Context: an optimization exercise on an open-source flow, tuned for small area. The choices shown serve that exercise and are no tape-out recipe.
At most, simulation tests tie the RTL to the original design; equivalence was not proved.
The series may have gaps, and a smaller design here may also do less where the tests do not look.
No functional check of the RTL was part of runs 3 to 9.
No activity file was given, so power comes from the tool's default toggle rates.

### IR drop over the die, run 1

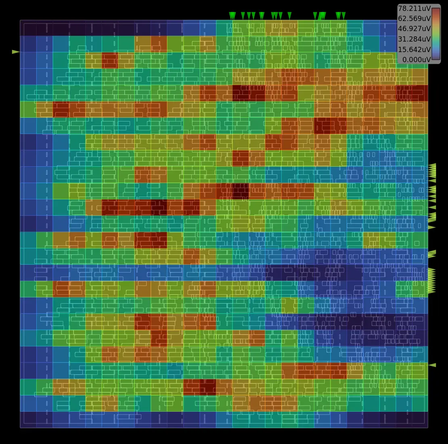
### Met4 routing, run 1

Scale bar: 50 um.
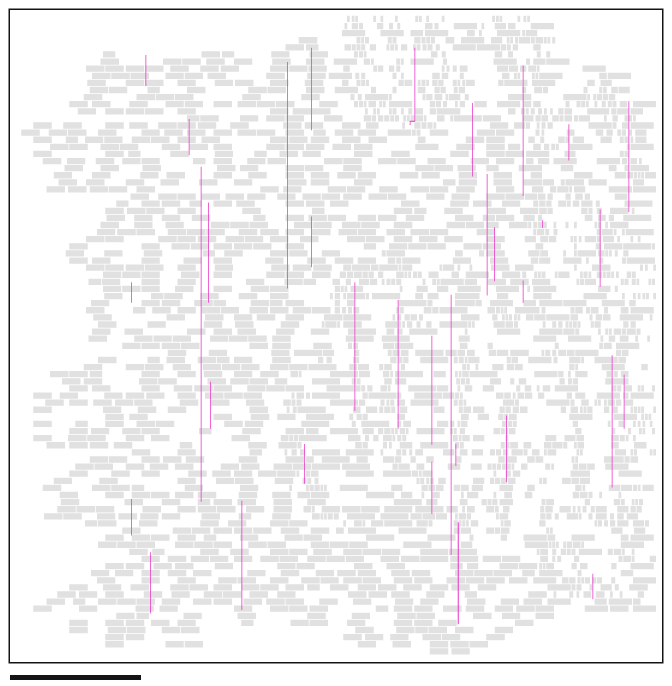
### Cell area per tile, run 1

25 x 25 tiles, from dark blue (low) to red (high), 0 to 100% covered.
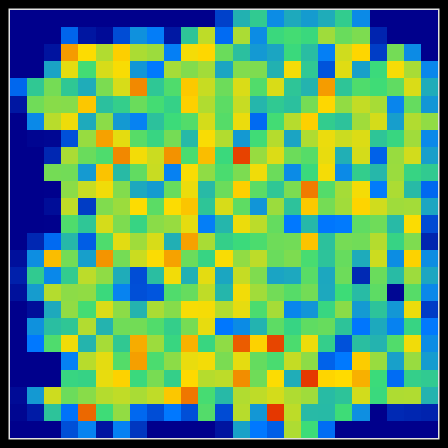
### Sequential cells grouped by signal name, run 1

Scale bar: 50 um. Other sequential cells in the stronger gray, the rest of the logic in the fainter gray.
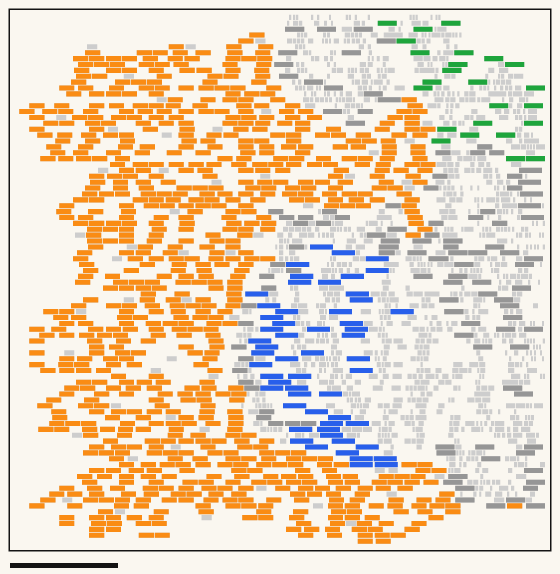
## flow/constraint.sdc

```tcl
create_clock -name core_clock -period 10.0 [get_ports {clk}]
set_input_delay 2.0000 -clock core_clock [delete_from_list [all_inputs] [get_ports {clk}]]
set_output_delay 2.0000 -clock core_clock [all_outputs]
set_load 0.01 [all_outputs]
```

## flow/config.mk

```make
export PLATFORM = sky130hd
export DESIGN_NAME = pll
export DESIGN_NICKNAME = pll
export VERILOG_FILES = /design/flow/design.v
export SDC_FILE = /design/flow/constraint.sdc
export NUM_CORES = 4
export LEC_CHECK = 0
export CAP_MARGIN = 20
export CORE_MARGIN = 2
export CORE_UTILIZATION = 45
export SLEW_MARGIN = 20
```

## flow/standard.sh

```bash
#!/bin/bash
# synth_recipe.tcl (not shown) runs the flow's synth.tcl, then flattens the netlist and writes it again
# the make line also repeats each setting of config.mk as NAME=value (left out here)
make -C /OpenROAD-flow-scripts/flow DESIGN_CONFIG=/design/flow/config.mk WORK_HOME=/design/flow/orfs CLKGATE_MAP_FILE= SYNTH_SCRIPT=/design/flow/synth_recipe.tcl "${@:-finish}"
```

## flow/flow/run.sh

```bash
#!/bin/bash
# Standard ORFS layout, with two changes: CTS uses small clock buffers in
# larger clusters and no dummy loads, and the port buffers are the smallest
# buffer cell.
set -euo pipefail
export CTS_ARGS="-sink_clustering_enable -repair_clock_nets -dont_use_dummy_load -buf_list sky130_fd_sc_hd__clkbuf_8 -sink_clustering_size 20 -sink_clustering_max_diameter 50"
export BUFFER_PORTS_ARGS="-buffer_cell sky130_fd_sc_hd__buf_1"
bash standard.sh synth > synth.log 2>&1
bash standard.sh finish > finish.log 2>&1
```

## flow/design.v

```verilog
module pll(
	input clk,
	input reset,
	input sig_in,
	input [6:0] phase_adj,      
	input [11:0] delay_adj,     
	input [15:0] default_freq,  
	output osc_out,
	output reg sig_bad,
	output [14-1:0] per_avg);
	reg [15:0] freq, freq_nxt, diff;
	reg        pd_up_d, pd_dn_d;
	reg        fb, fb_nxt, fb_d1, sig, sig_dly, sig_buf_dly, osc, osc_dly;
	reg        sig_bad_nxt;
	reg [768 - 1:0] sig_buffer;
	wire sig_buf = sig_buffer[768 - 1];
	reg [23:0] ctr, ctr_nxt, osc_nxt;
	reg [16:0] freq_nxt_x;
	assign osc_out = ctr[23];
	always @(*) begin
		ctr_nxt = ctr + {8'b0, freq};
		osc_nxt = ctr_nxt + {phase_adj, 17'b0};
		freq_nxt_x = {1'b0, freq} + {diff[15], diff};
		if(!reset)
			freq_nxt = default_freq;
		else if(freq_nxt_x[16])
			freq_nxt = 16'hFFFF;  
		else
			freq_nxt = freq_nxt_x[15:0];
	end
	always @(posedge clk or negedge reset) begin
		if(!reset) begin
			ctr     <= 24'b0;
			osc     <= 1'b0;
		end else begin
			ctr     <= ctr_nxt;
			osc     <= osc_nxt[23];
		end
	end
	always @(posedge clk) begin
		freq    <= freq_nxt;
		osc_dly <= osc;
		pd_up_d <= pd_up;
		pd_dn_d <= pd_dn;
	end
	reg [1:0] err, err_prev, err_dif;
	reg       pd_up, pd_up_nxt, pd_dn, pd_dn_nxt;
	wire sig_edge = sig_buf && !sig_buf_dly;
	wire fb_edge;
	always @(*) begin
		pd_up_nxt = ((pd_up && pd_dn) || sig_bad) ? 1'b0 : pd_up | sig_edge;
		pd_dn_nxt = ((pd_up && pd_dn) || sig_bad) ? 1'b0 : pd_dn | fb_edge;
		err      = {1'b0, pd_up} - {1'b0, pd_dn};
		err_prev = {1'b0, pd_up_d} - {1'b0, pd_dn_d};
		err_dif  = err - err_prev;
		diff     = {{9{err[1]}}, err, 5'b0} + {err_dif, 14'b0};
	end
	always @(posedge clk or negedge reset) begin
		if(!reset) begin
			pd_up   <= 1'b0;
			pd_dn   <= 1'b0;
		end else begin
			pd_up   <= pd_up_nxt;
			pd_dn   <= pd_dn_nxt;
		end
	end
	reg [11:0] dly_ctr, dly_ctr_nxt;
	always @(*) begin
		dly_ctr_nxt = dly_ctr;
		fb_nxt = fb;
		if(osc ^ osc_dly)
			dly_ctr_nxt = dly_ctr;
		else begin
			if(!dly_ctr)
				fb_nxt = osc;
			else
				dly_ctr_nxt = dly_ctr - 1;
			if(osc_nxt[23] ^ osc)
				dly_ctr_nxt = delay_adj;
		end
	end
	always @(posedge clk or negedge reset) begin
		if(!reset) begin
			dly_ctr   <= 12'b0;
			sig       <= 1'b0;
		end else begin
			dly_ctr   <= dly_ctr_nxt;
			sig       <= sig_in;
		end
	end
	always @(posedge clk) begin
		fb          <= fb_nxt;
		sig_dly     <= sig;
		sig_buf_dly <= sig_buf;
		fb_d1       <= fb;
	end
	reg [14-1:0] per_buffer[4 - 1:0];
	reg [14-1:0] per_ctr, per_ctr_nxt, trn_ctr, trn_ctr_nxt;
	reg     [9:0] bad_ctr, bad_ctr_nxt;
	reg    [11:0] post_bad_ctr, post_bad_ctr_nxt;
	reg     [3:0] flush_ctr, flush_ctr_nxt;
	reg           per_upd, per_upd_nxt, per_upd_d, post_bad_cnt, post_bad_cnt_nxt;
	wire [14:0] per_buf_sum00 = {1'b0, per_buffer[0]} + {1'b0, per_buffer[1]};
	wire [14:0] per_buf_sum01 = {1'b0, per_buffer[2]} + {1'b0, per_buffer[3]};
	wire [14:0] per_buf_sum10 = {1'b0, per_buf_sum00[14:1]} + {1'b0, per_buf_sum01[14:1]};
	wire [14-1:0] per_avg_r = per_buf_sum10[14:1];
	assign per_avg = reset ? per_avg_r : 14'b0;
	wire not_flushed = |(flush_ctr);
	always @(*) begin
		if(per_upd_d)
			per_ctr_nxt = 14'b0;
		else
			per_ctr_nxt = per_ctr + 1;
		per_upd_nxt = fb && !fb_d1;
		if(per_upd_nxt && not_flushed)
			flush_ctr_nxt = flush_ctr - 1;
		else
			flush_ctr_nxt = flush_ctr;
		if(sig ^ sig_dly)
			trn_ctr_nxt = 1'b0;
		else if(trn_ctr == 14'h3FFF)
			trn_ctr_nxt = trn_ctr;
		else
			trn_ctr_nxt = trn_ctr + 1;
		if((sig ^ sig_dly && (trn_ctr < {2'b0, per_avg_r[14-1:2]})) ||
		   (trn_ctr > per_avg_r) || not_flushed)
			bad_ctr_nxt = 768;
		else if(bad_ctr == 10'b0)
			bad_ctr_nxt = 10'b0;
		else
			bad_ctr_nxt = bad_ctr - 1;
		post_bad_ctr_nxt = post_bad_ctr;
		post_bad_cnt_nxt = post_bad_cnt;
		if(bad_ctr) begin
			post_bad_ctr_nxt = per_avg_r[14-1:2];
		end else if(post_bad_ctr && (post_bad_cnt || fb_edge)) begin
			post_bad_ctr_nxt = post_bad_ctr - 1;
			post_bad_cnt_nxt = 1'b1;
		end else if(!post_bad_ctr) begin
			post_bad_ctr_nxt = 12'b0;
			post_bad_cnt_nxt = 1'b0;
		end
		sig_bad_nxt = (|(bad_ctr)) || (|(post_bad_ctr));
	end
	always @(posedge clk or negedge reset) begin
		if(!reset) begin
			trn_ctr      <= 14'b0;
			per_upd      <= 1'b1;
			bad_ctr      <= 10'b0;
			sig_bad      <= 1'b0;
			post_bad_ctr <= 12'b0;
			post_bad_cnt <= 1'b0;
			flush_ctr    <= 8;
		end else begin
			trn_ctr      <= trn_ctr_nxt;
			per_upd      <= per_upd_nxt;
			bad_ctr      <= bad_ctr_nxt;
			sig_bad      <= sig_bad_nxt;
			post_bad_ctr <= post_bad_ctr_nxt;
			post_bad_cnt <= post_bad_cnt_nxt;
			flush_ctr    <= flush_ctr_nxt;
		end
	end
	integer i;
	always @(posedge clk) begin
		per_upd_d <= per_upd;
		per_ctr   <= per_ctr_nxt;
		if(per_upd_d) begin
			for(i = 0; i < 4 - 1; i = i + 1)
				per_buffer[i + 1] <= per_buffer[i];
			per_buffer[0] <= per_ctr;
		end
		sig_buffer <= {sig_buffer[768-2:0], sig_dly};
	end
	reg [2:0] fe_n, fe_n_nxt;
	reg [9:0] fe_ctr, fe_ctr_nxt, fe_gap;
	reg [2:0] fe_sel;
	assign fb_edge = (fe_n != 3'd0) && (fe_ctr == 10'd0);
	always @(*) begin
		fe_sel = fe_n - {2'b0, per_upd | per_upd_d};
		case(fe_sel)
			3'd1:    fe_gap = {8'b10111111, per_upd, !per_upd};
			3'd2:    fe_gap = per_buffer[0][9:0];
			3'd3:    fe_gap = per_buffer[1][9:0];
			default: fe_gap = per_buffer[2][9:0];
		endcase
		fe_n_nxt = fe_n + {2'b0, per_upd_nxt} - {2'b0, fb_edge};
		if(fb_edge && fe_n != 3'd1)
			fe_ctr_nxt = fe_gap;
		else if(per_upd_nxt && (fe_n == 3'd0 || fb_edge))
			fe_ctr_nxt = 768 - 1;
		else
			fe_ctr_nxt = fe_ctr - 1;
	end
	always @(posedge clk or negedge reset) begin
		if(!reset)
			fe_n <= 3'd0;
		else
			fe_n <= fe_n_nxt;
	end
	always @(posedge clk)
		fe_ctr <= fe_ctr_nxt;
endmodule
```

==> results_dict.tcl, run 1 <==
set metrics [dict create \
    syn_inst 1995 \
    cp-endpoint "per_avg[13]" \
    viasPerCell 4.73 \
    stdcell_area_um2 29300 \
    avgRoutedWirePerCell_um 13.8 \
    power_frac_clock_pct 26.5 \
    path_max_fanout 7 \
    yosys.area.top_type_share_pct 59.7 \
    status "finished clean" \
    cp-end-kind "output port" \
    slowest_stage "edfxtp_1" \
    synth_top_cell_by_area "dfxtp_1" \
    whs_ns 0.278 \
    slew_violations 0 \
    htree_levels 3 \
    rr_worst_depth 24 \
    ant_nets 0 \
    cp_cell_sequence "and2_1 > fa_1 > a21o_1 > a21oi_1 > o21bai_1 > a21oi_1 > nor2b_1 > o21a_1 > nor3_1 > nor2_1 > o41ai_1 > xnor2_1 > ha_1 > and3_1 > a221oi_1 > o31ai_2 > a21o_1 > a21oi_1 > nor2_1 > buf_1" \
    cts_sinks 958 \
    worst-slew-pin-transition_ns 1.05 \
    p_comb_share_pct 12.0 \
    hpwl_um 24900 \
    antenna_found_initial 0 \
    dr.pass1.iters 5 \
    clk_pin_slew_worst_paths_ns 0.11 \
    max_freq_ghz 0.137 \
    port_buffers 53 \
    cts_setup_buffers 0 \
    cts_root_buf "clkbuf_8" \
    cts-buffers-inserted 76 \
    cp_slowest_stage_delay_ns 0.44 \
    diodes 0 \
    first_iter_violations 665 \
    path_buf_inv 1 \
    cp_top_family "compound AO/OA/AOI/OAI gates" \
    yosys_register_bits 958 \
    seq_power_share_pct 61.5 \
    regToRegSetupSlack_ns 3.60 \
    clkLatencyLatePin_ns 0.63 \
    synth_cell_types 84 \
    synth_area_um2 27100 \
    clk_path_buf_depth 3 \
    nets 2245 \
    synth_warnings 2 \
    die_w_um 250 \
    placed_cell_area_um2 28200 \
    die_h_um 250 \
    start_kind "register" \
    ys.flop_type "dfxtp_1" \
    final_cell_mix "809 x dfxtp_1, 125 x nor2_1, 102 x ha_1, 93 x a21oi_1, 84 x dfrtp_1" \
    path_depth 20 \
    crit_type "reg2out" \
    holdCritPathClass "reg2reg" \
    setup_tns_ns 0 \
    gr-total-overflow 0 \
]
-- 'IR drop over the die' (at the start) --
Pwr Total: 6.64 mW
Switching Power: 1.64 mW
Pint: 5.00 mW

-- 'Met4 routing' (at the start) --
nets with wire on the layer: 18
share of all routed wire: 2.8%
longest straight run: 128 um
main direction: vertical
routed vias: 13604
routed wire length: 39800 um

-- 'Cell area per tile' (at the start) --
mean over tiles: 45%
fullest tile: 94%
tiles over 75% full: 7.4%
nearly empty tiles: 11%
initial core utilization: 45.2%
core box area: 60000 um2
fin util: 48.8%

-- 'Sequential cells grouped by signal name' (at the start) --
legend:
  green:
    signal: ctr
    placed_flops: 24
    where: north-east
  blue:
    signal: per_buffer
    placed_flops: 56
  orange:
    signal: sig_buffer
    placed_flops: 768
not colored: 110
FF/Latch Area: 20200 um2
Flop+latch power: 4.08 mW

-- run 1: cells in the mapped netlist (49+ instances only) --
master / number
xor2_1: 49
inv_1: 64
dfrtp_1: 84
nor2_1: 125
xnor2_1: 76
nor3_1: 55
a21oi_1: 93
o21ai_0: 57
dfxtp_1: 810
nand2_1: 70
edfxtp_1: 62
ha_1: 102
-- run 1: state kept, by name (all words and copies together), names as in the netlist, 3 cells and up --
signal,flops
bad_ctr,10
flush_ctr,4
ctr,24
per_buffer,56
trn_ctr,14
dly_ctr,12
per_ctr,14
fe_n,3
sig_buffer,768
fe_ctr,10
freq,16
post_bad_ctr,12
-- run 1: cell families after synthesis --
kind of cell / share of synthesized area [%]
flip-flops: 74.5
AO/OA/AOI/OAI: 7.31
adder cells (fa/ha/maj): 5.33
XOR/XNOR: 4.13
buffers and inverters: 1.44
multiplexers: 0.148
AND/OR/NAND/NOR: 7.10
-- run 1: cell type report --
class / instances / area, um2
clock buffers: 76 / 1050
fillers: 5223 / 30700
flip-flops and latches: 958 / 20200
well taps: 782 / 978
inverters: 65 / 244
repair buffers: 59 / 248
multi-input cells: 938 / 6520
-- run 1: metal layers --
metal / routed length, um / vias to the layer above / track usage, %
li1: - / 6903 / -
met1: 20200 / 6404 / 18.4
met2: 16700 / 210 / 19.8
met3: 1680 / 87 / 2.68
met4: 1130 / 0 / 5.42
met5: 0 / - / 0
-- run 1: worst min path at each step --
stage	from	to	slack (ns)	cells past startpoint
after floorplan	sig_buffer[99]	sig_buffer[100]	0.31	0
after global placement	sig_buffer[475]	sig_buffer[476]	0.31	0
after detailed placement	sig_buffer[12]	sig_buffer[13]	0.31	0
after CTS	sig_buffer[754]	sig_buffer[755]	0.28	0
after global routing	sig_buffer[365]	sig_buffer[366]	0.28	0
final	sig_buffer[754]	sig_buffer[755]	0.28	0
-- run 1: power by group through the flow --
stage / sequential [mW] / combinational, mW / clock, mW
6_report: 4.08 / 0.799 / 1.76
5_1_grt: 4.10 / 0.908 / 2.00
4_1_cts: 4.08 / 0.804 / 1.86
3_5_place_dp: 4.17 / 0.800 / 0
3_3_place_gp: 4.16 / 0.777 / 0
2_1_floorplan: 4.13 / 0.649 / 0
==> run 2, diff against run 1 <==
--- a/flow/config.mk
+++ b/flow/config.mk
@@ -7,2 +7,3 @@
 export LEC_CHECK = 0
+export ABC_AREA = 1
 export CAP_MARGIN = 20
### Sequential cells grouped by signal name, run 2

Scale bar: 100 um. Other sequential cells in the stronger gray, the rest of the logic in the fainter gray.
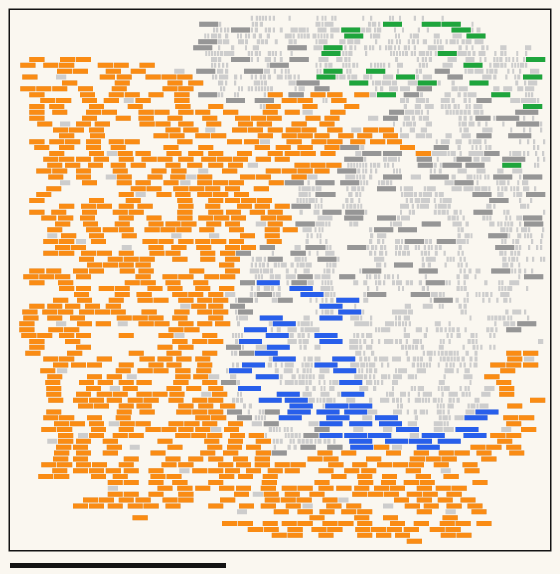
legend:
  orange:
    signal: sig_buffer
    placed_flops: 768
    where: widely spread
  blue:
    signal: per_buffer
    placed_flops: 56
  green:
    signal: ctr
    placed_flops: 24
    where: north-east
Seq area share: 68.7%
Flop+latch power: 4.10 mW
fin util: 48.9%

### Met4 routing, run 2

Scale bar: 100 um.
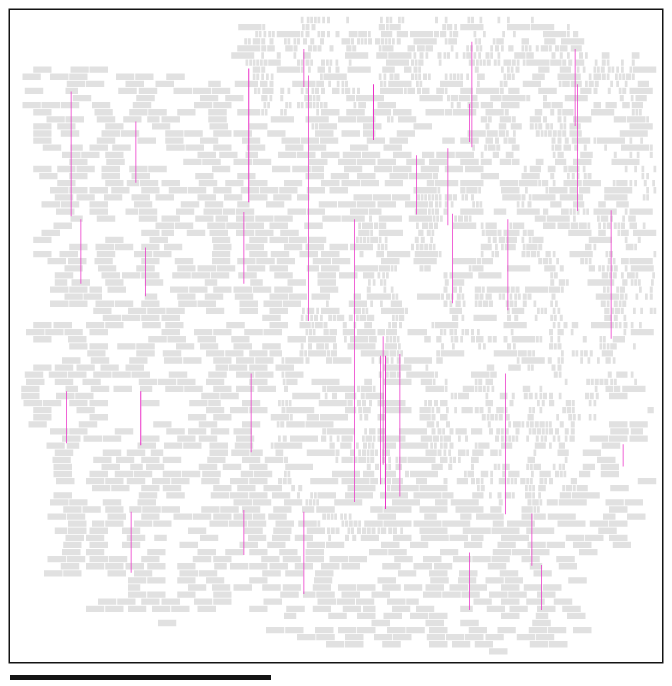
main direction: vertical
nets with wire on the layer: 16
routed wire length: 40800 um
routed vias: 14336

==> results_dict.tcl, run 2 <==
set metrics [dict create \
    htree_levels 3 \
    yosys.area.top_type_share_pct 59.5 \
    slowest_stage "edfxtp_1" \
    cts_sinks 958 \
    setup_tns_ns 0 \
    ant_nets 0 \
    crit_type "reg2out" \
    whs_ns 0.256 \
    dr.pass1.iters 5 \
    yosys_register_bits 958 \
    cts_root_buf "clkbuf_8" \
    switchingPower_mw 1.81 \
    largest_register_ffs 768 \
    path_max_fanout 5 \
    yosysMostFrequentCell "dfxtp_1" \
    p_comb_share_pct 14.7 \
    final_cell_mix "809 x dfxtp_1, 286 x nand2_1, 199 x inv_1, 171 x nor2_1, 105 x a21oi_1" \
    reg_top3 "sig_buffer: 768 flops, per_buffer: 56 flops, ctr: 24 flops" \
    start_util_pct 45.3 \
    start_kind "register" \
    gr-total-overflow 0 \
    first_iter_violations 781 \
    cts_setup_buffers 0 \
    cp_top_family "simple AND/OR/NAND/NOR gates" \
    regArea_um2 20200 \
    holdCritPathClass "reg2reg" \
    clk_path_buf_depth 3 \
    multi_input_area_um2 6170 \
    worst-slew-pin-transition_ns 0.849 \
    viasPerCell 4.58 \
    num-fill-cells 5347 \
    seq_power_share_pct 59.5 \
    clkLatencyLatePin_ns 0.66 \
    power_frac_clock_pct 25.8 \
    path_buf_inv 3 \
    cp_slowest_stage_delay_ns 0.45 \
    ys.flop_type "dfxtp_1" \
    top_register "sig_buffer" \
    status "finished clean" \
    ys_top_cells_by_count "810 x dfxtp_1, 286 x nand2_1, 199 x inv_1" \
    rr_worst_depth 32 \
    avgRoutedWirePerCell_um 13.0 \
    clk_pin_slew_worst_paths_ns 0.10 \
    cp_cell_sequence "ha_1 > nand2_1 > o21ai_0 > a21oi_1 > o21bai_1 > a21oi_1 > nor2_1 > nor2_1 > o21bai_1 > nand4_1 > nand2_1 > nand2_1 > nand2_1 > inv_1 > ha_1 > inv_1 > nor3_1 > and2_1 > nand2_1 > nand3_1 > nand2_1 > nor2_1 > buf_1" \
    synth_cell_types 49 \
    antenna_found_initial 0 \
    synth_warnings 2 \
    hold_depth 0 \
    total_power_mw 6.89 \
    p_int_mw 5.08 \
    min_to "sig_buffer[765]" \
    port_buffers 53 \
    hpwl_um 26400 \
    cts-buffers-inserted 77 \
    syn_inst 2225 \
    grt_usage_pct 13.4 \
    synth_area_um2 27200 \
]
### Power grid, run 2

Pins as bars on the die edge.
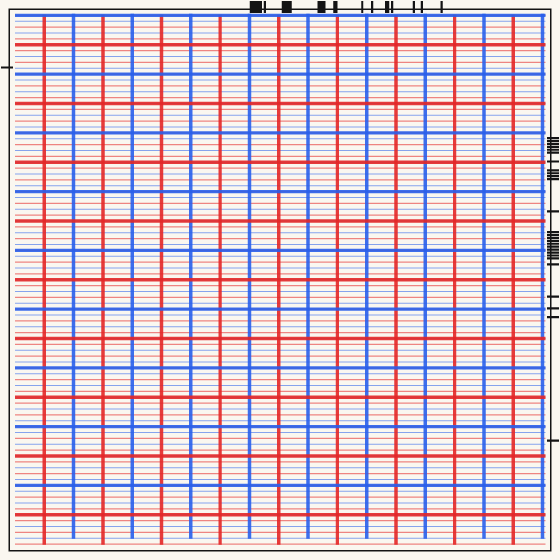
legend:
  red:
    net: VSS
  blue:
    net: VDD
met4 straps: 18
signal pins: 54
rows: 90
Die H: 250 um
die width: 250 um
core box area: 60100 um2

==> run 2: cell types whose count changed after synthesis, sizes merged, moves of 17 or more <==
cell    previous run  this run
nand2             70       292
inv               65       201
nand3             23        93
nor2             128       172
xnor2             76        40
nor3              56        30
a21o              27         2
nor2b             24         0
a31oi             23         3
clkbuf            26         6
o22ai             23         6
==> run 2: area by class of cell <==
class | count | share of cell area, %
clock buffers | 77 | 3.60
inverters | 203 | 2.59
multi-input cells | 1051 | 20.9
flip-flops and latches | 958 | 68.7
well taps | 782 | 3.32
repair buffers | 57 | 0.791
==> run 2: cells by family (layout without fill, tap and decap cells) <==
| family | Yosys count | after routing | synth area share, % |
|---|---|---|---|
| and+or+nand+nor | 622 | 622 | 9.66 |
| adders and majority gates | 109 | 109 | 5.20 |
| xor gates and xnor gates | 92 | 92 | 2.96 |
| DFF | 958 | 958 | 74.3 |
| AOI/OAI and AO/OA | 228 | 228 | 4.82 |
| buffers and inverters | 216 | 337 | 3.06 |
==> run 2: worst max path at each step <==
stage                     start     endpoint  cells after the start
3_5_place_dp   per_buffer[0][2]  per_avg[12]                     23
5_1_grt        per_buffer[0][2]  per_avg[12]                     23
3_3_place_gp   per_buffer[0][2]  per_avg[12]                     23
2_1_floorplan  per_buffer[0][2]  per_avg[12]                     22
6_report       per_buffer[2][2]  per_avg[12]                     23
4_1_cts        per_buffer[0][2]  per_avg[12]                     23
==> run 2: per-layer routing <==
layer / wire [um] / global-route usage [%] / vias to the layer above
met5: 0 / 0 / -
met1: 21000 / 19.1 / 6657
met2: 16900 / 20.0 / 232
met3: 1670 / 3.12 / 83
li1: - / - / 7364
met4: 1200 / 4.88 / 0
==> run 2: worst reg2reg max path: cells and delay by family (launching register included) <==
family	cells	cell delay, ns
AO/OA/AOI/OAI	7	1.14
adder cells (fa/ha/maj)	3	0.92
buffers and inverters	4	0.31
flip-flops	1	0.43
AND/OR/NAND/NOR	18	2.04
==> run 2: power by group through the flow <==
stage	combinational, mW	sequential, mW	clock, mW
floorplan	0.815	4.17	0
global placement	0.987	4.18	0
detailed placement	1.01	4.19	0
CTS	1.02	4.10	1.87
global route	1.16	4.12	2.01
finish	1.01	4.10	1.78
==> run 2: through the flow <==
step                util [%]  setup WS [ns]  instances  instance area [um2]
floorplan                  -           4.80       2225                27200
global placement        47.2           4.22       3051                28400
detailed placement      47.2           4.12       3051                28400
CTS                     48.9           3.34       3128                29400
global route            48.9           2.89       3128                29400
finish                  48.9           3.48       3128                29400
==> run 3, diff against run 2 <==
--- a/flow/design.v
+++ b/flow/design.v
@@ -66,3 +66,3 @@
 	end
-	reg [11:0] dly_ctr, dly_ctr_nxt;
+	reg [11:0] dly_ctr, dly_ctr_nxt, dly_ctr_max;
 	always @(*) begin
@@ -71,11 +71,7 @@
 		if(osc ^ osc_dly)
-			dly_ctr_nxt = dly_ctr;
-		else begin
-			if(!dly_ctr)
-				fb_nxt = osc;
-			else
-				dly_ctr_nxt = dly_ctr - 1;
-			if(osc_nxt[23] ^ osc)
-				dly_ctr_nxt = delay_adj;
-		end
+			dly_ctr_nxt = dly_ctr_max;
+		else if(!dly_ctr)
+			fb_nxt = osc;
+		else
+			dly_ctr_nxt = dly_ctr - 1;
 	end
@@ -92,2 +88,3 @@
 		fb          <= fb_nxt;
+		dly_ctr_max <= delay_adj;
 		sig_dly     <= sig;
--- a/flow/config.mk
+++ b/flow/config.mk
@@ -7,3 +7,2 @@
 export LEC_CHECK = 0
-export ABC_AREA = 1
 export CAP_MARGIN = 20
### Sequential cells grouped by signal name, run 3

Scale bar: 100 um. Other sequential cells in the stronger gray, the rest of the logic in the fainter gray.
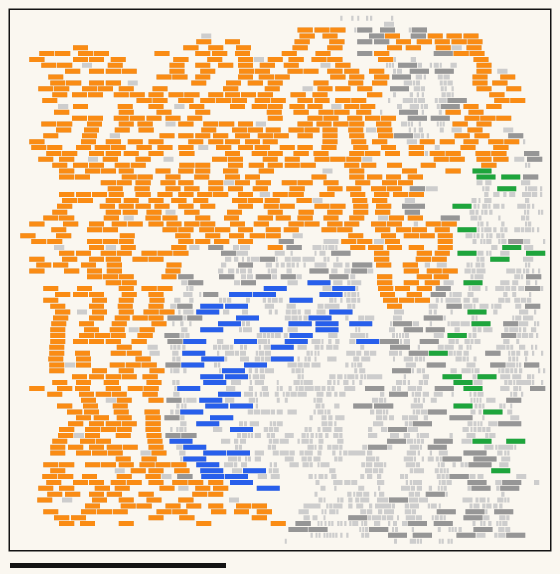
legend:
  orange:
    signal: sig_buffer
    placed_flops: 768
    where: widely spread
  blue:
    signal: per_buffer
    placed_flops: 56
  green:
    signal: ctr
    placed_flops: 24
not colored: 122
Flop+latch power: 4.12 mW
FF/Latch Area: 20500 um2
fin util: 48.9%

### Power grid, run 3

Pins as bars on the die edge.
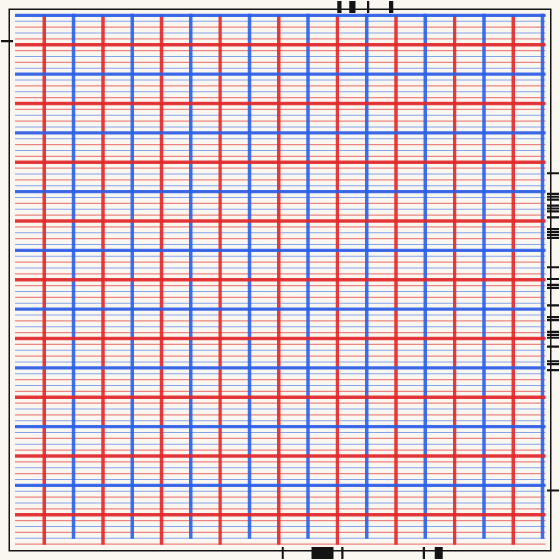
legend:
  red:
    net: VSS
  blue:
    net: VDD
met1 rails: 91
signal pins: 54
rows: 90
met5 straps: 18
Peak VDD IR: 90.5 uV

==> results_dict.tcl, run 3 <==
set metrics [dict create \
    status "finished clean" \
    first_iter_violations 710 \
    clk_pin_slew_worst_paths_ns 0.09 \
    viasPerCell 4.75 \
    drt-total-wl_um 40400 \
    reg_top3 "sig_buffer: 768 flops, per_buffer: 56 flops, ctr: 24 flops" \
    slew_violations 0 \
    setup_tns_ns 0 \
    die_w_um 250 \
    syn_inst 1974 \
    cts_sinks 970 \
    core_um2 60100 \
    nets 2231 \
    ys.flop_type "dfxtp_1" \
    top_register "sig_buffer" \
    crit_type "reg2out" \
    ys_top_cells_by_count "822 x dfxtp_1, 119 x nor2_1, 102 x ha_1" \
    yosys.area.top_type_share_pct 60.4 \
    cts-buffers-inserted 75 \
    clk_path_buf_depth 3 \
    cp-end-kind "output port" \
    worst-slew-pin-transition_ns 0.968 \
    num_vias 13600 \
    largest_register_ffs 768 \
    htree_levels 3 \
    gr-total-overflow 0 \
    cts_root_buf "clkbuf_8" \
    holdCritPathClass "reg2reg" \
    dr.pass1.iters 5 \
    die_h_um 250 \
    clkLatencyLatePin_ns 0.68 \
    port_buffers 53 \
    num-fill-cells 5179 \
    start_util_pct 45.3 \
    synth_top_cell_by_area "dfxtp_1" \
    grt_usage_pct 13.2 \
    synth_cell_types 88 \
    cp_slowest_stage_delay_ns 0.54 \
    slowest_stage "a21oi_1" \
    synth_warnings 2 \
    antenna_found_initial 1 \
    yosysMostFrequentCell "dfxtp_1" \
    ant_nets 0 \
    hpwl_um 25200 \
    max_freq_ghz 0.131 \
    cts_setup_buffers 0 \
    start_kind "register" \
    avgRoutedWirePerCell_um 14.1 \
    final_cell_mix "821 x dfxtp_1, 119 x nor2_1, 102 x ha_1, 84 x dfrtp_1, 75 x clkbuf_8" \
    hold_violations 0 \
    yosys_register_bits 970 \
    synth_area_um2 27200 \
]
### IR drop over the die, run 3

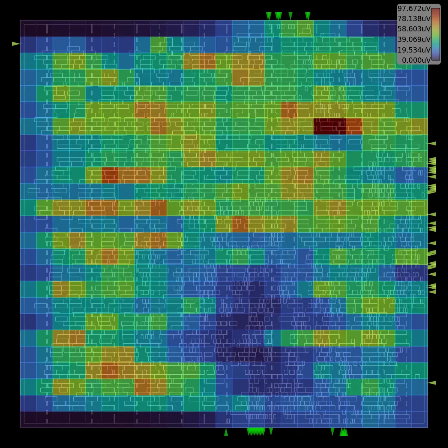
Switching Power: 1.59 mW
PwrDens: 225 nW/um2
Pwr Total: 6.61 mW
Pint: 5.02 mW

[run 3: cell count changes after synthesis, moves of 20 or more]
cell	delta
nand2_1	-215
inv_1	-127
nand3_1	-61
nor2_1	-52
a21oi_1	-37
xnor2_1	+35
nor2b_1	+24
a21o_1	+20
[run 3: worst max-delay path, delay by kind of cell, from the launching register on]
kind | cells | cell delay, ns
compound gates | 11 | 2.83
simple gates | 6 | 0.65
xor+xnor | 1 | 0.09
fa+ha+maj | 2 | 0.85
flops | 1 | 0.43
buf+inv | 1 | 0.16
[run 3: area by class of cell]
type	count	area [um2]	area share [%]
flip-flops and latches	970	20500	69.6
multi-input cells	902	6390	21.7
clock buffers	75	1030	3.51
well taps	782	978	3.33
inverters	73	274	0.931
repair buffers	62	270	0.918
diodes	1	2.50	0.00850
[run 3: per-layer routing]
layer / up-vias / global-route usage [%] / part of all wire [%] / wire length (um)
met5: - / 0 / 0 / 0
li1: 6875 / - / - / -
met1: 6428 / 18.7 / 51 / 20500
met4: 0 / 5.73 / 3.0 / 1190
met2: 212 / 19.6 / 42 / 17000
met3: 85 / 2.71 / 4.2 / 1700
[run 3: final timing paths]
kind | start | to | slack [ns] | cells after the start
min | sig_buffer[760] | sig_buffer[761] | 0.29 | 0
max | per_buffer[0][0] | per_avg[13] | 2.39 | 21
max reg2reg | per_buffer[0][0] | bad_ctr[8] | 3.72 | 25
min reg2reg | sig_buffer[760] | sig_buffer[761] | 0.29 | 0
min in group asynchronous | reset | fe_n[2] | 1.65 | 2
max in group asynchronous | reset | ctr[5] | 7.16 | 3
[run 3: kinds of logic after synthesis]
group,share of synthesized area [%]
and+or+nand+nor,7.25
adders and majority gates,5.20
buffers and inverters,1.42
xor gates and xnor gates,3.70
muxes,0.115
AOI/OAI and AO/OA,7.14
DFF,75.2
[run 3: power by group]
group          total (mW)  internal, mW  switching [mW]
combinational       0.722         0.314           0.408
sequential           4.12          4.03          0.0957
clock                1.76         0.673            1.09
total                6.61          5.02            1.59
[run 3: metrics by stage]
| stage | power [mW] | worst slack (ns) | util [%] | cell area, um2 | cells |
|---|---|---|---|---|---|
| 2_1_floorplan | 4.75 | 3.89 | - | 27200 | 1974 |
| 3_3_place_gp | 4.90 | 3.09 | 47.2 | 28400 | 2789 |
| 3_5_place_dp | 4.94 | 2.93 | 47.2 | 28400 | 2789 |
| 4_1_cts | 6.71 | 2.25 | 48.9 | 29400 | 2864 |
| 5_1_grt | 6.97 | 1.90 | 48.9 | 29400 | 2865 |
| 6_report | 6.61 | 2.39 | 48.9 | 29400 | 2865 |
==> run 4, diff against run 3 <==
--- a/flow/flow/run.sh
+++ b/flow/flow/run.sh
@@ -5,3 +5,3 @@
 set -euo pipefail
-export CTS_ARGS="-sink_clustering_enable -repair_clock_nets -dont_use_dummy_load -buf_list sky130_fd_sc_hd__clkbuf_8 -sink_clustering_size 20 -sink_clustering_max_diameter 50"
+export CTS_ARGS="-sink_clustering_enable -repair_clock_nets -dont_use_dummy_load -buf_list sky130_fd_sc_hd__clkbuf_8 -sink_clustering_size 24 -sink_clustering_max_diameter 35"
 export BUFFER_PORTS_ARGS="-buffer_cell sky130_fd_sc_hd__buf_1"
--- a/flow/config.mk
+++ b/flow/config.mk
@@ -9,3 +9,3 @@
 export CORE_MARGIN = 2
-export CORE_UTILIZATION = 45
+export CORE_UTILIZATION = 60
 export SLEW_MARGIN = 20
### Cell area per tile, run 4

22 x 22 tiles, from dark blue (low) to red (high), 0 to 100% covered.
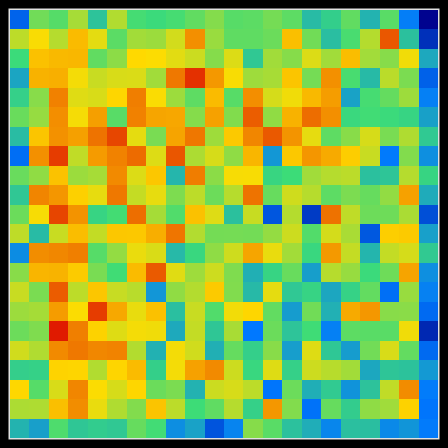
tiles over 75% full: 25%
emptiest ninth of the die: south-east
nearly empty tiles: 0.20%
fullest tile: 97%
mean over tiles: 61%
fin util: 65.7%
core box area: 45100 um2

### Sequential cells grouped by signal name, run 4

Scale bar: 50 um. Other sequential cells in the stronger gray, the rest of the logic in the fainter gray.
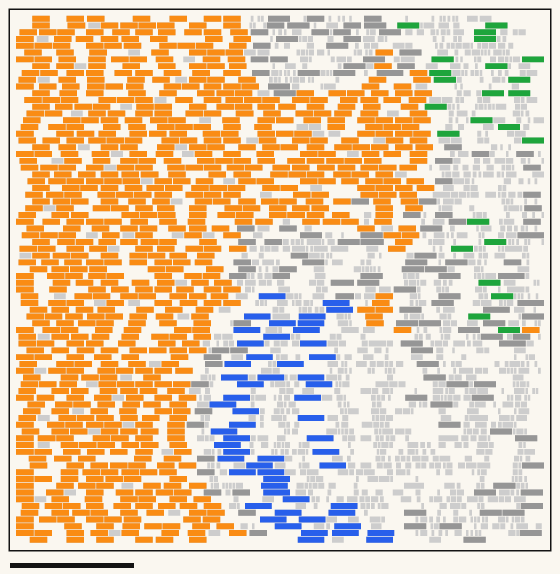
legend:
  blue:
    signal: per_buffer
    placed_flops: 56
    where: south
  green:
    signal: ctr
    placed_flops: 24
  orange:
    signal: sig_buffer
    placed_flops: 768
not colored: 122
Seq area share: 69.1%
Flop+latch power: 4.13 mW

==> results_dict.tcl, run 4 <==
set metrics [dict create \
    htree_levels 3 \
    synth_top_cell_by_area "dfxtp_1" \
    cp_slowest_stage_delay_ns 0.50 \
    diodes 0 \
    total_power_mw 6.92 \
    power.density_nw_per_um2 234 \
    antenna_found_initial 0 \
    port_buffers 53 \
    clk_pin_slew_worst_paths_ns 0.08 \
    cp-end-kind "output port" \
    yosys_register_bits 970 \
    top_register "sig_buffer" \
    start_kind "register" \
    rr_worst_depth 26 \
    met3_length_um 1520 \
    slowest_stage "a21oi_1" \
    crit_type "reg2out" \
    yosysMostFrequentCell "dfxtp_1" \
    top_layer "met4" \
    num-fill-cells 3390 \
    cts-buffers-inserted 107 \
    status "finished clean" \
    hpwl_um 23900 \
    largest_register_ffs 768 \
    reg_top3 "sig_buffer: 768 flops, per_buffer: 56 flops, ctr: 24 flops" \
    path_max_fanout 10 \
    path_buf_inv 1 \
    cts_setup_buffers 0 \
]
### Power grid, run 4

Pins as bars on the die edge.
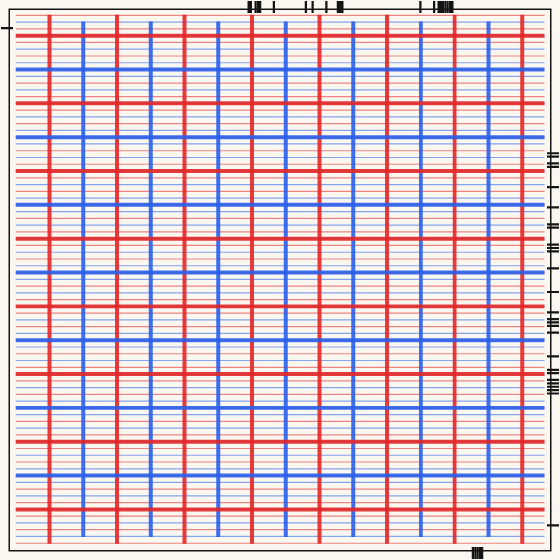
legend:
  red:
    net: VSS
  blue:
    net: VDD
met5 straps: 15
met4 straps: 15
die width: 217 um
Die H: 217 um
Peak VDD IR: 168 uV

## run 4: cell types whose count changed in the layout (fill, tap and decap cells not counted)
cell,before,now
diode_2,1,0
buf_4,9,6
clkbuf_8,75,107
## run 4: worst paths after layout
| path | slack [ns] | startpoint | end |
|---|---|---|---|
| worst min-delay path | 0.27 | sig_buffer[15] | sig_buffer[16] |
| max in group asynchronous | 7.26 | reset | dly_ctr[2] |
| worst min register to register | 0.27 | sig_buffer[15] | sig_buffer[16] |
| worst max-delay path | 2.35 | per_buffer[0][0] | per_avg[13] |
| worst max register to register | 3.69 | per_buffer[0][0] | bad_ctr[8] |
| min in group asynchronous | 1.34 | reset | bad_ctr[5] |
## run 4: layer usage
layer | vias to the layer above | global-route usage, %
met2 | 216 | 25.3
li1 | 6945 | -
met5 | - | 0
met3 | 79 | 4.19
met4 | 0 | 6.62
met1 | 6505 | 24.6
## run 4: report_power, final
part	switching [mW]	leakage [nW]	internal (mW)	total, mW
clock network	1.12	0.769	0.942	2.06
logic	0.415	2.99	0.314	0.729
registers	0.0962	8.28	4.03	4.13
total	1.63	12.0	5.29	6.92
## run 4: through the flow
stage | setup slack (ns) | util [%] | hold WS (ns) | cell area (um2) | std cells
6_report | 2.35 | 65.7 | 0.269 | 29600 | 2711
5_1_grt | 1.95 | 65.7 | 0.258 | 29600 | 2711
4_1_cts | 2.31 | 65.7 | 0.268 | 29600 | 2711
3_5_place_dp | 3.07 | 62.4 | 0.312 | 28100 | 2604
3_3_place_gp | 3.22 | 62.4 | 0.311 | 28100 | 2604
2_1_floorplan | 3.89 | - | 0.310 | 27200 | 1974
## run 4: cell type report
type / count / area (um2) / area share (%)
Inverter: 73 / 274 / 0.925
Sequential cell: 970 / 20500 / 69.1
Multi-Input combinational cell: 902 / 6390 / 21.6
Timing Repair Buffer: 59 / 248 / 0.837
Tap cell: 600 / 751 / 2.54
Clock buffer: 107 / 1470 / 4.97
## run 4: logic make-up after synthesis
family	Yosys count	share of synthesized area [%]
compound gates	290	7.14
xor+xnor	112	3.70
fa+ha+maj	109	5.20
buf+inv	102	1.42
flops	970	75.2
mux	3	0.115
simple gates	388	7.25
==> run 5, diff against run 4 <==
--- a/flow/design.v
+++ b/flow/design.v
@@ -9,5 +9,4 @@
 	output reg sig_bad,
-	output [14-1:0] per_avg);
+	output reg [14-1:0] per_avg);
 	reg [15:0] freq, freq_nxt, diff;
-	reg        pd_up_d, pd_dn_d;
 	reg        fb, fb_nxt, fb_d1, sig, sig_dly, sig_buf_dly, osc, osc_dly;
@@ -34,2 +33,3 @@
 			osc     <= 1'b0;
+			osc_dly <= 1'b0;
 		end else begin
@@ -37,12 +37,9 @@
 			osc     <= osc_nxt[23];
-		end
-	end
-	always @(posedge clk) begin
-		freq    <= freq_nxt;
-		osc_dly <= osc;
-		pd_up_d <= pd_up;
-		pd_dn_d <= pd_dn;
-	end
+			osc_dly <= osc;
+		end
+	end
+	always @(posedge clk)
+		freq <= freq_nxt;
 	reg [1:0] err, err_prev, err_dif;
-	reg       pd_up, pd_up_nxt, pd_dn, pd_dn_nxt;
+	reg       pd_up, pd_up_nxt, pd_dn, pd_dn_nxt, pd_up_d, pd_dn_d;
 	wire sig_edge = sig_buf && !sig_buf_dly;
@@ -61,2 +58,4 @@
 			pd_dn   <= 1'b0;
+			pd_up_d <= 1'b0;
+			pd_dn_d <= 1'b0;
 		end else begin
@@ -64,2 +63,4 @@
 			pd_dn   <= pd_dn_nxt;
+			pd_up_d <= pd_up;
+			pd_dn_d <= pd_dn;
 		end
@@ -80,2 +81,3 @@
 			dly_ctr   <= 12'b0;
+			fb        <= 1'b0;
 			sig       <= 1'b0;
@@ -83,2 +85,3 @@
 			dly_ctr   <= dly_ctr_nxt;
+			fb        <= fb_nxt;
 			sig       <= sig_in;
@@ -87,3 +90,2 @@
 	always @(posedge clk) begin
-		fb          <= fb_nxt;
 		dly_ctr_max <= delay_adj;
@@ -98,3 +100,3 @@
 	reg     [3:0] flush_ctr, flush_ctr_nxt;
-	reg           per_upd, per_upd_nxt, per_upd_d, post_bad_cnt, post_bad_cnt_nxt;
+	reg           per_upd, per_upd_nxt, post_bad_cnt, post_bad_cnt_nxt;
 	wire [14:0] per_buf_sum00 = {1'b0, per_buffer[0]} + {1'b0, per_buffer[1]};
@@ -102,7 +104,5 @@
 	wire [14:0] per_buf_sum10 = {1'b0, per_buf_sum00[14:1]} + {1'b0, per_buf_sum01[14:1]};
-	wire [14-1:0] per_avg_r = per_buf_sum10[14:1];
-	assign per_avg = reset ? per_avg_r : 14'b0;
 	wire not_flushed = |(flush_ctr);
 	always @(*) begin
-		if(per_upd_d)
+		if(per_upd)
 			per_ctr_nxt = 14'b0;
@@ -121,4 +121,4 @@
 			trn_ctr_nxt = trn_ctr + 1;
-		if((sig ^ sig_dly && (trn_ctr < {2'b0, per_avg_r[14-1:2]})) ||
-		   (trn_ctr > per_avg_r) || not_flushed)
+		if((sig ^ sig_dly && (trn_ctr < {2'b0, per_avg[14-1:2]})) ||
+		   (trn_ctr > per_avg) || not_flushed)
 			bad_ctr_nxt = 768;
@@ -131,3 +131,3 @@
 		if(bad_ctr) begin
-			post_bad_ctr_nxt = per_avg_r[14-1:2];
+			post_bad_ctr_nxt = per_avg[14-1:2];
 		end else if(post_bad_ctr && (post_bad_cnt || fb_edge)) begin
@@ -143,3 +143,5 @@
 		if(!reset) begin
+			per_ctr      <= 14'b0;
 			trn_ctr      <= 14'b0;
+			per_avg      <= 14'b0;
 			per_upd      <= 1'b1;
@@ -151,3 +153,5 @@
 		end else begin
+			per_ctr      <= per_ctr_nxt;
 			trn_ctr      <= trn_ctr_nxt;
+			per_avg      <= per_buf_sum10[14:1];
 			per_upd      <= per_upd_nxt;
@@ -162,5 +166,3 @@
 	always @(posedge clk) begin
-		per_upd_d <= per_upd;
-		per_ctr   <= per_ctr_nxt;
-		if(per_upd_d) begin
+		if(per_upd) begin
 			for(i = 0; i < 4 - 1; i = i + 1)
@@ -176,5 +178,5 @@
 	always @(*) begin
-		fe_sel = fe_n - {2'b0, per_upd | per_upd_d};
+		fe_sel = fe_n - {2'b0, per_upd};
 		case(fe_sel)
-			3'd1:    fe_gap = {8'b10111111, per_upd, !per_upd};
+			3'd1:    fe_gap = per_ctr[9:0];
 			3'd2:    fe_gap = per_buffer[0][9:0];
==> flow/run.sh (new file) <==
#!/bin/bash
# synth_recipe.tcl (not shown) runs the flow's synth.tcl, then flattens the netlist and writes it again
# the make line also repeats each setting of config.mk as NAME=value (left out here)
make -C /OpenROAD-flow-scripts/flow DESIGN_CONFIG=/design/flow/config.mk WORK_HOME=/design/flow/orfs CLKGATE_MAP_FILE= SYNTH_SCRIPT=/design/flow/synth_recipe.tcl finish
--- a/flow/config.mk
+++ b/flow/config.mk
@@ -9,3 +9,3 @@
 export CORE_MARGIN = 2
-export CORE_UTILIZATION = 60
+export CORE_UTILIZATION = 45
 export SLEW_MARGIN = 20
removed: flow/flow/run.sh
removed: flow/standard.sh
### Power grid, run 5

Pins as bars on the die edge.
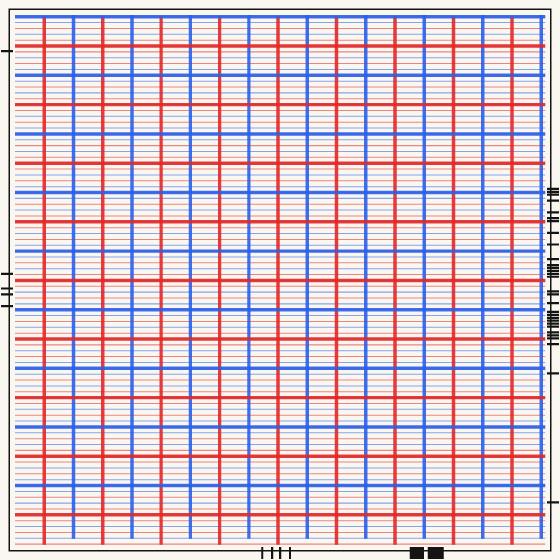
legend:
  red:
    net: VSS
  blue:
    net: VDD
met1 rails: 91
met4 straps: 18
Die H: 251 um
Peak VDD IR: 160 uV
core box area: 60200 um2
die width: 251 um

### Sequential cells grouped by signal name, run 5

Scale bar: 100 um. Other sequential cells in the stronger gray, the rest of the logic in the fainter gray.
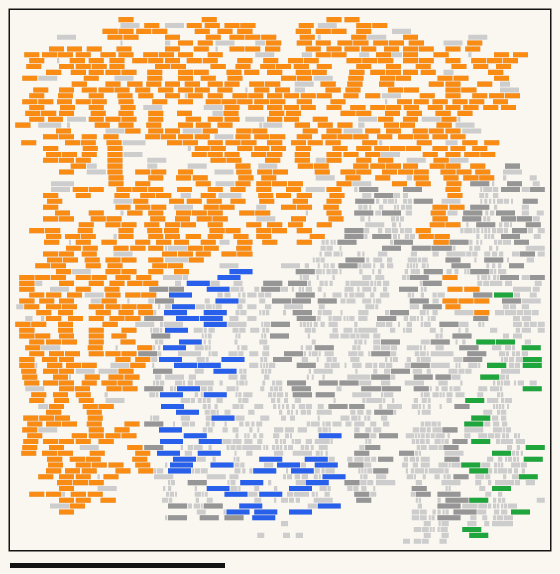
legend:
  green:
    signal: ctr
    placed_flops: 24
    where: south-east
  blue:
    signal: per_buffer
    placed_flops: 56
  orange:
    signal: sig_buffer
    placed_flops: 768
    where: widely spread
not colored: 135
Flop+latch power: 4.37 mW
fin util: 53.1%
Seq area share: 65.2%
FF/Latch Area: 20900 um2

==> results_dict.tcl, run 5 <==
set metrics [dict create \
    status "finished clean" \
    cp_cell_sequence "ha_1 > fa_1 > a21oi_1 > o21ai_1 > a21oi_1 > o22ai_1 > a221o_1 > o211ai_1 > xnor2_1 > ha_1 > and3_1 > a221o_1 > a221oi_2 > xor2_1" \
    yosys.area.top_type_share_pct 58.8 \
    crit_type "reg2reg" \
    largest_register_ffs 768 \
    drt-total-wl_um 40500 \
    p_comb_share_pct 14.1 \
    ys_top_cells_by_count "804 x dfxtp_1, 116 x dfrtp_1, 113 x ha_1" \
    viasPerCell 4.66 \
    fin_cells 2910 \
    switchingPower_mw 2.34 \
    clk_pin_slew_worst_paths_ns 0.06 \
    htree_levels 3 \
    path_max_fanout 4 \
    slew_violations 0 \
    hpwl_um 24600 \
    reg_top3 "sig_buffer: 768 flops, per_buffer: 56 flops, ctr: 24 flops" \
    num_vias 13558 \
    clk_path_buf_depth 3 \
    avgRoutedWirePerCell_um 13.9 \
    grt_usage_pct 13.4 \
    p_int_mw 6.77 \
    synth_cell_types 78 \
    p_sw_share_pct 25.7 \
    syn_inst 1918 \
    start_kind "register" \
    cts_sinks 983 \
    nets 2210 \
    port_buffers 53 \
    setup_tns_ns 0 \
    yosysMostFrequentCell "dfxtp_1" \
    ys.flop_type "dfxtp_1" \
    gr-total-overflow 0 \
    cp_slowest_stage_delay_ns 0.42 \
]
### Cell area per tile, run 5

25 x 25 tiles, from dark blue (low) to red (high), 0 to 100% covered.
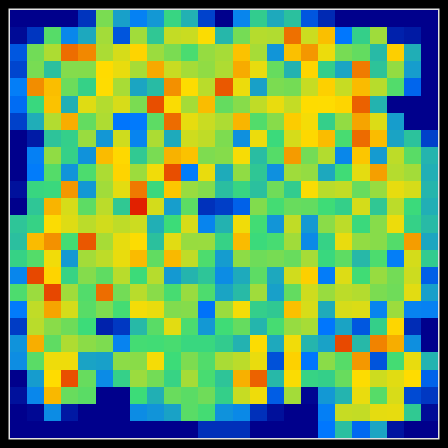
nearly empty tiles: 8.6%
fullest tile: 96%
mean over tiles: 49%
initial core utilization: 45.4%

==> run 5: cell count changes in the layout (fill, tap and decap cells not counted), moves of 18 or more <==
cell / delta
clkbuf_16: +94
inv_1: -18
dfrtp_1: +32
o21ai_0: -20
buf_1: -52
clkbuf_8: -87
clkdlybuf4s50_1: +52
==> run 5: path summary, 6_finish.rpt <==
| kind | from | endpoint | slack (ns) | depth (start not counted) |
|---|---|---|---|---|
| max | freq[0] | osc | 6.05 | 14 |
| min | sig_buffer[651] | sig_buffer[652] | 0.32 | 0 |
| max reg2reg | freq[0] | osc | 6.05 | 14 |
| min reg2reg | sig_buffer[651] | sig_buffer[652] | 0.32 | 0 |
| max in group asynchronous | reset | trn_ctr[6] | 7.24 | 2 |
| min in group asynchronous | reset | ctr[3] | 1.39 | 1 |
==> run 5: area by class of cell <==
class / count / share of cell area [%]
inverter: 54 / 0.633
sequential: 983 / 65.2
multi-input combinational: 863 / 19.5
clock buffer: 129 / 8.38
clock inverter: 39 / 1.38
timing repair buffer: 60 / 1.83
tap: 782 / 3.06
==> run 5: power groups by stage <==
stage	registers [mW]	clock network [mW]	logic [mW]
finish	4.37	3.46	1.28
global route	4.39	3.72	1.45
CTS	4.37	3.57	1.29
detailed placement	4.45	0	1.28
global placement	4.44	0	1.25
floorplan	4.39	0	0.948
==> run 5: logic make-up (layout without fill, tap and decap cells) <==
group	Yosys count	in the layout	synth area share (%)
AO/OA/AOI/OAI	259	259	6.36
adder cells (fa/ha/maj)	119	119	5.60
AND/OR/NAND/NOR	353	353	6.39
XOR/XNOR	118	118	3.83
flip-flops	983	983	76.3
multiplexers	14	14	0.517
buffers and inverters	72	282	1.01
==> run 5: critical path, delay by kind of cell, from the launching register on <==
| kind | cells | cell delay, ns |
|---|---|---|
| adders and majority gates | 3 | 0.95 |
| DFF | 1 | 0.38 |
| and+or+nand+nor | 1 | 0.18 |
| AOI/OAI and AO/OA | 8 | 2.04 |
| xor gates and xnor gates | 2 | 0.34 |
==> run 5: stage by stage <==
| stage | util (%) | setup slack (ns) | power [mW] |
|---|---|---|---|
| final | 53.1 | 6.05 | 9.12 |
| after global routing | 53.1 | 5.72 | 9.57 |
| after CTS | 53.1 | 6.04 | 9.23 |
| after detailed placement | 47.9 | 5.86 | 5.73 |
| after global placement | 47.9 | 5.95 | 5.69 |
| after floorplan | - | 6.44 | 5.34 |
==> run 5: layer usage <==
| layer | vias up | wire, um | part of all wire, % | GRT usage (%) |
|---|---|---|---|---|
| li1 | 6828 | - | - | - |
| met1 | 6430 | 20400 | 50 | 19.0 |
| met2 | 193 | 16800 | 42 | 19.6 |
| met3 | 107 | 1970 | 4.9 | 3.63 |
| met4 | 0 | 1310 | 3.2 | 5.22 |
| met5 | - | 0 | 0 | 0 |
==> run 6, diff against run 5 <==
--- a/flow/config.mk
+++ b/flow/config.mk
@@ -10,2 +10,3 @@
 export CORE_UTILIZATION = 45
+export CTS_BUF_LIST = sky130_fd_sc_hd__clkbuf_4
 export SLEW_MARGIN = 20
### IR drop over the die, run 6

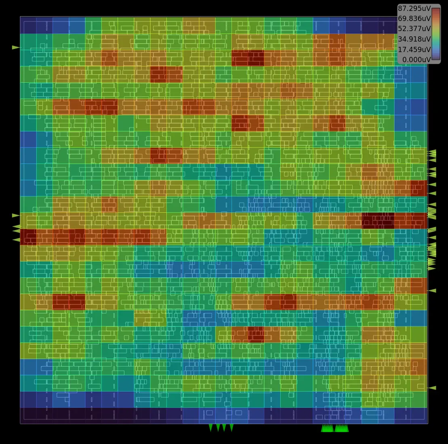
Pint: 6.33 mW
Switching Power: 2.35 mW
Pwr Total: 8.68 mW
PwrDens: 273 nW/um2

### Met4 routing, run 6

Scale bar: 100 um.
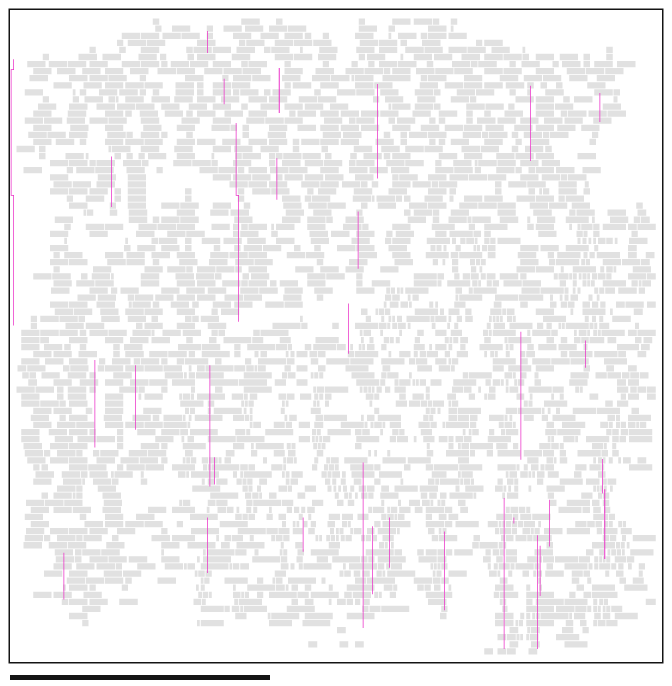
longest straight run: 63.2 um
nets with wire on the layer: 20
share of all routed wire: 2.2%
main direction: vertical
routed wire length: 41500 um
routed vias: 14346

==> results_dict.tcl, run 6 <==
set metrics [dict create \
    slew_violations 0 \
    top_register "sig_buffer" \
    synth_top_cell_by_area "dfxtp_1" \
    slowest_stage "clkdlybuf4s50_1" \
    worst-slew-pin-transition_ns 0.885 \
    num-fill-cells 5065 \
    cts_sinks 983 \
    path_buf_inv 1 \
    status "finished clean" \
    min_from "sig_buffer[684]" \
    yosysMostFrequentCell "dfxtp_1" \
    multi_input_area_um2 6230 \
    die_h_um 251 \
    gr-total-overflow 0 \
    holdCritPathClass "reg2reg" \
    placed_cell_area_um2 28900 \
    viasPerCell 4.54 \
    syn_inst 1918 \
    stdcell_area_um2 31800 \
    ant_nets 0 \
    cp_slowest_stage_delay_ns 0.60 \
    setup_ws_ns 5.95 \
    hold_violations 0 \
    start_util_pct 45.4 \
    clk_pin_slew_worst_paths_ns 0.06 \
    start_kind "register" \
    port_buffers 53 \
    core_um2 60200 \
    r2r_start "freq[0]" \
    whs_ns 0.298 \
    hpwl_um 24600 \
    reg_top3 "sig_buffer: 768 flops, per_buffer: 56 flops, ctr: 24 flops" \
    cts_root_buf "clkbuf_4" \
    rr_endpoint "osc" \
    final_cell_mix "804 x dfxtp_1, 337 x clkbuf_4, 116 x dfrtp_1, 113 x ha_1, 111 x nor2_1" \
    avgRoutedWirePerCell_um 13.1 \
    hold_depth 0 \
    vdd_ir_drop_max_uv 138 \
    largest_register_ffs 768 \
    die_w_um 251 \
    regArea_um2 20900 \
    cp-end-kind "output port" \
    synth_warnings 2 \
    min_to "sig_buffer[685]" \
    place_ws_ns 5.86 \
    cts_setup_buffers 0 \
    path_max_fanout 2 \
    cp_cell_sequence "clkdlybuf4s50_1" \
    dr.pass1.iters 5 \
    rr_worst_depth 14 \
    synth_area_um2 27400 \
    setup_tns_ns 0 \
    clk_path_buf_depth 3 \
    nets 2344 \
    yosys_register_bits 983 \
    htree_levels 4 \
    max_freq_ghz 0.247 \
    antenna_found_initial 3 \
    ys.flop_type "dfxtp_1" \
]
### Cell area per tile, run 6

25 x 25 tiles, from dark blue (low) to red (high), 0 to 100% covered.
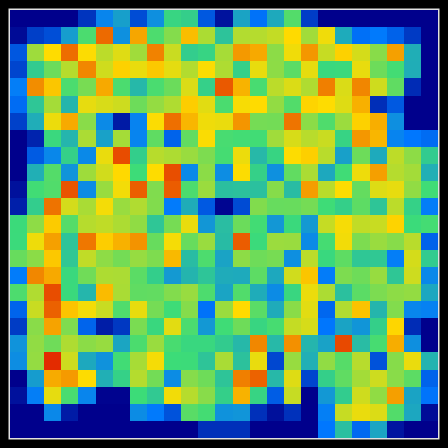
fullest tile: 95%
nearly empty tiles: 8.3%
mean over tiles: 49%
tiles over 75% full: 12%
fin util: 52.8%

[run 6: cell counts after synthesis]
Identical to the previous run, type by type.
[run 6: report_power, final]
group	total, mW	internal (mW)	switching [mW]
sequential	4.36	4.17	0.191
combinational	1.28	0.577	0.705
clock	3.04	1.58	1.46
[run 6: layout make-up]
type	count	area share [%]
inverter	54	0.637
sequential	983	65.7
multi-input combinational	863	19.6
clock inverter	76	1.19
antenna	2	0.0157
timing repair buffer	60	1.84
clock buffer	337	7.96
tap	782	3.08
[run 6: per-layer routing]
metal	GRT usage, %	vias to the layer above	share of wire (%)
li1	-	7259	-
met1	18.8	6744	50
met2	19.8	271	42
met3	4.98	72	5.2
met4	7.31	0	2.2
met5	0	-	0
[run 6: worst max-delay path by stage]
stage / startpoint / endpoint / slack [ns] / depth (start not counted)
finish: per_avg[8] / per_avg[8] / 5.95 / 1
global route: freq[0] / osc / 5.72 / 14
CTS: per_avg[8] / per_avg[8] / 5.77 / 1
detailed placement: reset / freq[0] / 5.86 / 3
global placement: reset / freq[0] / 5.95 / 3
floorplan: freq[0] / osc / 6.44 / 14
[run 6: worst reg2reg max path: stages, from the launching register on]
cell	delay, ns
edfxtp_1	0.38
ha_1	0.25
fa_1	0.42
a21oi_1	0.24
o21ai_1	0.09
a21oi_1	0.29
o22ai_1	0.20
a221o_1	0.38
o211ai_1	0.23
xnor2_1	0.18
ha_1	0.28
and3_1	0.18
a221o_1	0.36
a221oi_2	0.23
xor2_1	0.16
[run 6: kinds of logic (layout without fill, tap and decap cells)]
logic type,count (synthesis),after routing,synth area share (%)
AOI/OAI and AO/OA,259,259,6.36
xor gates and xnor gates,118,118,3.83
adders and majority gates,119,119,5.60
buffers and inverters,72,527,1.01
muxes,14,14,0.517
and+or+nand+nor,353,353,6.39
other,0,2,0
DFF,983,983,76.3
[run 6: stage by stage]
stage / std cells / utilization, %
floorplan: 1918 / -
global placement: 2742 / 47.9
detailed placement: 2742 / 47.9
CTS: 3155 / 52.7
global route: 3157 / 52.8
finish: 3157 / 52.8
==> run 7, diff against run 6 <==
==> flow/flow/run.sh (new file) <==
#!/bin/bash
# Standard ORFS layout, with two changes: CTS uses small clock buffers and no
# dummy loads, and the port buffers are the smallest buffer cell.
set -euo pipefail
export CTS_ARGS="-sink_clustering_enable -repair_clock_nets -dont_use_dummy_load -buf_list sky130_fd_sc_hd__clkbuf_4"
export BUFFER_PORTS_ARGS="-buffer_cell sky130_fd_sc_hd__buf_1"
bash standard.sh synth > synth.log 2>&1
bash standard.sh finish > finish.log 2>&1
==> flow/standard.sh (new file) <==
#!/bin/bash
# synth_recipe.tcl (not shown) runs the flow's synth.tcl, then flattens the netlist and writes it again
# the make line also repeats each setting of config.mk as NAME=value (left out here)
make -C /OpenROAD-flow-scripts/flow DESIGN_CONFIG=/design/flow/config.mk WORK_HOME=/design/flow/orfs CLKGATE_MAP_FILE= SYNTH_SCRIPT=/design/flow/synth_recipe.tcl "${@:-finish}"
--- a/flow/config.mk
+++ b/flow/config.mk
@@ -10,3 +10,2 @@
 export CORE_UTILIZATION = 45
-export CTS_BUF_LIST = sky130_fd_sc_hd__clkbuf_4
 export SLEW_MARGIN = 20
removed: flow/run.sh
### Met4 routing, run 7

Scale bar: 100 um.
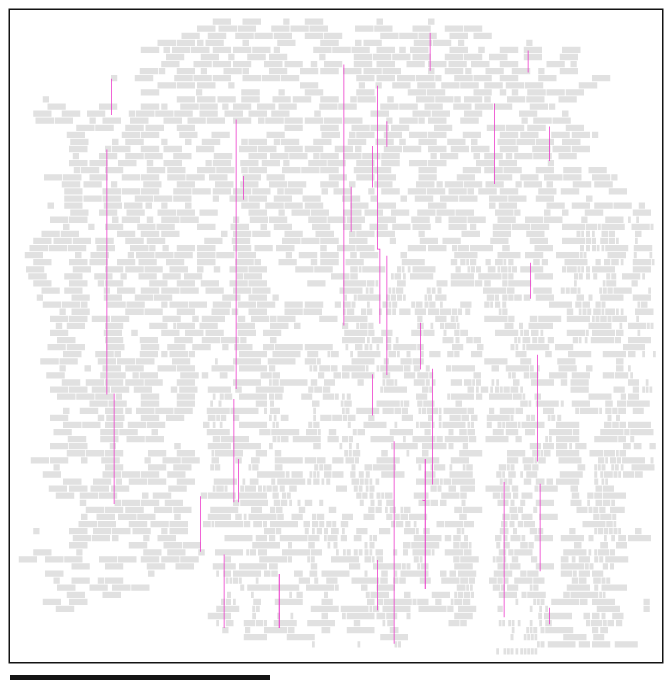
wire length on this layer: 1100 um
longest straight run: 103 um
nets with wire on the layer: 15
main direction: vertical
routed vias: 14086
routed wire length: 41100 um

### Cell area per tile, run 7

25 x 25 tiles, from dark blue (low) to red (high), 0 to 100% covered.
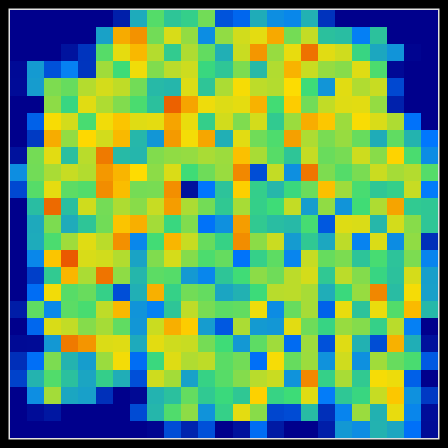
nearly empty tiles: 11%
mean over tiles: 47%
fullest tile: 90%
tiles over 75% full: 9.3%
fin util: 50.3%

==> results_dict.tcl, run 7 <==
set metrics [dict create \
    cts_root_buf "clkbuf_4" \
    status "finished clean" \
    cts-buffers-inserted 229 \
    cts_setup_buffers 0 \
    hold_violations 0 \
    worst-slew-pin-transition_ns 0.978 \
    synth_cell_types 78 \
    r2r_start "freq[0]" \
    clk_pin_slew_worst_paths_ns 0.06 \
    slew_violations 0 \
    placed_cell_area_um2 28600 \
    synth_area_um2 27400 \
    ant_nets 0 \
    ys.flop_type "dfxtp_1" \
    rr_worst_depth 14 \
    port_buffers 53 \
    die_w_um 251 \
    largest_register_ffs 768 \
    clkLatencyLatePin_ns 1.02 \
    p_comb_share_pct 15.9 \
    yosysMostFrequentCell "dfxtp_1" \
    holdCritPathClass "reg2reg" \
    synth_warnings 2 \
    final_cell_mix "804 x dfxtp_1, 230 x clkbuf_4, 116 x dfrtp_1, 113 x ha_1, 111 x nor2_1" \
    yosys.area.top_type_share_pct 58.8 \
    grt_usage_pct 13.8 \
    setup_tns_ns 0 \
    cts_sinks 983 \
    start_util_pct 45.4 \
]
### IR drop over the die, run 7

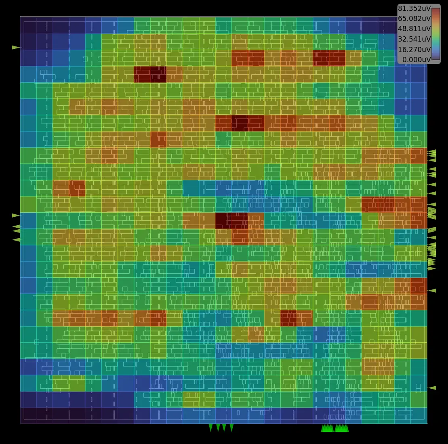
PwrDens: 260 nW/um2
Pint: 5.74 mW
Switching Power: 2.14 mW
Pwr Total: 7.88 mW

run 7: cell counts after synthesis:
Identical to the previous run, type by type.
run 7: worst max path at each step:
stage	start	end	slack [ns]	cells after the start
after floorplan	freq[0]	osc	6.44	14
after global placement	reset	freq[15]	5.72	5
after detailed placement	reset	freq[15]	5.71	5
after CTS	freq[0]	osc	5.97	14
after global routing	freq[0]	osc	5.63	14
final	freq[0]	osc	5.98	14
run 7: layer usage:
metal	vias up	global-route usage (%)	part of all wire (%)	wire length, um
li1	7102	-	-	-
met2	244	19.2	42	17300
met4	2	7.82	2.7	1100
met3	81	5.21	5.6	2290
met5	-	0	0.029	12
met1	6657	18.3	49	20300
run 7: power by group through the flow:
stage / logic, mW / clock network (mW) / registers [mW]
4_1_cts: 1.26 / 2.42 / 4.36
3_3_place_gp: 1.22 / 0 / 4.43
2_1_floorplan: 0.948 / 0 / 4.39
5_1_grt: 1.43 / 2.60 / 4.38
6_report: 1.25 / 2.27 / 4.36
3_5_place_dp: 1.26 / 0 / 4.44
run 7: stage by stage:
step	instances	utilization (%)	hold slack [ns]	total power [mW]	setup WS (ns)
2_1_floorplan	1918	-	0.310	5.34	6.44
3_3_place_gp	2743	47.4	0.312	5.65	5.72
3_5_place_dp	2743	47.4	0.312	5.70	5.71
4_1_cts	2972	50.2	0.209	8.04	5.97
6_report	2976	50.3	0.226	7.88	5.98
5_1_grt	2973	50.3	0.194	8.40	5.63
run 7: cells by family after synthesis:
logic type / Yosys count / synth area share [%]
flops: 983 / 76.3
simple gates: 353 / 6.39
compound gates: 259 / 6.36
fa+ha+maj: 119 / 5.60
xor+xnor: 118 / 3.83
buf+inv: 72 / 1.01
mux: 14 / 0.517
run 7: worst max-delay path, delay by kind of cell (launching register included):
family,cells,cell delay (ns)
adder cells (fa/ha/maj),3,0.94
AND/OR/NAND/NOR,1,0.19
AO/OA/AOI/OAI,8,2.06
XOR/XNOR,2,0.35
flip-flops,1,0.36
run 7: final cells by class:
cell class,count,area [um2],share of cell area [%]
flip-flops and latches,983,20900,68.9
multi-input cells,863,6230,20.6
clock buffers,229,1720,5.68
diodes,4,10.0,0.0330
repair buffers,61,263,0.867
well taps,782,978,3.23
inverters,54,203,0.669
==> run 8, diff against run 7 <==
==> flow/flow/run.sh (replaced) <==
#!/bin/bash
# Standard ORFS layout, with two changes: CTS uses small clock buffers in
# larger clusters and no dummy loads, and the port buffers are the smallest
# buffer cell.
set -euo pipefail
export CTS_ARGS="-sink_clustering_enable -repair_clock_nets -dont_use_dummy_load -buf_list {sky130_fd_sc_hd__clkbuf_4 sky130_fd_sc_hd__clkbuf_8} -sink_clustering_size 20 -sink_clustering_max_diameter 50"
export BUFFER_PORTS_ARGS="-buffer_cell sky130_fd_sc_hd__buf_1"
bash standard.sh synth > synth.log 2>&1
bash standard.sh finish > finish.log 2>&1
### Cell area per tile, run 8

25 x 25 tiles, from dark blue (low) to red (high), 0 to 100% covered.
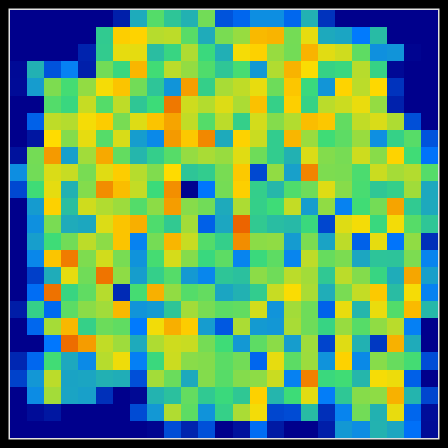
tiles over 75% full: 10%
emptiest ninth of the die: south-west
fullest tile: 89%
fin util: 49.2%

### Sequential cells grouped by signal name, run 8

Scale bar: 100 um. Other sequential cells in the stronger gray, the rest of the logic in the fainter gray.
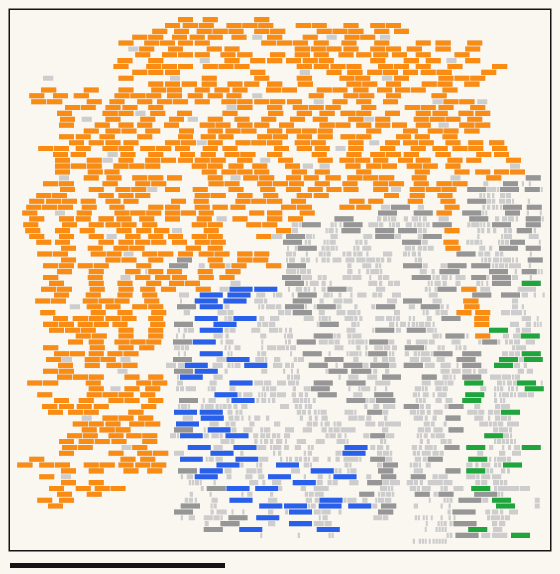
legend:
  green:
    signal: ctr
    placed_flops: 24
  orange:
    signal: sig_buffer
    placed_flops: 768
    where: widely spread
  blue:
    signal: per_buffer
    placed_flops: 56
    where: south
Seq area share: 70.5%
Flop+latch power: 4.35 mW

==> results_dict.tcl, run 8 <==
set metrics [dict create \
    status "finished clean" \
    core_um2 60200 \
    path_max_fanout 4 \
    setup_tns_ns 0 \
    final_cell_mix "804 x dfxtp_1, 116 x dfrtp_1, 113 x ha_1, 111 x nor2_1, 78 x clkbuf_8" \
    top_register "sig_buffer" \
    syn_inst 1918 \
    cp-end-kind "register" \
    switchingPower_mw 2.00 \
    cp_cell_sequence "ha_1 > fa_1 > a21oi_1 > o21ai_1 > a21oi_1 > o22ai_1 > a221o_1 > o211ai_1 > xnor2_1 > ha_1 > and3_1 > a221o_1 > a221oi_2 > xor2_1" \
    setup_ws_ns 6.03 \
    die_h_um 251 \
    place_ws_ns 5.71 \
    clkLatencyLatePin_ns 0.67 \
    met3_length_um 2110 \
    cp_top_family "compound AO/OA/AOI/OAI gates" \
    power_frac_clock_pct 24.3 \
    cp_slowest_stage_delay_ns 0.41 \
    synth_warnings 2 \
    met1_length_um 20000 \
    crit_type "reg2reg" \
    cts-buffers-inserted 78 \
    rr_worst_depth 14 \
    reg_top3 "sig_buffer: 768 flops, per_buffer: 56 flops, ctr: 24 flops" \
    wl_met2_um 16200 \
    ant_nets 0 \
    r2r_start "freq[0]" \
    synth_area_um2 27400 \
    dr.pass1.iters 7 \
    seq_power_share_pct 58.8 \
    yosys.area.top_type_share_pct 58.8 \
    hpwl_um 24900 \
    slew_violations 0 \
    port_buffers 53 \
    start_util_pct 45.4 \
    worst-slew-pin-transition_ns 0.978 \
    hold_violations 0 \
    path_buf_inv 0 \
    slowest_stage "fa_1" \
    synth_cell_types 78 \
    cts_root_buf "clkbuf_8" \
    cts_sinks 983 \
    clk_pin_slew_worst_paths_ns 0.10 \
    power.density_nw_per_um2 250 \
    p_sw_share_pct 27.0 \
    viasPerCell 4.71 \
    p_int_mw 5.40 \
    holdCritPathClass "reg2reg" \
    yosys_register_bits 983 \
    p_comb_share_pct 16.9 \
    gr-total-overflow 0 \
    max_freq_ghz 0.252 \
    htree_levels 3 \
]
### Met4 routing, run 8

Scale bar: 100 um.
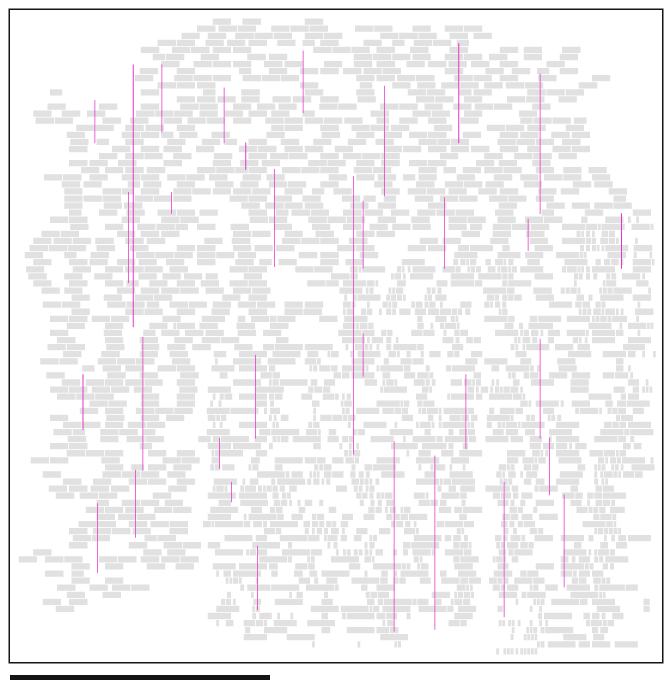
longest straight run: 107 um
nets with wire on the layer: 12
routed vias: 13283
routed wire length: 39500 um

-- run 8: power by group through the flow --
stage	sequential (mW)	clock [mW]	combinational (mW)
2_1_floorplan	4.39	0	0.948
3_3_place_gp	4.43	0	1.22
3_5_place_dp	4.44	0	1.26
4_1_cts	4.35	1.91	1.26
5_1_grt	4.38	2.04	1.43
6_report	4.35	1.80	1.25
-- run 8: worst paths after layout --
path / to / slack (ns)
min in group asynchronous: sig / 1.63
setup reg to reg: osc / 6.03
hold reg to reg: sig_buffer[676] / 0.26
setup / recovery: osc / 6.03
hold / removal: sig_buffer[676] / 0.26
max in group asynchronous: post_bad_ctr[5] / 6.89
-- run 8: layout make-up --
type | instances | area [um2] | share of cell area, %
diodes | 2 | 5.00 | 0.0169
clock buffers | 78 | 1070 | 3.62
inverters | 54 | 203 | 0.684
multi-input cells | 863 | 6230 | 21.0
flip-flops and latches | 983 | 20900 | 70.5
well taps | 782 | 978 | 3.30
repair buffers | 61 | 263 | 0.886
-- run 8: metrics by stage --
stage	total power, mW	utilization (%)	cell area, um2	instances	hold slack [ns]
after detailed placement	5.70	47.4	28600	2743	0.312
after global routing	7.85	49.2	29600	2822	0.256
after global placement	5.65	47.4	28500	2743	0.312
final	7.41	49.2	29600	2823	0.263
after floorplan	5.34	-	27400	1918	0.310
after CTS	7.52	49.2	29600	2821	0.256
-- run 8: logic make-up after synthesis --
kind of cell | share of synthesized area [%]
flip-flops | 76.3
adder cells (fa/ha/maj) | 5.60
buffers and inverters | 1.01
AND/OR/NAND/NOR | 6.39
AO/OA/AOI/OAI | 6.36
XOR/XNOR | 3.83
multiplexers | 0.517
-- run 8: layer usage --
| layer | up-vias | GRT usage [%] |
|---|---|---|
| met1 | 6265 | 18.5 |
| met2 | 201 | 18.8 |
| li1 | 6738 | - |
| met3 | 79 | 3.78 |
| met4 | 0 | 4.84 |
| met5 | - | 0 |
==> run 9: a larger rewrite; changed files in full <==
removed: flow/flow/run.sh
removed: flow/standard.sh
==> flow/design.v <==
module pll(
	input clk, 
	input reset,
	input sig_in,
	input [6:0] phase_adj,      
	input [11:0] delay_adj,     
	input [15:0] default_freq,  
	output reg osc_out,
	output reg sig_bad,
	output reg [14-1:0] per_avg);
	reg [15:0] freq, freq_nxt, diff, diff_nxt;
	reg        fb, fb_nxt, fb_buf_dly, sig, sig_dly, sig_buf_dly, osc, osc_dly;
	reg        sig_bad_nxt;
	reg [768 - 1:0] sig_buffer, fb_buffer;
	wire fb_buf = fb_buffer[768 - 1];
	wire sig_buf = sig_buffer[768 - 1];
	reg [23:0] ctr, ctr_nxt, osc_nxt;
	reg [16:0] freq_nxt_x;
	always @(*) begin
		ctr_nxt = ctr + {8'b0, freq};
		osc_nxt = ctr_nxt + {phase_adj, 17'b0};
		freq_nxt_x = {1'b0, freq} + {diff[15], diff};
		if(!reset)
			freq_nxt = default_freq;
		else if(freq_nxt_x[16])
			freq_nxt = diff[0] ? 16'b0 : 16'hFFFF;
		else
			freq_nxt = freq_nxt_x[15:0];
	end
	always @(posedge clk or negedge reset) begin
		if(!reset) begin
			ctr     <= 24'b0;
			osc     <= 1'b0;
			osc_dly <= 1'b0;
		end else begin
			ctr     <= ctr_nxt;
			osc     <= osc_nxt[23];
			osc_dly <= osc;
		end
	end
	always @(posedge clk) begin
		osc_out <= ctr_nxt[23];
		freq <= freq_nxt;
	end
	reg [1:0] err, err_nxt, err_dif;
	reg       pd_up, pd_up_nxt, pd_dn, pd_dn_nxt;
	wire sig_edge = sig_buf && !sig_buf_dly;
	wire fb_edge  = fb_buf && !fb_buf_dly;
	always @(*) begin
		pd_up_nxt = ((pd_up && pd_dn) || sig_bad) ? 1'b0 : pd_up | sig_edge;
		pd_dn_nxt = ((pd_up && pd_dn) || sig_bad) ? 1'b0 : pd_dn | fb_edge;
		err     = {1'b0, pd_up} - {1'b0, pd_dn};
		err_nxt = {1'b0, pd_up_nxt} - {1'b0, pd_dn_nxt};
		err_dif = err_nxt - err;
		diff_nxt = {{9{err_nxt[1]}}, err_nxt, 5'b0} + {err_dif, 14'b0};
	end
	always @(posedge clk or negedge reset) begin
		if(!reset) begin
			diff  <= 16'b0;
			pd_up <= 1'b0;
			pd_dn <= 1'b0;
		end else begin
			diff  <= diff_nxt;
			pd_up <= pd_up_nxt;
			pd_dn <= pd_dn_nxt;
		end
	end
	reg [11:0] dly_ctr, dly_ctr_nxt, dly_ctr_max;
	reg        dly_count, dly_count_nxt;
	always @(*) begin
		dly_count_nxt = dly_count;
		dly_ctr_nxt = dly_ctr;
		fb_nxt = fb;
		if(osc ^ osc_dly) begin
			dly_ctr_nxt = dly_ctr_max;
			dly_count_nxt = 1'b1;
		end else if(!dly_ctr) begin
			dly_count_nxt = 1'b0;
			fb_nxt = osc;
		end else if(dly_count) begin
			dly_ctr_nxt = dly_ctr - 1;
		end
	end
	always @(posedge clk or negedge reset) begin
		if(!reset) begin
			dly_ctr   <= 12'b0;
			dly_count <= 1'b0;
			fb        <= 1'b0;
			sig       <= 1'b0;
		end else begin
			dly_ctr   <= dly_ctr_nxt;
			dly_count <= dly_count_nxt;
			fb        <= fb_nxt;
			sig       <= sig_in;
		end
	end
	always @(posedge clk) begin
		dly_ctr_max <= delay_adj;
		sig_dly     <= sig;
		sig_buf_dly <= sig_buf;
		fb_buf_dly  <= fb_buf;
	end
	reg [14-1:0] per_buffer[4 - 1:0];
	reg [14-1:0] per_ctr, per_ctr_nxt, bad_ctr, bad_ctr_nxt, trn_ctr, trn_ctr_nxt;
	reg [14-1:0] post_bad_ctr, post_bad_ctr_nxt;
	reg     [3:0] flush_ctr, flush_ctr_nxt;
	reg           per_upd, per_upd_nxt, post_bad_cnt, post_bad_cnt_nxt;
	wire [14:0] per_buf_sum00 = {1'b0, per_buffer[0]} + {1'b0, per_buffer[1]};
	wire [14:0] per_buf_sum01 = {1'b0, per_buffer[2]} + {1'b0, per_buffer[3]};
	wire [14:0] per_buf_sum10 = {1'b0, per_buf_sum00[14:1]} + {1'b0, per_buf_sum01[14:1]};
	wire not_flushed = |(flush_ctr);
	wire trn_bad = (trn_ctr < {2'b0, per_avg[14-1:2]}) || (trn_ctr > per_avg);
	always @(*) begin
		if(per_upd)
			per_ctr_nxt = 14'b0;
		else
			per_ctr_nxt = per_ctr + 1;
		per_upd_nxt = fb && !fb_buffer[0];
		if(per_upd_nxt && not_flushed)
			flush_ctr_nxt = flush_ctr - 1;
		else
			flush_ctr_nxt = flush_ctr;
		if(sig ^ sig_dly)
			trn_ctr_nxt = 1'b0;
		else if(trn_ctr == 14'hFFFF)
			trn_ctr_nxt = trn_ctr;
		else
			trn_ctr_nxt = trn_ctr + 1;
		if((sig ^ sig_dly && (trn_ctr < {2'b0, per_avg[14-1:2]})) ||
		   (trn_ctr > per_avg) || not_flushed)
			bad_ctr_nxt = 768;
		else if(bad_ctr == 14'b0)
			bad_ctr_nxt = 14'b0;
		else
			bad_ctr_nxt = bad_ctr - 1;
		post_bad_ctr_nxt = post_bad_ctr;
		post_bad_cnt_nxt = post_bad_cnt;
		if(bad_ctr) begin
			post_bad_ctr_nxt = {2'b0, per_avg[14-1:2]};
		end else if(post_bad_ctr && (post_bad_cnt || fb_edge)) begin
			post_bad_ctr_nxt = post_bad_ctr - 1;
			post_bad_cnt_nxt = 1'b1;
		end else if(!post_bad_ctr) begin
			post_bad_ctr_nxt = 14'b0;
			post_bad_cnt_nxt = 1'b0;
		end
		sig_bad_nxt = (|(bad_ctr)) || (|(post_bad_ctr));
	end
	always @(posedge clk or negedge reset) begin
		if(!reset) begin
			per_ctr      <= 14'b0;
			trn_ctr      <= 14'b0;
			per_avg      <= 14'b0;
			per_upd      <= 1'b1;
			bad_ctr      <= 14'b0;
			sig_bad      <= 1'b0;
			post_bad_ctr <= 14'b0;
			post_bad_cnt <= 1'b0;
			flush_ctr    <= 8;
		end else begin
			per_ctr      <= per_ctr_nxt;
			trn_ctr      <= trn_ctr_nxt;
			per_avg      <= per_buf_sum10[14:1];
			per_upd      <= per_upd_nxt;
			bad_ctr      <= bad_ctr_nxt;
			sig_bad      <= sig_bad_nxt;
			post_bad_ctr <= post_bad_ctr_nxt;
			post_bad_cnt <= post_bad_cnt_nxt;
			flush_ctr    <= flush_ctr_nxt;
		end
	end
	integer i;
	always @(posedge clk) begin
		if(per_upd) begin
			for(i = 0; i < 4 - 1; i = i + 1)
				per_buffer[i + 1] <= per_buffer[i];
			per_buffer[0] <= per_ctr;
		end
		sig_buffer <= {sig_buffer[768-2:0], sig_dly};
		fb_buffer  <= {fb_buffer [768-2:0], fb     };
	end
endmodule
==> flow/run.sh <==
#!/bin/bash
# synth_recipe.tcl (not shown) runs the flow's synth.tcl, then flattens the netlist and writes it again
# the make line also repeats each setting of config.mk as NAME=value (left out here)
make -C /OpenROAD-flow-scripts/flow DESIGN_CONFIG=/design/flow/config.mk WORK_HOME=/design/flow/orfs CLKGATE_MAP_FILE= SYNTH_SCRIPT=/design/flow/synth_recipe.tcl finish
### Cell area per tile, run 9

31 x 31 tiles, from dark blue (low) to red (high), 0 to 100% covered.
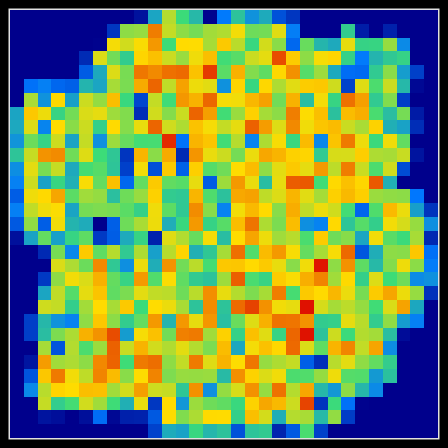
tiles over 75% full: 21%
mean over tiles: 50%
fullest tile: 98%
core box area: 93000 um2
initial core utilization: 45.3%
fin util: 53.4%

### Sequential cells grouped by signal name, run 9

Scale bar: 100 um. Other sequential cells in the stronger gray, the rest of the logic in the fainter gray.
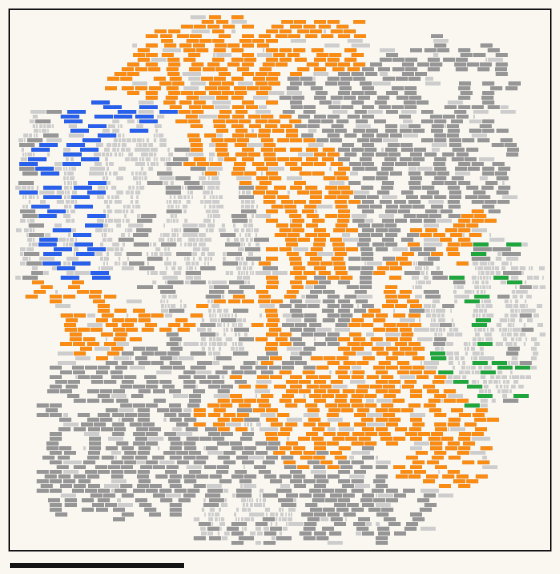
legend:
  blue:
    signal: per_buffer
    placed_flops: 56
  green:
    signal: ctr
    placed_flops: 24
  orange:
    signal: sig_buffer
    placed_flops: 768
Flop+latch power: 7.27 mW
Seq area share: 72.9%
FF/Latch Area: 36200 um2

==> results_dict.tcl, run 9 <==
set metrics [dict create \
    holdCritPathClass "reg2reg" \
    die_h_um 310 \
    ant_nets 0 \
    viasPerCell 4.28 \
    status "finished clean" \
    synth_cell_types 71 \
    nets 2961 \
    grt_usage_pct 11.9 \
    die_w_um 310 \
    crit_type "reg2reg" \
    path_max_fanout 4 \
    htree_levels 4 \
    path_buf_inv 0 \
    clk_path_buf_depth 3 \
    synth_area_um2 42200 \
    dr.pass1.iters 5 \
    syn_inst 2607 \
    reg_top3 "fb_buffer: 768 flops, sig_buffer: 768 flops, per_buffer: 56 flops" \
    path_depth 17 \
    antenna_found_initial 0 \
    cts_setup_buffers 0 \
    cp_slowest_stage_delay_ns 0.43 \
    cts-buffers-inserted 158 \
    drt-total-wl_um 55100 \
    ys.flop_type "dfxtp_1" \
    max_freq_ghz 0.244 \
    yosys.area.top_type_share_pct 74.2 \
    yosysMostFrequentCell "dfxtp_1" \
    hold_violations 0 \
    avgRoutedWirePerCell_um 13.1 \
    slowest_stage "fa_1" \
    synth_warnings 3 \
    port_buffers 53 \
    cp_top_family "compound AO/OA/AOI/OAI gates" \
    cp-end-kind "register" \
    cts_sinks 1748 \
    rr_worst_depth 17 \
    cp_cell_sequence "ha_1 > fa_1 > a211oi_1 > o21ai_0 > a31oi_1 > a211oi_1 > o31a_1 > o211ai_1 > xnor2_1 > ha_1 > a21o_1 > a21oi_1 > o21ai_0 > o32ai_1 > a21oi_1 > mux2i_1 > xnor2_1" \
    start_kind "register" \
    fin_cells 4198 \
    hpwl_um 30500 \
    first_iter_violations 724 \
    slew_violations 0 \
]
### IR drop over the die, run 9

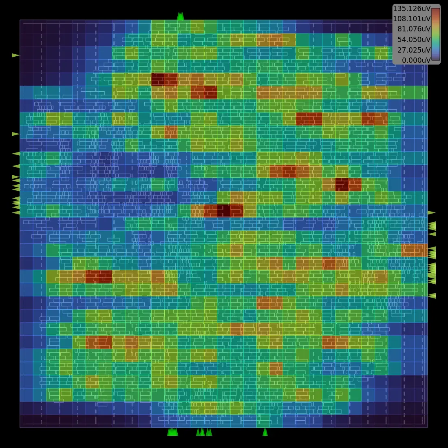
Pwr Total: 14.1 mW
Pint: 11.1 mW
PwrDens: 284 nW/um2

[run 9: worst paths after layout]
path | end | from | slack [ns]
worst min register to register | sig_buffer[330] | sig_buffer[329] | 0.30
worst min-delay path | sig_buffer[330] | sig_buffer[329] | 0.30
worst max-delay path | osc | freq[0] | 5.91
min in group asynchronous | per_ctr[12] | reset | 1.23
worst max register to register | osc | freq[0] | 5.91
max in group asynchronous | ctr[10] | reset | 7.54
[run 9: per-stage QoR]
| step | worst slack, ns | hold WS [ns] | instance area (um2) |
|---|---|---|---|
| 2_1_floorplan | 6.50 | 0.310 | 42200 |
| 3_3_place_gp | 5.88 | 0.311 | 44200 |
| 3_5_place_dp | 5.88 | 0.312 | 44200 |
| 4_1_cts | 5.90 | 0.301 | 49700 |
| 5_1_grt | 5.57 | 0.305 | 49700 |
| 6_report | 5.91 | 0.305 | 49700 |
[run 9: layout make-up]
type	instances	area (um2)
flip-flops and latches	1748	36200
clock buffers	229	4590
repair buffers	58	569
diodes	2	5.00
fillers	7402	43300
clock inverters	63	886
well taps	1254	1570
multi-input cells	792	5680
inverters	52	195
[run 9: power by group]
part | switching, mW | internal, mW | total (mW)
clock | 2.52 | 3.60 | 6.11
sequential | 0.119 | 7.15 | 7.27
combinational | 0.396 | 0.328 | 0.725
total | 3.03 | 11.1 | 14.1
[run 9: routing by layer]
metal	track usage (%)	part of all wire (%)	vias to the layer above
li1	-	-	9029
met1	16.8	51	8517
met2	17.2	42	288
met3	3.25	4.6	118
met4	5.39	2.7	0
met5	0	0	-
[run 9: cell families (layout without fill, tap and decap cells)]
logic type,Yosys count,after routing,synth area share [%]
flops,1748,1748,85.9
simple gates,325,325,3.81
compound gates,226,226,3.49
xor+xnor,118,118,2.47
fa+ha+maj,113,113,3.44
buf+inv,67,402,0.641
mux,10,10,0.240
other cells,0,2,0
==> run 10: a larger rewrite; changed files in full <==
removed: flow/run.sh
==> flow/design.v <==
module pll(
	input clk,
	input reset,
	input sig_in,
	input [6:0] phase_adj,      
	input [11:0] delay_adj,     
	input [15:0] default_freq,  
	output osc_out,
	output reg sig_bad,
	output [14-1:0] per_avg);
	reg [15:0] freq, freq_nxt, diff;
	reg        pd_up_d, pd_dn_d;
	reg        fb, fb_nxt, fb_d1, sig, sig_dly, sig_buf_dly, osc, osc_dly;
	reg        sig_bad_nxt;
	reg [768 - 1:0] sig_buffer;
	wire sig_buf = sig_buffer[768 - 1];
	reg [23:0] ctr, ctr_nxt, osc_nxt;
	reg [16:0] freq_nxt_x;
	assign osc_out = ctr[23];
	always @(*) begin
		ctr_nxt = ctr + {8'b0, freq};
		osc_nxt = ctr_nxt + {phase_adj, 17'b0};
		freq_nxt_x = {1'b0, freq} + {diff[15], diff};
		if(!reset)
			freq_nxt = default_freq;
		else if(freq_nxt_x[16])
			freq_nxt = 16'hFFFF;  
		else
			freq_nxt = freq_nxt_x[15:0];
	end
	always @(posedge clk or negedge reset) begin
		if(!reset) begin
			ctr     <= 24'b0;
			osc     <= 1'b0;
		end else begin
			ctr     <= ctr_nxt;
			osc     <= osc_nxt[23];
		end
	end
	always @(posedge clk) begin
		freq    <= freq_nxt;
		osc_dly <= osc;
		pd_up_d <= pd_up;
		pd_dn_d <= pd_dn;
	end
	reg [1:0] err, err_prev, err_dif;
	reg       pd_up, pd_up_nxt, pd_dn, pd_dn_nxt;
	wire sig_edge = sig_buf && !sig_buf_dly;
	wire fb_edge;
	always @(*) begin
		pd_up_nxt = ((pd_up && pd_dn) || sig_bad) ? 1'b0 : pd_up | sig_edge;
		pd_dn_nxt = ((pd_up && pd_dn) || sig_bad) ? 1'b0 : pd_dn | fb_edge;
		err      = {1'b0, pd_up} - {1'b0, pd_dn};
		err_prev = {1'b0, pd_up_d} - {1'b0, pd_dn_d};
		err_dif  = err - err_prev;
		diff     = {{9{err[1]}}, err, 5'b0} + {err_dif, 14'b0};
	end
	always @(posedge clk or negedge reset) begin
		if(!reset) begin
			pd_up   <= 1'b0;
			pd_dn   <= 1'b0;
		end else begin
			pd_up   <= pd_up_nxt;
			pd_dn   <= pd_dn_nxt;
		end
	end
	reg [11:0] dly_ctr, dly_ctr_nxt;
	always @(*) begin
		dly_ctr_nxt = dly_ctr;
		fb_nxt = fb;
		if(osc ^ osc_dly)
			dly_ctr_nxt = dly_ctr;
		else begin
			if(!dly_ctr)
				fb_nxt = osc;
			else
				dly_ctr_nxt = dly_ctr - 1;
			if(osc_nxt[23] ^ osc)
				dly_ctr_nxt = delay_adj;
		end
	end
	always @(posedge clk or negedge reset) begin
		if(!reset) begin
			dly_ctr   <= 12'b0;
			sig       <= 1'b0;
		end else begin
			dly_ctr   <= dly_ctr_nxt;
			sig       <= sig_in;
		end
	end
	always @(posedge clk) begin
		fb          <= fb_nxt;
		sig_dly     <= sig;
		sig_buf_dly <= sig_buf;
		fb_d1       <= fb;
	end
	reg [14-1:0] per_buffer[4 - 1:0];
	reg [14-1:0] per_ctr, per_ctr_nxt, trn_ctr, trn_ctr_nxt;
	reg     [9:0] bad_ctr, bad_ctr_nxt;
	reg    [11:0] post_bad_ctr, post_bad_ctr_nxt;
	reg     [3:0] flush_ctr, flush_ctr_nxt;
	reg           per_upd, per_upd_nxt, per_upd_d, post_bad_cnt, post_bad_cnt_nxt;
	wire [14:0] per_buf_sum00 = {1'b0, per_buffer[0]} + {1'b0, per_buffer[1]};
	wire [14:0] per_buf_sum01 = {1'b0, per_buffer[2]} + {1'b0, per_buffer[3]};
	wire [14:0] per_buf_sum10 = {1'b0, per_buf_sum00[14:1]} + {1'b0, per_buf_sum01[14:1]};
	wire [14-1:0] per_avg_r = per_buf_sum10[14:1];
	assign per_avg = reset ? per_avg_r : 14'b0;
	wire not_flushed = |(flush_ctr);
	always @(*) begin
		if(per_upd_d)
			per_ctr_nxt = 14'b0;
		else
			per_ctr_nxt = per_ctr + 1;
		per_upd_nxt = fb && !fb_d1;
		if(per_upd_nxt && not_flushed)
			flush_ctr_nxt = flush_ctr - 1;
		else
			flush_ctr_nxt = flush_ctr;
		if(sig ^ sig_dly)
			trn_ctr_nxt = 1'b0;
		else if(trn_ctr == 14'h3FFF)
			trn_ctr_nxt = trn_ctr;
		else
			trn_ctr_nxt = trn_ctr + 1;
		if((sig ^ sig_dly && (trn_ctr < {2'b0, per_avg_r[14-1:2]})) ||
		   (trn_ctr > per_avg_r) || not_flushed)
			bad_ctr_nxt = 768;
		else if(bad_ctr == 10'b0)
			bad_ctr_nxt = 10'b0;
		else
			bad_ctr_nxt = bad_ctr - 1;
		post_bad_ctr_nxt = post_bad_ctr;
		post_bad_cnt_nxt = post_bad_cnt;
		if(bad_ctr) begin
			post_bad_ctr_nxt = per_avg_r[14-1:2];
		end else if(post_bad_ctr && (post_bad_cnt || fb_edge)) begin
			post_bad_ctr_nxt = post_bad_ctr - 1;
			post_bad_cnt_nxt = 1'b1;
		end else if(!post_bad_ctr) begin
			post_bad_ctr_nxt = 12'b0;
			post_bad_cnt_nxt = 1'b0;
		end
		sig_bad_nxt = (|(bad_ctr)) || (|(post_bad_ctr));
	end
	always @(posedge clk or negedge reset) begin
		if(!reset) begin
			trn_ctr      <= 14'b0;
			per_upd      <= 1'b1;
			bad_ctr      <= 10'b0;
			sig_bad      <= 1'b0;
			post_bad_ctr <= 12'b0;
			post_bad_cnt <= 1'b0;
			flush_ctr    <= 8;
		end else begin
			trn_ctr      <= trn_ctr_nxt;
			per_upd      <= per_upd_nxt;
			bad_ctr      <= bad_ctr_nxt;
			sig_bad      <= sig_bad_nxt;
			post_bad_ctr <= post_bad_ctr_nxt;
			post_bad_cnt <= post_bad_cnt_nxt;
			flush_ctr    <= flush_ctr_nxt;
		end
	end
	integer i;
	always @(posedge clk) begin
		per_upd_d <= per_upd;
		per_ctr   <= per_ctr_nxt;
		if(per_upd_d) begin
			for(i = 0; i < 4 - 1; i = i + 1)
				per_buffer[i + 1] <= per_buffer[i];
			per_buffer[0] <= per_ctr;
		end
		sig_buffer <= {sig_buffer[768-2:0], sig_dly};
	end
	reg [2:0] fe_n, fe_n_nxt;
	reg [9:0] fe_ctr, fe_ctr_nxt, fe_gap;
	reg [2:0] fe_sel;
	assign fb_edge = (fe_n != 3'd0) && (fe_ctr == 10'd0);
	always @(*) begin
		fe_sel = fe_n - {2'b0, per_upd | per_upd_d};
		case(fe_sel)
			3'd1:    fe_gap = {8'b10111111, per_upd, !per_upd};
			3'd2:    fe_gap = per_buffer[0][9:0];
			3'd3:    fe_gap = per_buffer[1][9:0];
			default: fe_gap = per_buffer[2][9:0];
		endcase
		fe_n_nxt = fe_n + {2'b0, per_upd_nxt} - {2'b0, fb_edge};
		if(fb_edge && fe_n != 3'd1)
			fe_ctr_nxt = fe_gap;
		else if(per_upd_nxt && (fe_n == 3'd0 || fb_edge))
			fe_ctr_nxt = 768 - 1;
		else
			fe_ctr_nxt = fe_ctr - 1;
	end
	always @(posedge clk or negedge reset) begin
		if(!reset)
			fe_n <= 3'd0;
		else
			fe_n <= fe_n_nxt;
	end
	always @(posedge clk)
		fe_ctr <= fe_ctr_nxt;
endmodule
==> flow/flow/run.sh <==
#!/bin/bash
# The standard ORFS layout, with these changes:
# - synthesis: ABC uses an area script, adders are left to ABC (no full-adder
#   cell extraction) and carry chains are mapped as ripple carry;
# - CTS: clkbuf_8 leaf buffers in clusters of up to 20 sinks, no dummy loads;
# - port buffers are buf_1 cells.
# Each step's full output goes to its own log file here.
set -euo pipefail
W=$PWD
sed "s#SYNTH_SCRIPT=[^ ]*#SYNTH_SCRIPT=$W/flow/synth.tcl#" standard.sh > my_standard.sh
export FLOW_ABC_SCRIPT=$W/flow/abc_area.script
export ADDER_MAP_FILE=
export SYNTH_OPERATIONS_ARGS="-extra-map $W/flow/lcu_ripple.v"
export CTS_ARGS="-sink_clustering_enable -repair_clock_nets -dont_use_dummy_load -buf_list sky130_fd_sc_hd__clkbuf_8 -sink_clustering_size 20 -sink_clustering_max_diameter 50"
export BUFFER_PORTS_ARGS="-buffer_cell sky130_fd_sc_hd__buf_1"
bash my_standard.sh synth > synth.log 2>&1
bash my_standard.sh finish > finish.log 2>&1
==> flow/flow/abc_area.script <==
strash
&get -n
&fraig -x
&put
scorr
dc2
strash
&get -n
&dch -f
&nf
&put
==> flow/flow/lcu_ripple.v <==
(* techmap_celltype = "$lcu" *)
module _lcu_ripple (P, G, CI, CO);
	parameter WIDTH = 2;
	(* force_downto *)
	input [WIDTH-1:0] P, G;
	input CI;
	(* force_downto *)
	output [WIDTH-1:0] CO;
	genvar i;
	generate
		for (i = 0; i < WIDTH; i = i + 1) begin : stage
			if (i == 0)
				assign CO[0] = G[0] | (P[0] & CI);
			else
				assign CO[i] = G[i] | (P[i] & CO[i-1]);
		end
	endgenerate
endmodule
==> flow/flow/synth.tcl <==
# The standard flow's synthesis script (synth_recipe.tcl), with one change: ABC maps the
# logic with an area-oriented script (flow/abc_area.script) in place of
# ORFS's delay-oriented one. Registers are mapped before ABC runs, so they
# are the standard synthesis's.
proc synth {args} { yosys synth -nofsm -noshare {*}$args }
proc abc {args} {
  set i [lsearch $args -script]
  if {$i >= 0} {
    set args [lreplace $args $i [expr {$i + 1}] -script $::env(FLOW_ABC_SCRIPT)]
  }
  yosys abc {*}$args
}
source $::env(SCRIPTS_DIR)/synth.tcl
# left out here: clear keep_hierarchy, flatten, clean up, hide names made inside functions, write 1_2_yosys.v
==> flow/standard.sh <==
#!/bin/bash
# synth_recipe.tcl (not shown) runs the flow's synth.tcl, then flattens the netlist and writes it again
# the make line also repeats each setting of config.mk as NAME=value (left out here)
make -C /OpenROAD-flow-scripts/flow DESIGN_CONFIG=/design/flow/config.mk WORK_HOME=/design/flow/orfs CLKGATE_MAP_FILE= SYNTH_SCRIPT=/design/flow/synth_recipe.tcl "${@:-finish}"
### Power grid, run 10

Pins as bars on the die edge.
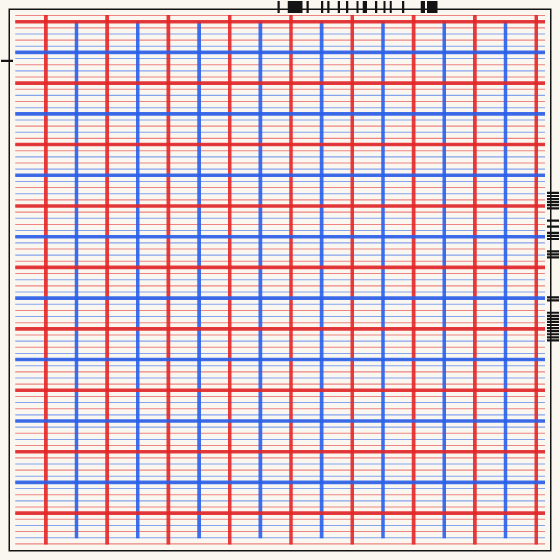
legend:
  red:
    net: VSS
  blue:
    net: VDD
met4 straps: 17
met1 rails: 87
signal pins: 54
rows: 86
met5 straps: 17
die width: 239 um
core box area: 54900 um2
Peak VDD IR: 126 uV
Die H: 239 um

### IR drop over the die, run 10

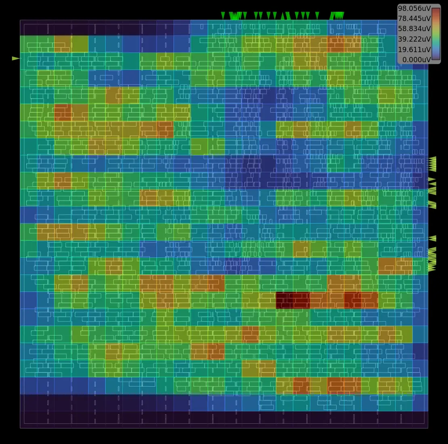
Switching Power: 1.46 mW
Pwr Total: 6.39 mW
Pint: 4.92 mW

==> results_dict.tcl, run 10 <==
set metrics [dict create \
    synth_area_um2 24900 \
    port_buffers 53 \
    holdCritPathClass "reg2reg" \
    first_iter_violations 502 \
    synth_top_cell_by_area "dfxtp_1" \
    setup_ws_ns 0.461 \
    cts_root_buf "clkbuf_8" \
    status "finished clean" \
    yosys.area.top_type_share_pct 65.2 \
    dp_cells 2410 \
    num_vias 11030 \
    ys_top_cells_by_count "810 x dfxtp_1, 129 x xnor2_1, 87 x nor2_1" \
    power_frac_clock_pct 26.0 \
    seq_power_share_pct 64.3 \
    num-fill-cells 4738 \
    regToRegSetupSlack_ns 2.39 \
    ant_nets 0 \
    cts-buffers-inserted 68 \
    hpwl_um 18400 \
    fin_cells 2478 \
    top_register "sig_buffer" \
    cts_sinks 958 \
    reg_top3 "sig_buffer: 768 flops, per_buffer: 56 flops, ctr: 24 flops" \
    final_cell_mix "809 x dfxtp_1, 129 x xnor2_1, 87 x nor2_1, 84 x dfrtp_1, 68 x clkbuf_8" \
    cp-end-kind "output port" \
    clk_path_buf_depth 3 \
    dr.pass1.iters 5 \
    clkLatencyLatePin_ns 0.64 \
    yosys_register_bits 958 \
    htree_levels 3 \
    avgRoutedWirePerCell_um 12.7 \
    syn_inst 1644 \
    viasPerCell 4.45 \
    worst-slew-pin-transition_ns 0.866 \
    antenna_found_initial 0 \
    clk_pin_slew_worst_paths_ns 0.10 \
    largest_register_ffs 768 \
    power.density_nw_per_um2 237 \
    yosysMostFrequentCell "dfxtp_1" \
    crit_type "reg2out" \
    max_freq_ghz 0.105 \
    setup_tns_ns 0 \
    diodes 0 \
    slew_violations 0 \
    start_kind "register" \
    drt-total-wl_um 31400 \
    cts_setup_buffers 0 \
    area_growth_pct 8.43 \
    p_sw_share_pct 22.9 \
]
### Cell area per tile, run 10

24 x 24 tiles, from dark blue (low) to red (high), 0 to 100% covered.
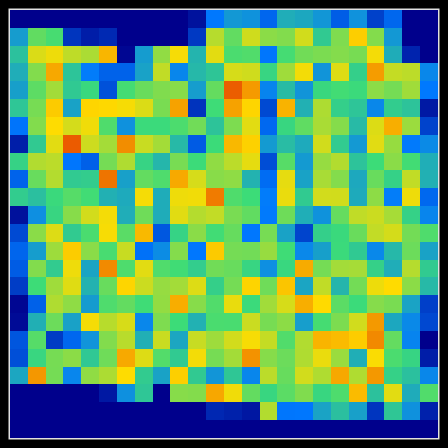
emptiest ninth of the die: south-west
tiles over 75% full: 8.0%
nearly empty tiles: 11%
fullest tile: 90%
mean over tiles: 46%
initial core utilization: 45.3%
fin util: 49.1%

-- run 10: cell types whose count changed in the layout (fill, tap and decap cells not counted), sizes merged, moves of 55 or more --
cell | previous run | this run
dfxtp | 1563 | 810
clkbuf | 229 | 69
ha | 108 | 0
inv | 63 | 0
maj3 | 0 | 61
xnor2 | 71 | 129
buf | 6 | 61
-- run 10: path summary, 6_finish.rpt --
kind | to | cells after the start | start
hold reg to reg | sig_buffer[295] | 0 | sig_buffer[294]
hold / removal | sig_buffer[295] | 0 | sig_buffer[294]
min in group asynchronous | ctr[0] | 1 | reset
setup reg to reg | bad_ctr[3] | 21 | per_buffer[0][1]
max in group asynchronous | dly_ctr[4] | 2 | reset
setup / recovery | per_avg[13] | 19 | per_buffer[0][1]
-- run 10: final cells by class --
class                           count  area, um2  area share, %
Clock buffer                       68        936           3.47
Sequential cell                   958      20200           75.0
Tap cell                          704        881           3.27
Multi-Input combinational cell    652       4520           16.8
Inverter                           34        128          0.473
Timing Repair Buffer               62        270           1.00
-- run 10: logic make-up after synthesis --
logic type / share of synthesized area (%)
compound gates: 3.90
xor+xnor: 6.19
fa+ha+maj: 2.45
buf+inv: 0.513
flops: 81.3
mux: 1.12
simple gates: 4.49
-- run 10: power by group through the flow --
stage / Clock [mW] / Sequential [mW] / Combinational (mW)
5_1_grt: 1.89 / 4.13 / 0.703
6_report: 1.66 / 4.11 / 0.622
2_1_floorplan: 0 / 4.16 / 0.506
3_5_place_dp: 0 / 4.19 / 0.627
3_3_place_gp: 0 / 4.18 / 0.606
4_1_cts: 1.75 / 4.11 / 0.634
-- run 10: critical path, cell delays in order (launching register included) --
cell	delay, ns
edfxtp_1	0.46
xnor2_1	0.27
o21ai_0	0.18
maj3_1	0.42
maj3_1	0.40
maj3_1	0.40
maj3_1	0.41
xnor2_1	0.25
clkinv_1	0.10
maj3_1	0.37
maj3_1	0.40
maj3_1	0.41
maj3_1	0.40
maj3_1	0.40
maj3_1	0.40
maj3_1	0.40
maj3_1	0.39
a21oi_1	0.46
and2_0	0.20
buf_1	0.17
-- run 10: stage by stage --
step / instance area, um2 / hold WS (ns)
after floorplan: 24900 / 0.310
after global placement: 26000 / 0.311
after detailed placement: 26000 / 0.312
after CTS: 27000 / 0.267
after global routing: 27000 / 0.268
final: 27000 / 0.272
-- run 10: routing by layer --
metal / share of wire (%) / GRT usage (%) / wire length, um / up-vias
li1: - / - / - / 5637
met1: 52 / 16.3 / 16400 / 5189
met2: 40 / 16.3 / 12600 / 129
met3: 4.7 / 3.49 / 1490 / 75
met4: 2.6 / 4.15 / 830 / 0
met5: 0 / 0 / 0 / -
==> run 11, diff against run 10 <==
--- a/flow/design.v
+++ b/flow/design.v
@@ -98,3 +98,4 @@
 	reg [14-1:0] per_ctr, per_ctr_nxt, trn_ctr, trn_ctr_nxt;
-	reg     [9:0] bad_ctr, bad_ctr_nxt;
+	reg     [9:0] bad_lfsr, bad_lfsr_nxt;
+	reg           bad_act, bad_act_nxt, bad_evt;
 	reg    [11:0] post_bad_ctr, post_bad_ctr_nxt;
@@ -124,12 +125,9 @@
 			trn_ctr_nxt = trn_ctr + 1;
-		if((sig ^ sig_dly && (trn_ctr < {2'b0, per_avg_r[14-1:2]})) ||
-		   (trn_ctr > per_avg_r) || not_flushed)
-			bad_ctr_nxt = 768;
-		else if(bad_ctr == 10'b0)
-			bad_ctr_nxt = 10'b0;
-		else
-			bad_ctr_nxt = bad_ctr - 1;
+		bad_evt = (sig ^ sig_dly && (trn_ctr < {2'b0, per_avg_r[14-1:2]})) ||
+		          (trn_ctr > per_avg_r) || not_flushed;
+		bad_lfsr_nxt = bad_evt ? 10'h3FF : {bad_lfsr[8:0], bad_lfsr[9] ^ bad_lfsr[6]};
+		bad_act_nxt  = bad_evt || (bad_act && bad_lfsr != 10'h1E0);
 		post_bad_ctr_nxt = post_bad_ctr;
 		post_bad_cnt_nxt = post_bad_cnt;
-		if(bad_ctr) begin
+		if(bad_act) begin
 			post_bad_ctr_nxt = per_avg_r[14-1:2];
@@ -142,3 +140,3 @@
 		end
-		sig_bad_nxt = (|(bad_ctr)) || (|(post_bad_ctr));
+		sig_bad_nxt = bad_act || (|(post_bad_ctr));
 	end
@@ -148,3 +146,3 @@
 			per_upd      <= 1'b1;
-			bad_ctr      <= 10'b0;
+			bad_act      <= 1'b0;
 			sig_bad      <= 1'b0;
@@ -156,3 +154,3 @@
 			per_upd      <= per_upd_nxt;
-			bad_ctr      <= bad_ctr_nxt;
+			bad_act      <= bad_act_nxt;
 			sig_bad      <= sig_bad_nxt;
@@ -166,2 +164,3 @@
 		per_upd_d <= per_upd;
+		bad_lfsr  <= bad_lfsr_nxt;
 		per_ctr   <= per_ctr_nxt;
### Sequential cells grouped by signal name, run 11

Scale bar: 50 um. Other sequential cells in the stronger gray, the rest of the logic in the fainter gray.
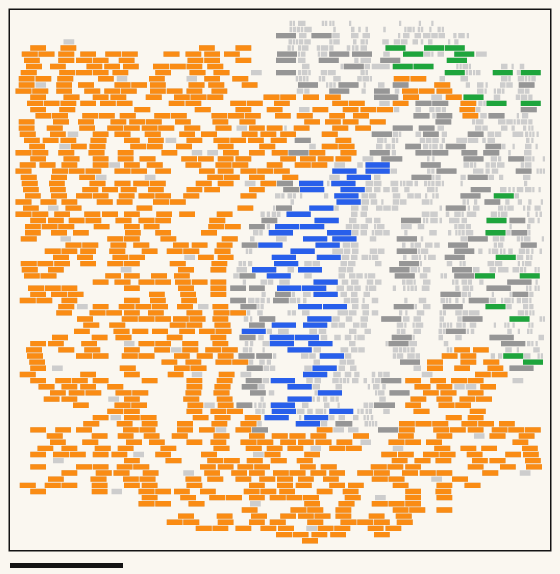
legend:
  orange:
    signal: sig_buffer
    placed_flops: 768
    where: widely spread
  green:
    signal: ctr
    placed_flops: 24
  blue:
    signal: per_buffer
    placed_flops: 56
    where: center
fin util: 49.6%
FF/Latch Area: 20200 um2
Flop+latch power: 4.07 mW

### IR drop over the die, run 11

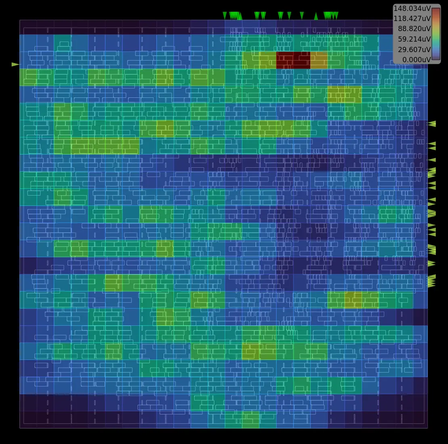
Switching Power: 1.44 mW
PwrDens: 235 nW/um2
Pwr Total: 6.32 mW
Pint: 4.89 mW

==> results_dict.tcl, run 11 <==
set metrics [dict create \
    final_cell_mix "819 x dfxtp_1, 117 x xnor2_1, 94 x nor2_1, 75 x dfrtp_1, 72 x clkbuf_8" \
    grt_usage_pct 11.4 \
    hold_depth 0 \
    synth_top_cell_by_area "dfxtp_1" \
    clkLatencyLatePin_ns 0.66 \
    ys_top_cells_by_count "820 x dfxtp_1, 117 x xnor2_1, 94 x nor2_1" \
    r2r_start "per_buffer[0][1]" \
    setup_tns_ns 0 \
    die_w_um 238 \
    hold_violations 0 \
    nets 1811 \
    clk_path_buf_depth 3 \
    hpwl_um 18300 \
    min_to "sig_buffer[469]" \
    cp-end-kind "output port" \
    grt_use_met2_pct 16.1 \
    first_iter_violations 549 \
    dr.pass1.iters 5 \
    largest_register_ffs 768 \
    avgRoutedWirePerCell_um 12.7 \
    yosysMostFrequentCell "dfxtp_1" \
    synth_area_um2 24700 \
    synth_cell_types 49 \
    cts_root_buf "clkbuf_8" \
    min_from "sig_buffer[468]" \
    worst-slew-pin-transition_ns 0.946 \
    syn_inst 1638 \
    cpMostUsedCell "maj3_1" \
    ys.flop_type "dfxtp_1" \
    port_buffers 53 \
    vdd_ir_drop_max_uv 160 \
    cts_setup_buffers 0 \
    die_h_um 238 \
    path_max_fanout 4 \
    slowest_stage "edfxtp_1" \
    cp_cell_sequence "xnor2_1 > o21ai_0 > maj3_1 > maj3_1 > maj3_1 > maj3_1 > maj3_1 > maj3_1 > maj3_1 > maj3_1 > xnor2_1 > clkinv_1 > maj3_1 > maj3_1 > maj3_1 > maj3_1 > xnor2_1 > and2_0 > buf_1" \
    holdCritPathClass "reg2reg" \
    drt-total-wl_um 31300 \
    yosys_register_bits 959 \
    viasPerCell 4.46 \
    yosys.area.top_type_share_pct 66.4 \
    regToRegSetupSlack_ns 2.37 \
    cts_sinks 959 \
    status "finished clean" \
    crit_type "reg2out" \
    cts-buffers-inserted 72 \
    clk_pin_slew_worst_paths_ns 0.11 \
    gr-total-overflow 0 \
    diodes 0 \
    start_kind "register" \
    slew_violations 0 \
    max_freq_ghz 0.106 \
    rr_endpoint "bad_act" \
]
### Cell area per tile, run 11

24 x 24 tiles, from dark blue (low) to red (high), 0 to 100% covered.
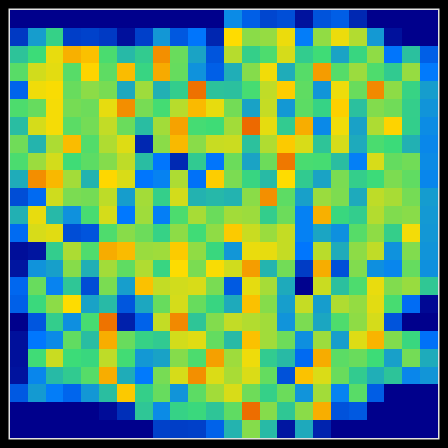
nearly empty tiles: 8.5%
emptiest ninth of the die: south-west
mean over tiles: 46%
tiles over 75% full: 8.5%
fullest tile: 88%
initial core utilization: 45.7%
core box area: 54100 um2

## run 11: cell count changes after synthesis, sizes merged, moves of 4 or more
cell    before  now
xnor2      129  117
nand3b       1   10
nor2        87   94
a22oi       12    7
a21oi       58   64
dfrtp       84   75
mux2        22    0
dfxtp      810  820
mux2i        3   13
clkinv      34   29
a21o         7    3
or3          6    2
## run 11: cell families (layout without fill, tap and decap cells)
kind of cell / after synthesis / in the layout / synth area share (%)
AO/OA/AOI/OAI: 158 / 158 / 4.01
AND/OR/NAND/NOR: 251 / 251 / 4.89
adder cells (fa/ha/maj): 63 / 63 / 2.55
flip-flops: 959 / 959 / 81.7
multiplexers: 13 / 13 / 0.526
XOR/XNOR: 165 / 165 / 5.90
buffers and inverters: 29 / 162 / 0.440
## run 11: metrics by stage
stage	worst slack [ns]	instance area, um2	utilization (%)	hold WS, ns	instances
floorplan	1.73	24700	-	0.310	1638
global placement	1.22	25900	47.8	0.311	2395
CTS	0.386	26900	49.6	0.270	2467
global route	0.0200	26900	49.6	0.268	2467
detailed placement	1.13	25900	47.8	0.312	2395
finish	0.543	26900	49.6	0.264	2467
## run 11: critical path, delay by kind of cell, from the launching register on
| kind | cells | cell delay (ns) |
|---|---|---|
| adders and majority gates | 12 | 4.84 |
| AOI/OAI and AO/OA | 1 | 0.17 |
| xor gates and xnor gates | 3 | 0.89 |
| and+or+nand+nor | 1 | 0.20 |
| buffers and inverters | 2 | 0.26 |
| DFF | 1 | 0.47 |
## run 11: power by group
| part | leakage (nW) | switching [mW] | total, mW | internal, mW |
|---|---|---|---|---|
| sequential | 8.15 | 0.0891 | 4.07 | 3.98 |
| clock | 0.518 | 1.06 | 1.70 | 0.647 |
| combinational | 1.54 | 0.291 | 0.549 | 0.259 |
| total | 10.2 | 1.44 | 6.32 | 4.89 |
## run 11: how the worst max path moves through the flow
stage / from / end / slack (ns) / depth (start not counted)
2_1_floorplan: per_buffer[1][1] / per_avg[12] / 1.73 / 18
5_1_grt: per_buffer[0][1] / per_avg[12] / 0.02 / 19
4_1_cts: per_buffer[0][1] / per_avg[12] / 0.39 / 19
6_report: per_buffer[0][1] / per_avg[12] / 0.54 / 19
3_3_place_gp: per_buffer[1][1] / per_avg[12] / 1.22 / 19
3_5_place_dp: per_buffer[1][1] / per_avg[12] / 1.13 / 19
## run 11: metal layers
layer  up-vias  wire [um]
li1       5643          -
met1      5138      16400
met2       141      12500
met3        86       1340
met4         0       1110
met5         -          0
## run 11: area by class of cell
type	instances	area [um2]
timing repair buffer	61	263
fill	4652	27300
sequential	959	20200
tap	696	871
multi-input combinational	650	4430
inverter	29	109
clock buffer	72	991

==> screenshots <==
Power grid.
Pins as bars on the die edge.
panel A
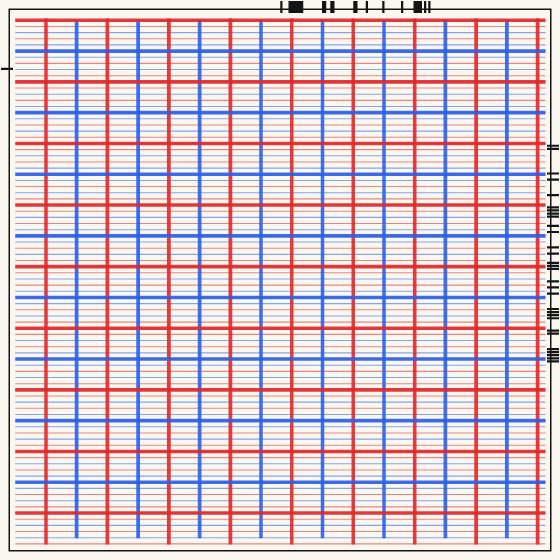
panel B
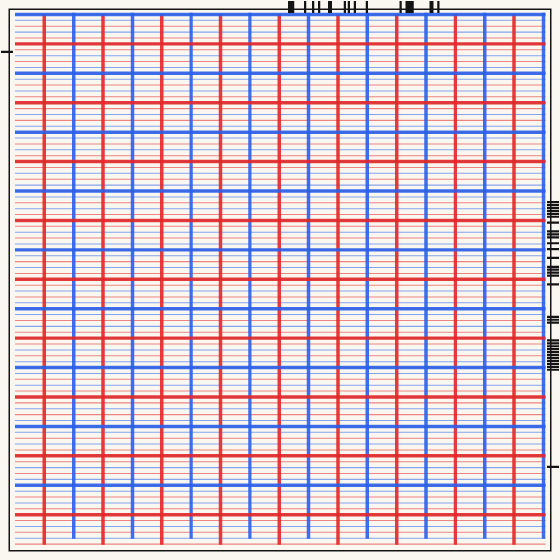
panel C
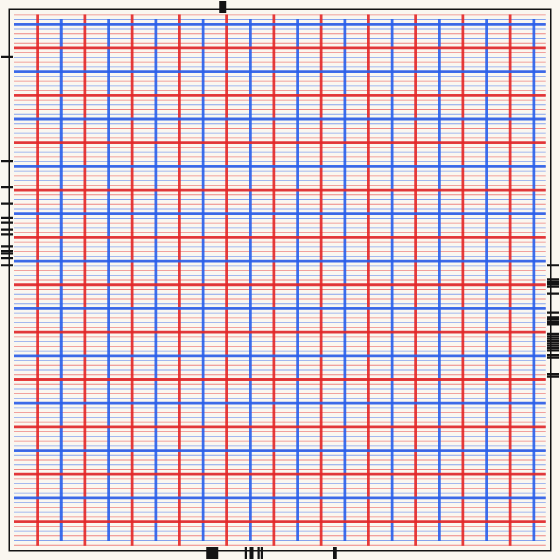
| from | picture |
|---|---|
| run 9 | panel C |
| run 1 | panel B |
| run 11 | panel A |
- largest die: panel C

Key to panel B:
legend:
  blue:
    net: VDD
  red:
    net: VSS
signal pins: 54
met1 rails: 91
rows: 90
met5 straps: 18


==> screenshots <==
Met4 routing.
picture 1
Scale bar: 50 um.
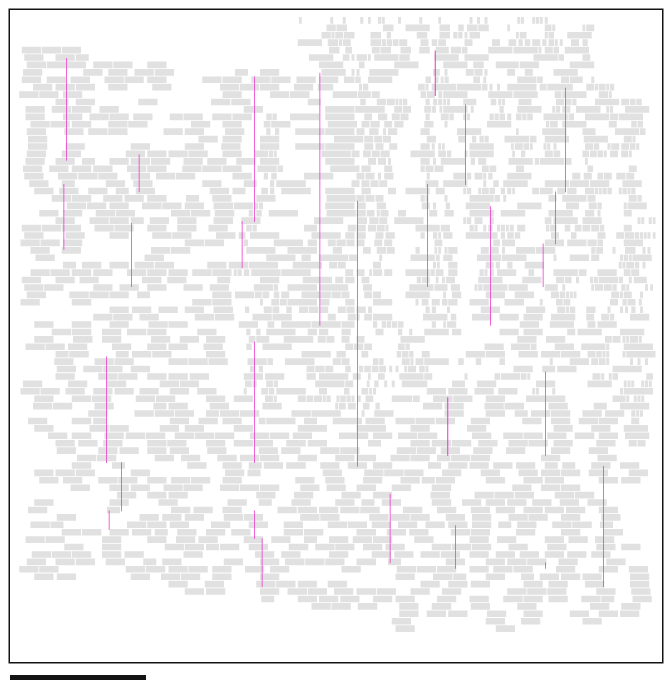
picture 2
Scale bar: 100 um.
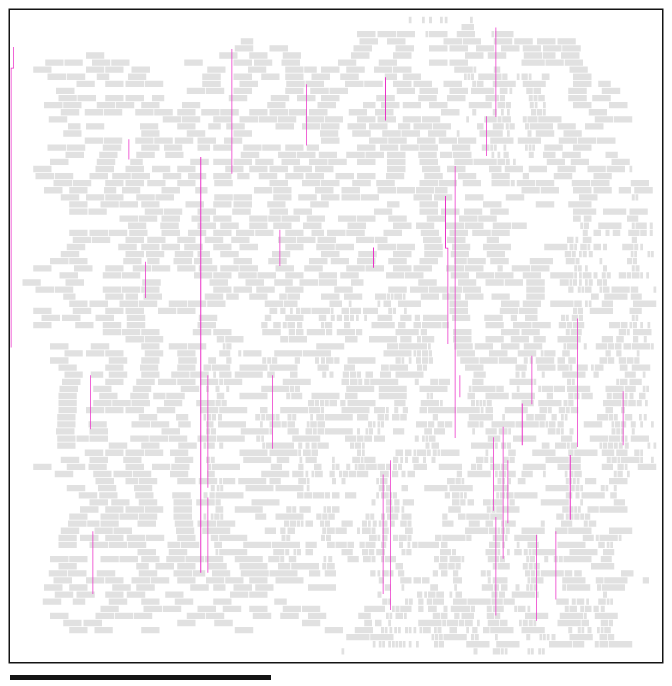
picture 3
Scale bar: 50 um.
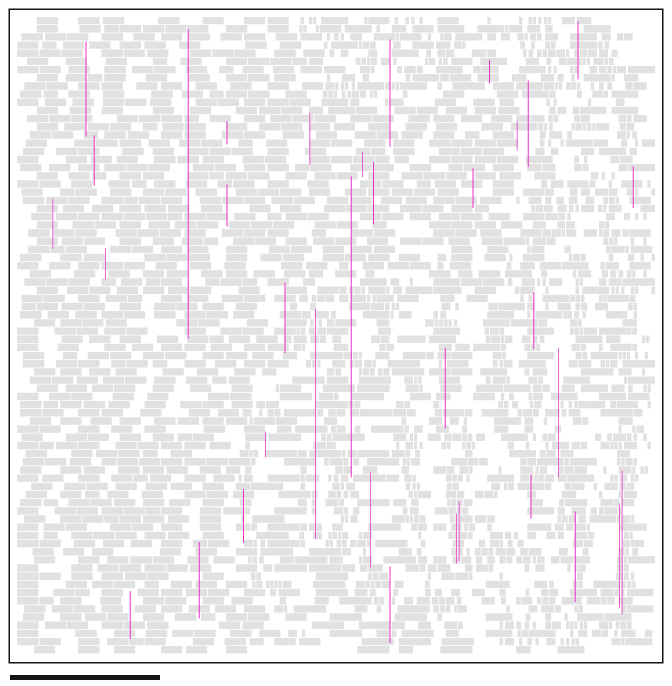
picture 4
Scale bar: 100 um.
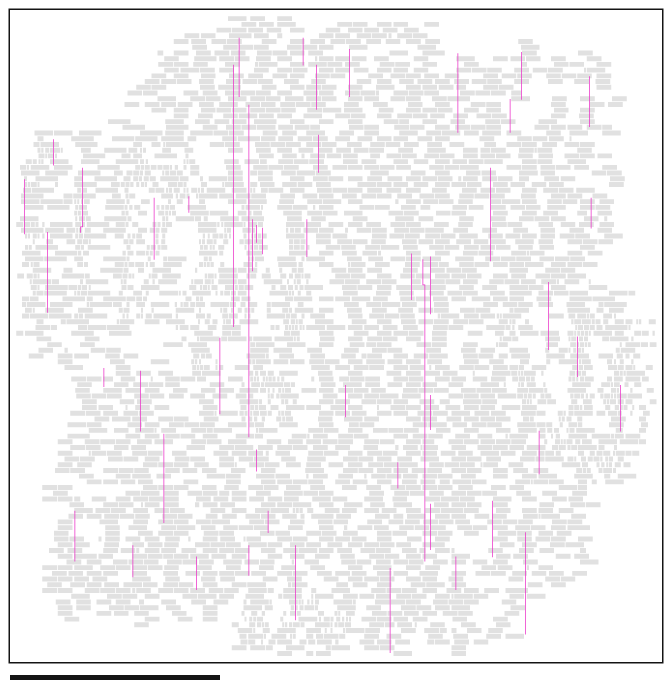
picture 5
Scale bar: 50 um.
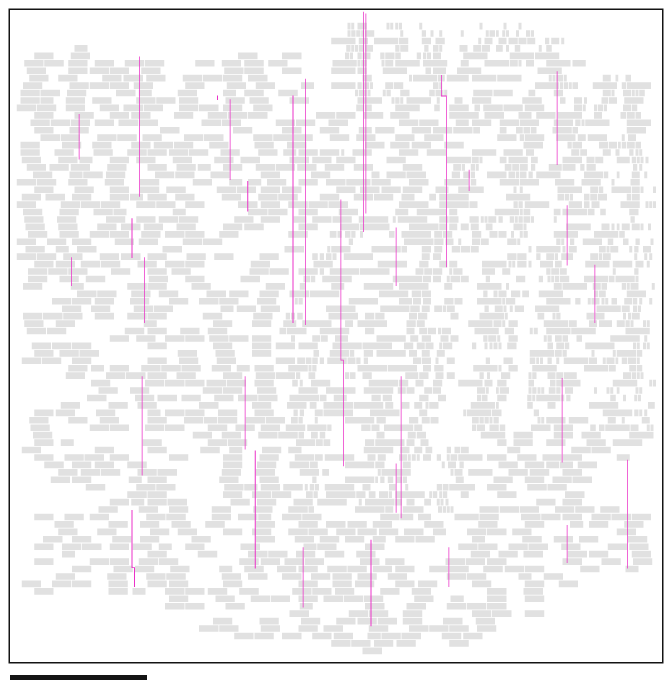
picture 6
Scale bar: 100 um.
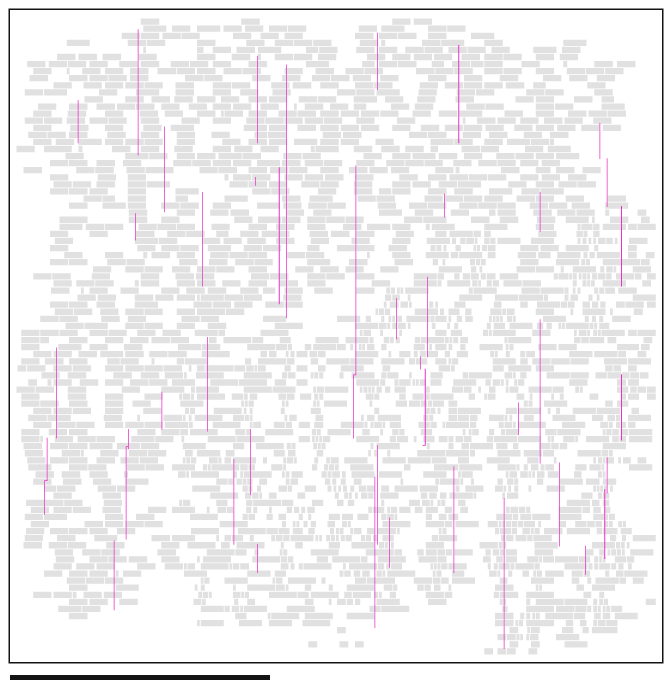
picture 6 -> run 5
picture 2 -> run 3
picture 3 -> run 4
picture 5 -> run 11
picture 1 -> run 10
picture 4 -> run 9

Key to picture 2:
wire length on this layer: 1190 um
longest straight run: 159 um
main direction: vertical
nets with wire on the layer: 17

[static timing again, ports no longer ideal]
Ports are ideal in the flow. The routed layouts listed here were re-timed in OpenROAD.
Step 1: set_driving_cell puts a clkbuf_16 on clk and a buf_2 on each other input, an assumption about the parent block.
Step 2 moves the port delays by t, midway between the first and last clock arrival at a register: inputs arrive t later, outputs are due t later. That takes back most of the time a late clock gives input paths.
Three values: ideal, step 1, step 2; two values: the first two.
run	shift t [ns]	setup WS [ns]	worst setup path at the end	worst register clock-pin slew, ns	pins driven straight from the clock port
run 1	0.664	2.687 / 2.638 / 3.302	register to output	0.11 / 0.11	1
run 2	0.685	3.479 / 3.423 / 4.109	register to output	0.11 / 0.11	1
run 3	0.680	2.388 / 2.337 / 3.018	register to output	0.11 / 0.11	1
run 4	0.703	2.353 / 2.300 / 3.003	register to output	0.10 / 0.10	1
run 5	0.677	6.046 / 6.046 / 5.951	input to register	0.06 / 0.06	1
run 6	0.992	5.950 / 5.901 / 5.948	input to register	0.07 / 0.07	1
run 7	1.007	5.985 / 5.985 / 5.831	input to register	0.07 / 0.07	1
run 8	0.685	6.029 / 6.029 / 5.777	input to register	0.11 / 0.11	1
run 9	0.788	5.910 / 5.910 / 5.910	register to register	0.07 / 0.07	1
run 10	0.657	0.461 / 0.410 / 1.067	register to output	0.11 / 0.11	1
run 11	0.678	0.543 / 0.492 / 1.170	register to output	0.11 / 0.11	1
After both steps setup and hold are still met in every run listed. The setup slack of run 8, which loses most, moves by 0.000 ns with the drivers and by -0.252 ns with both steps.
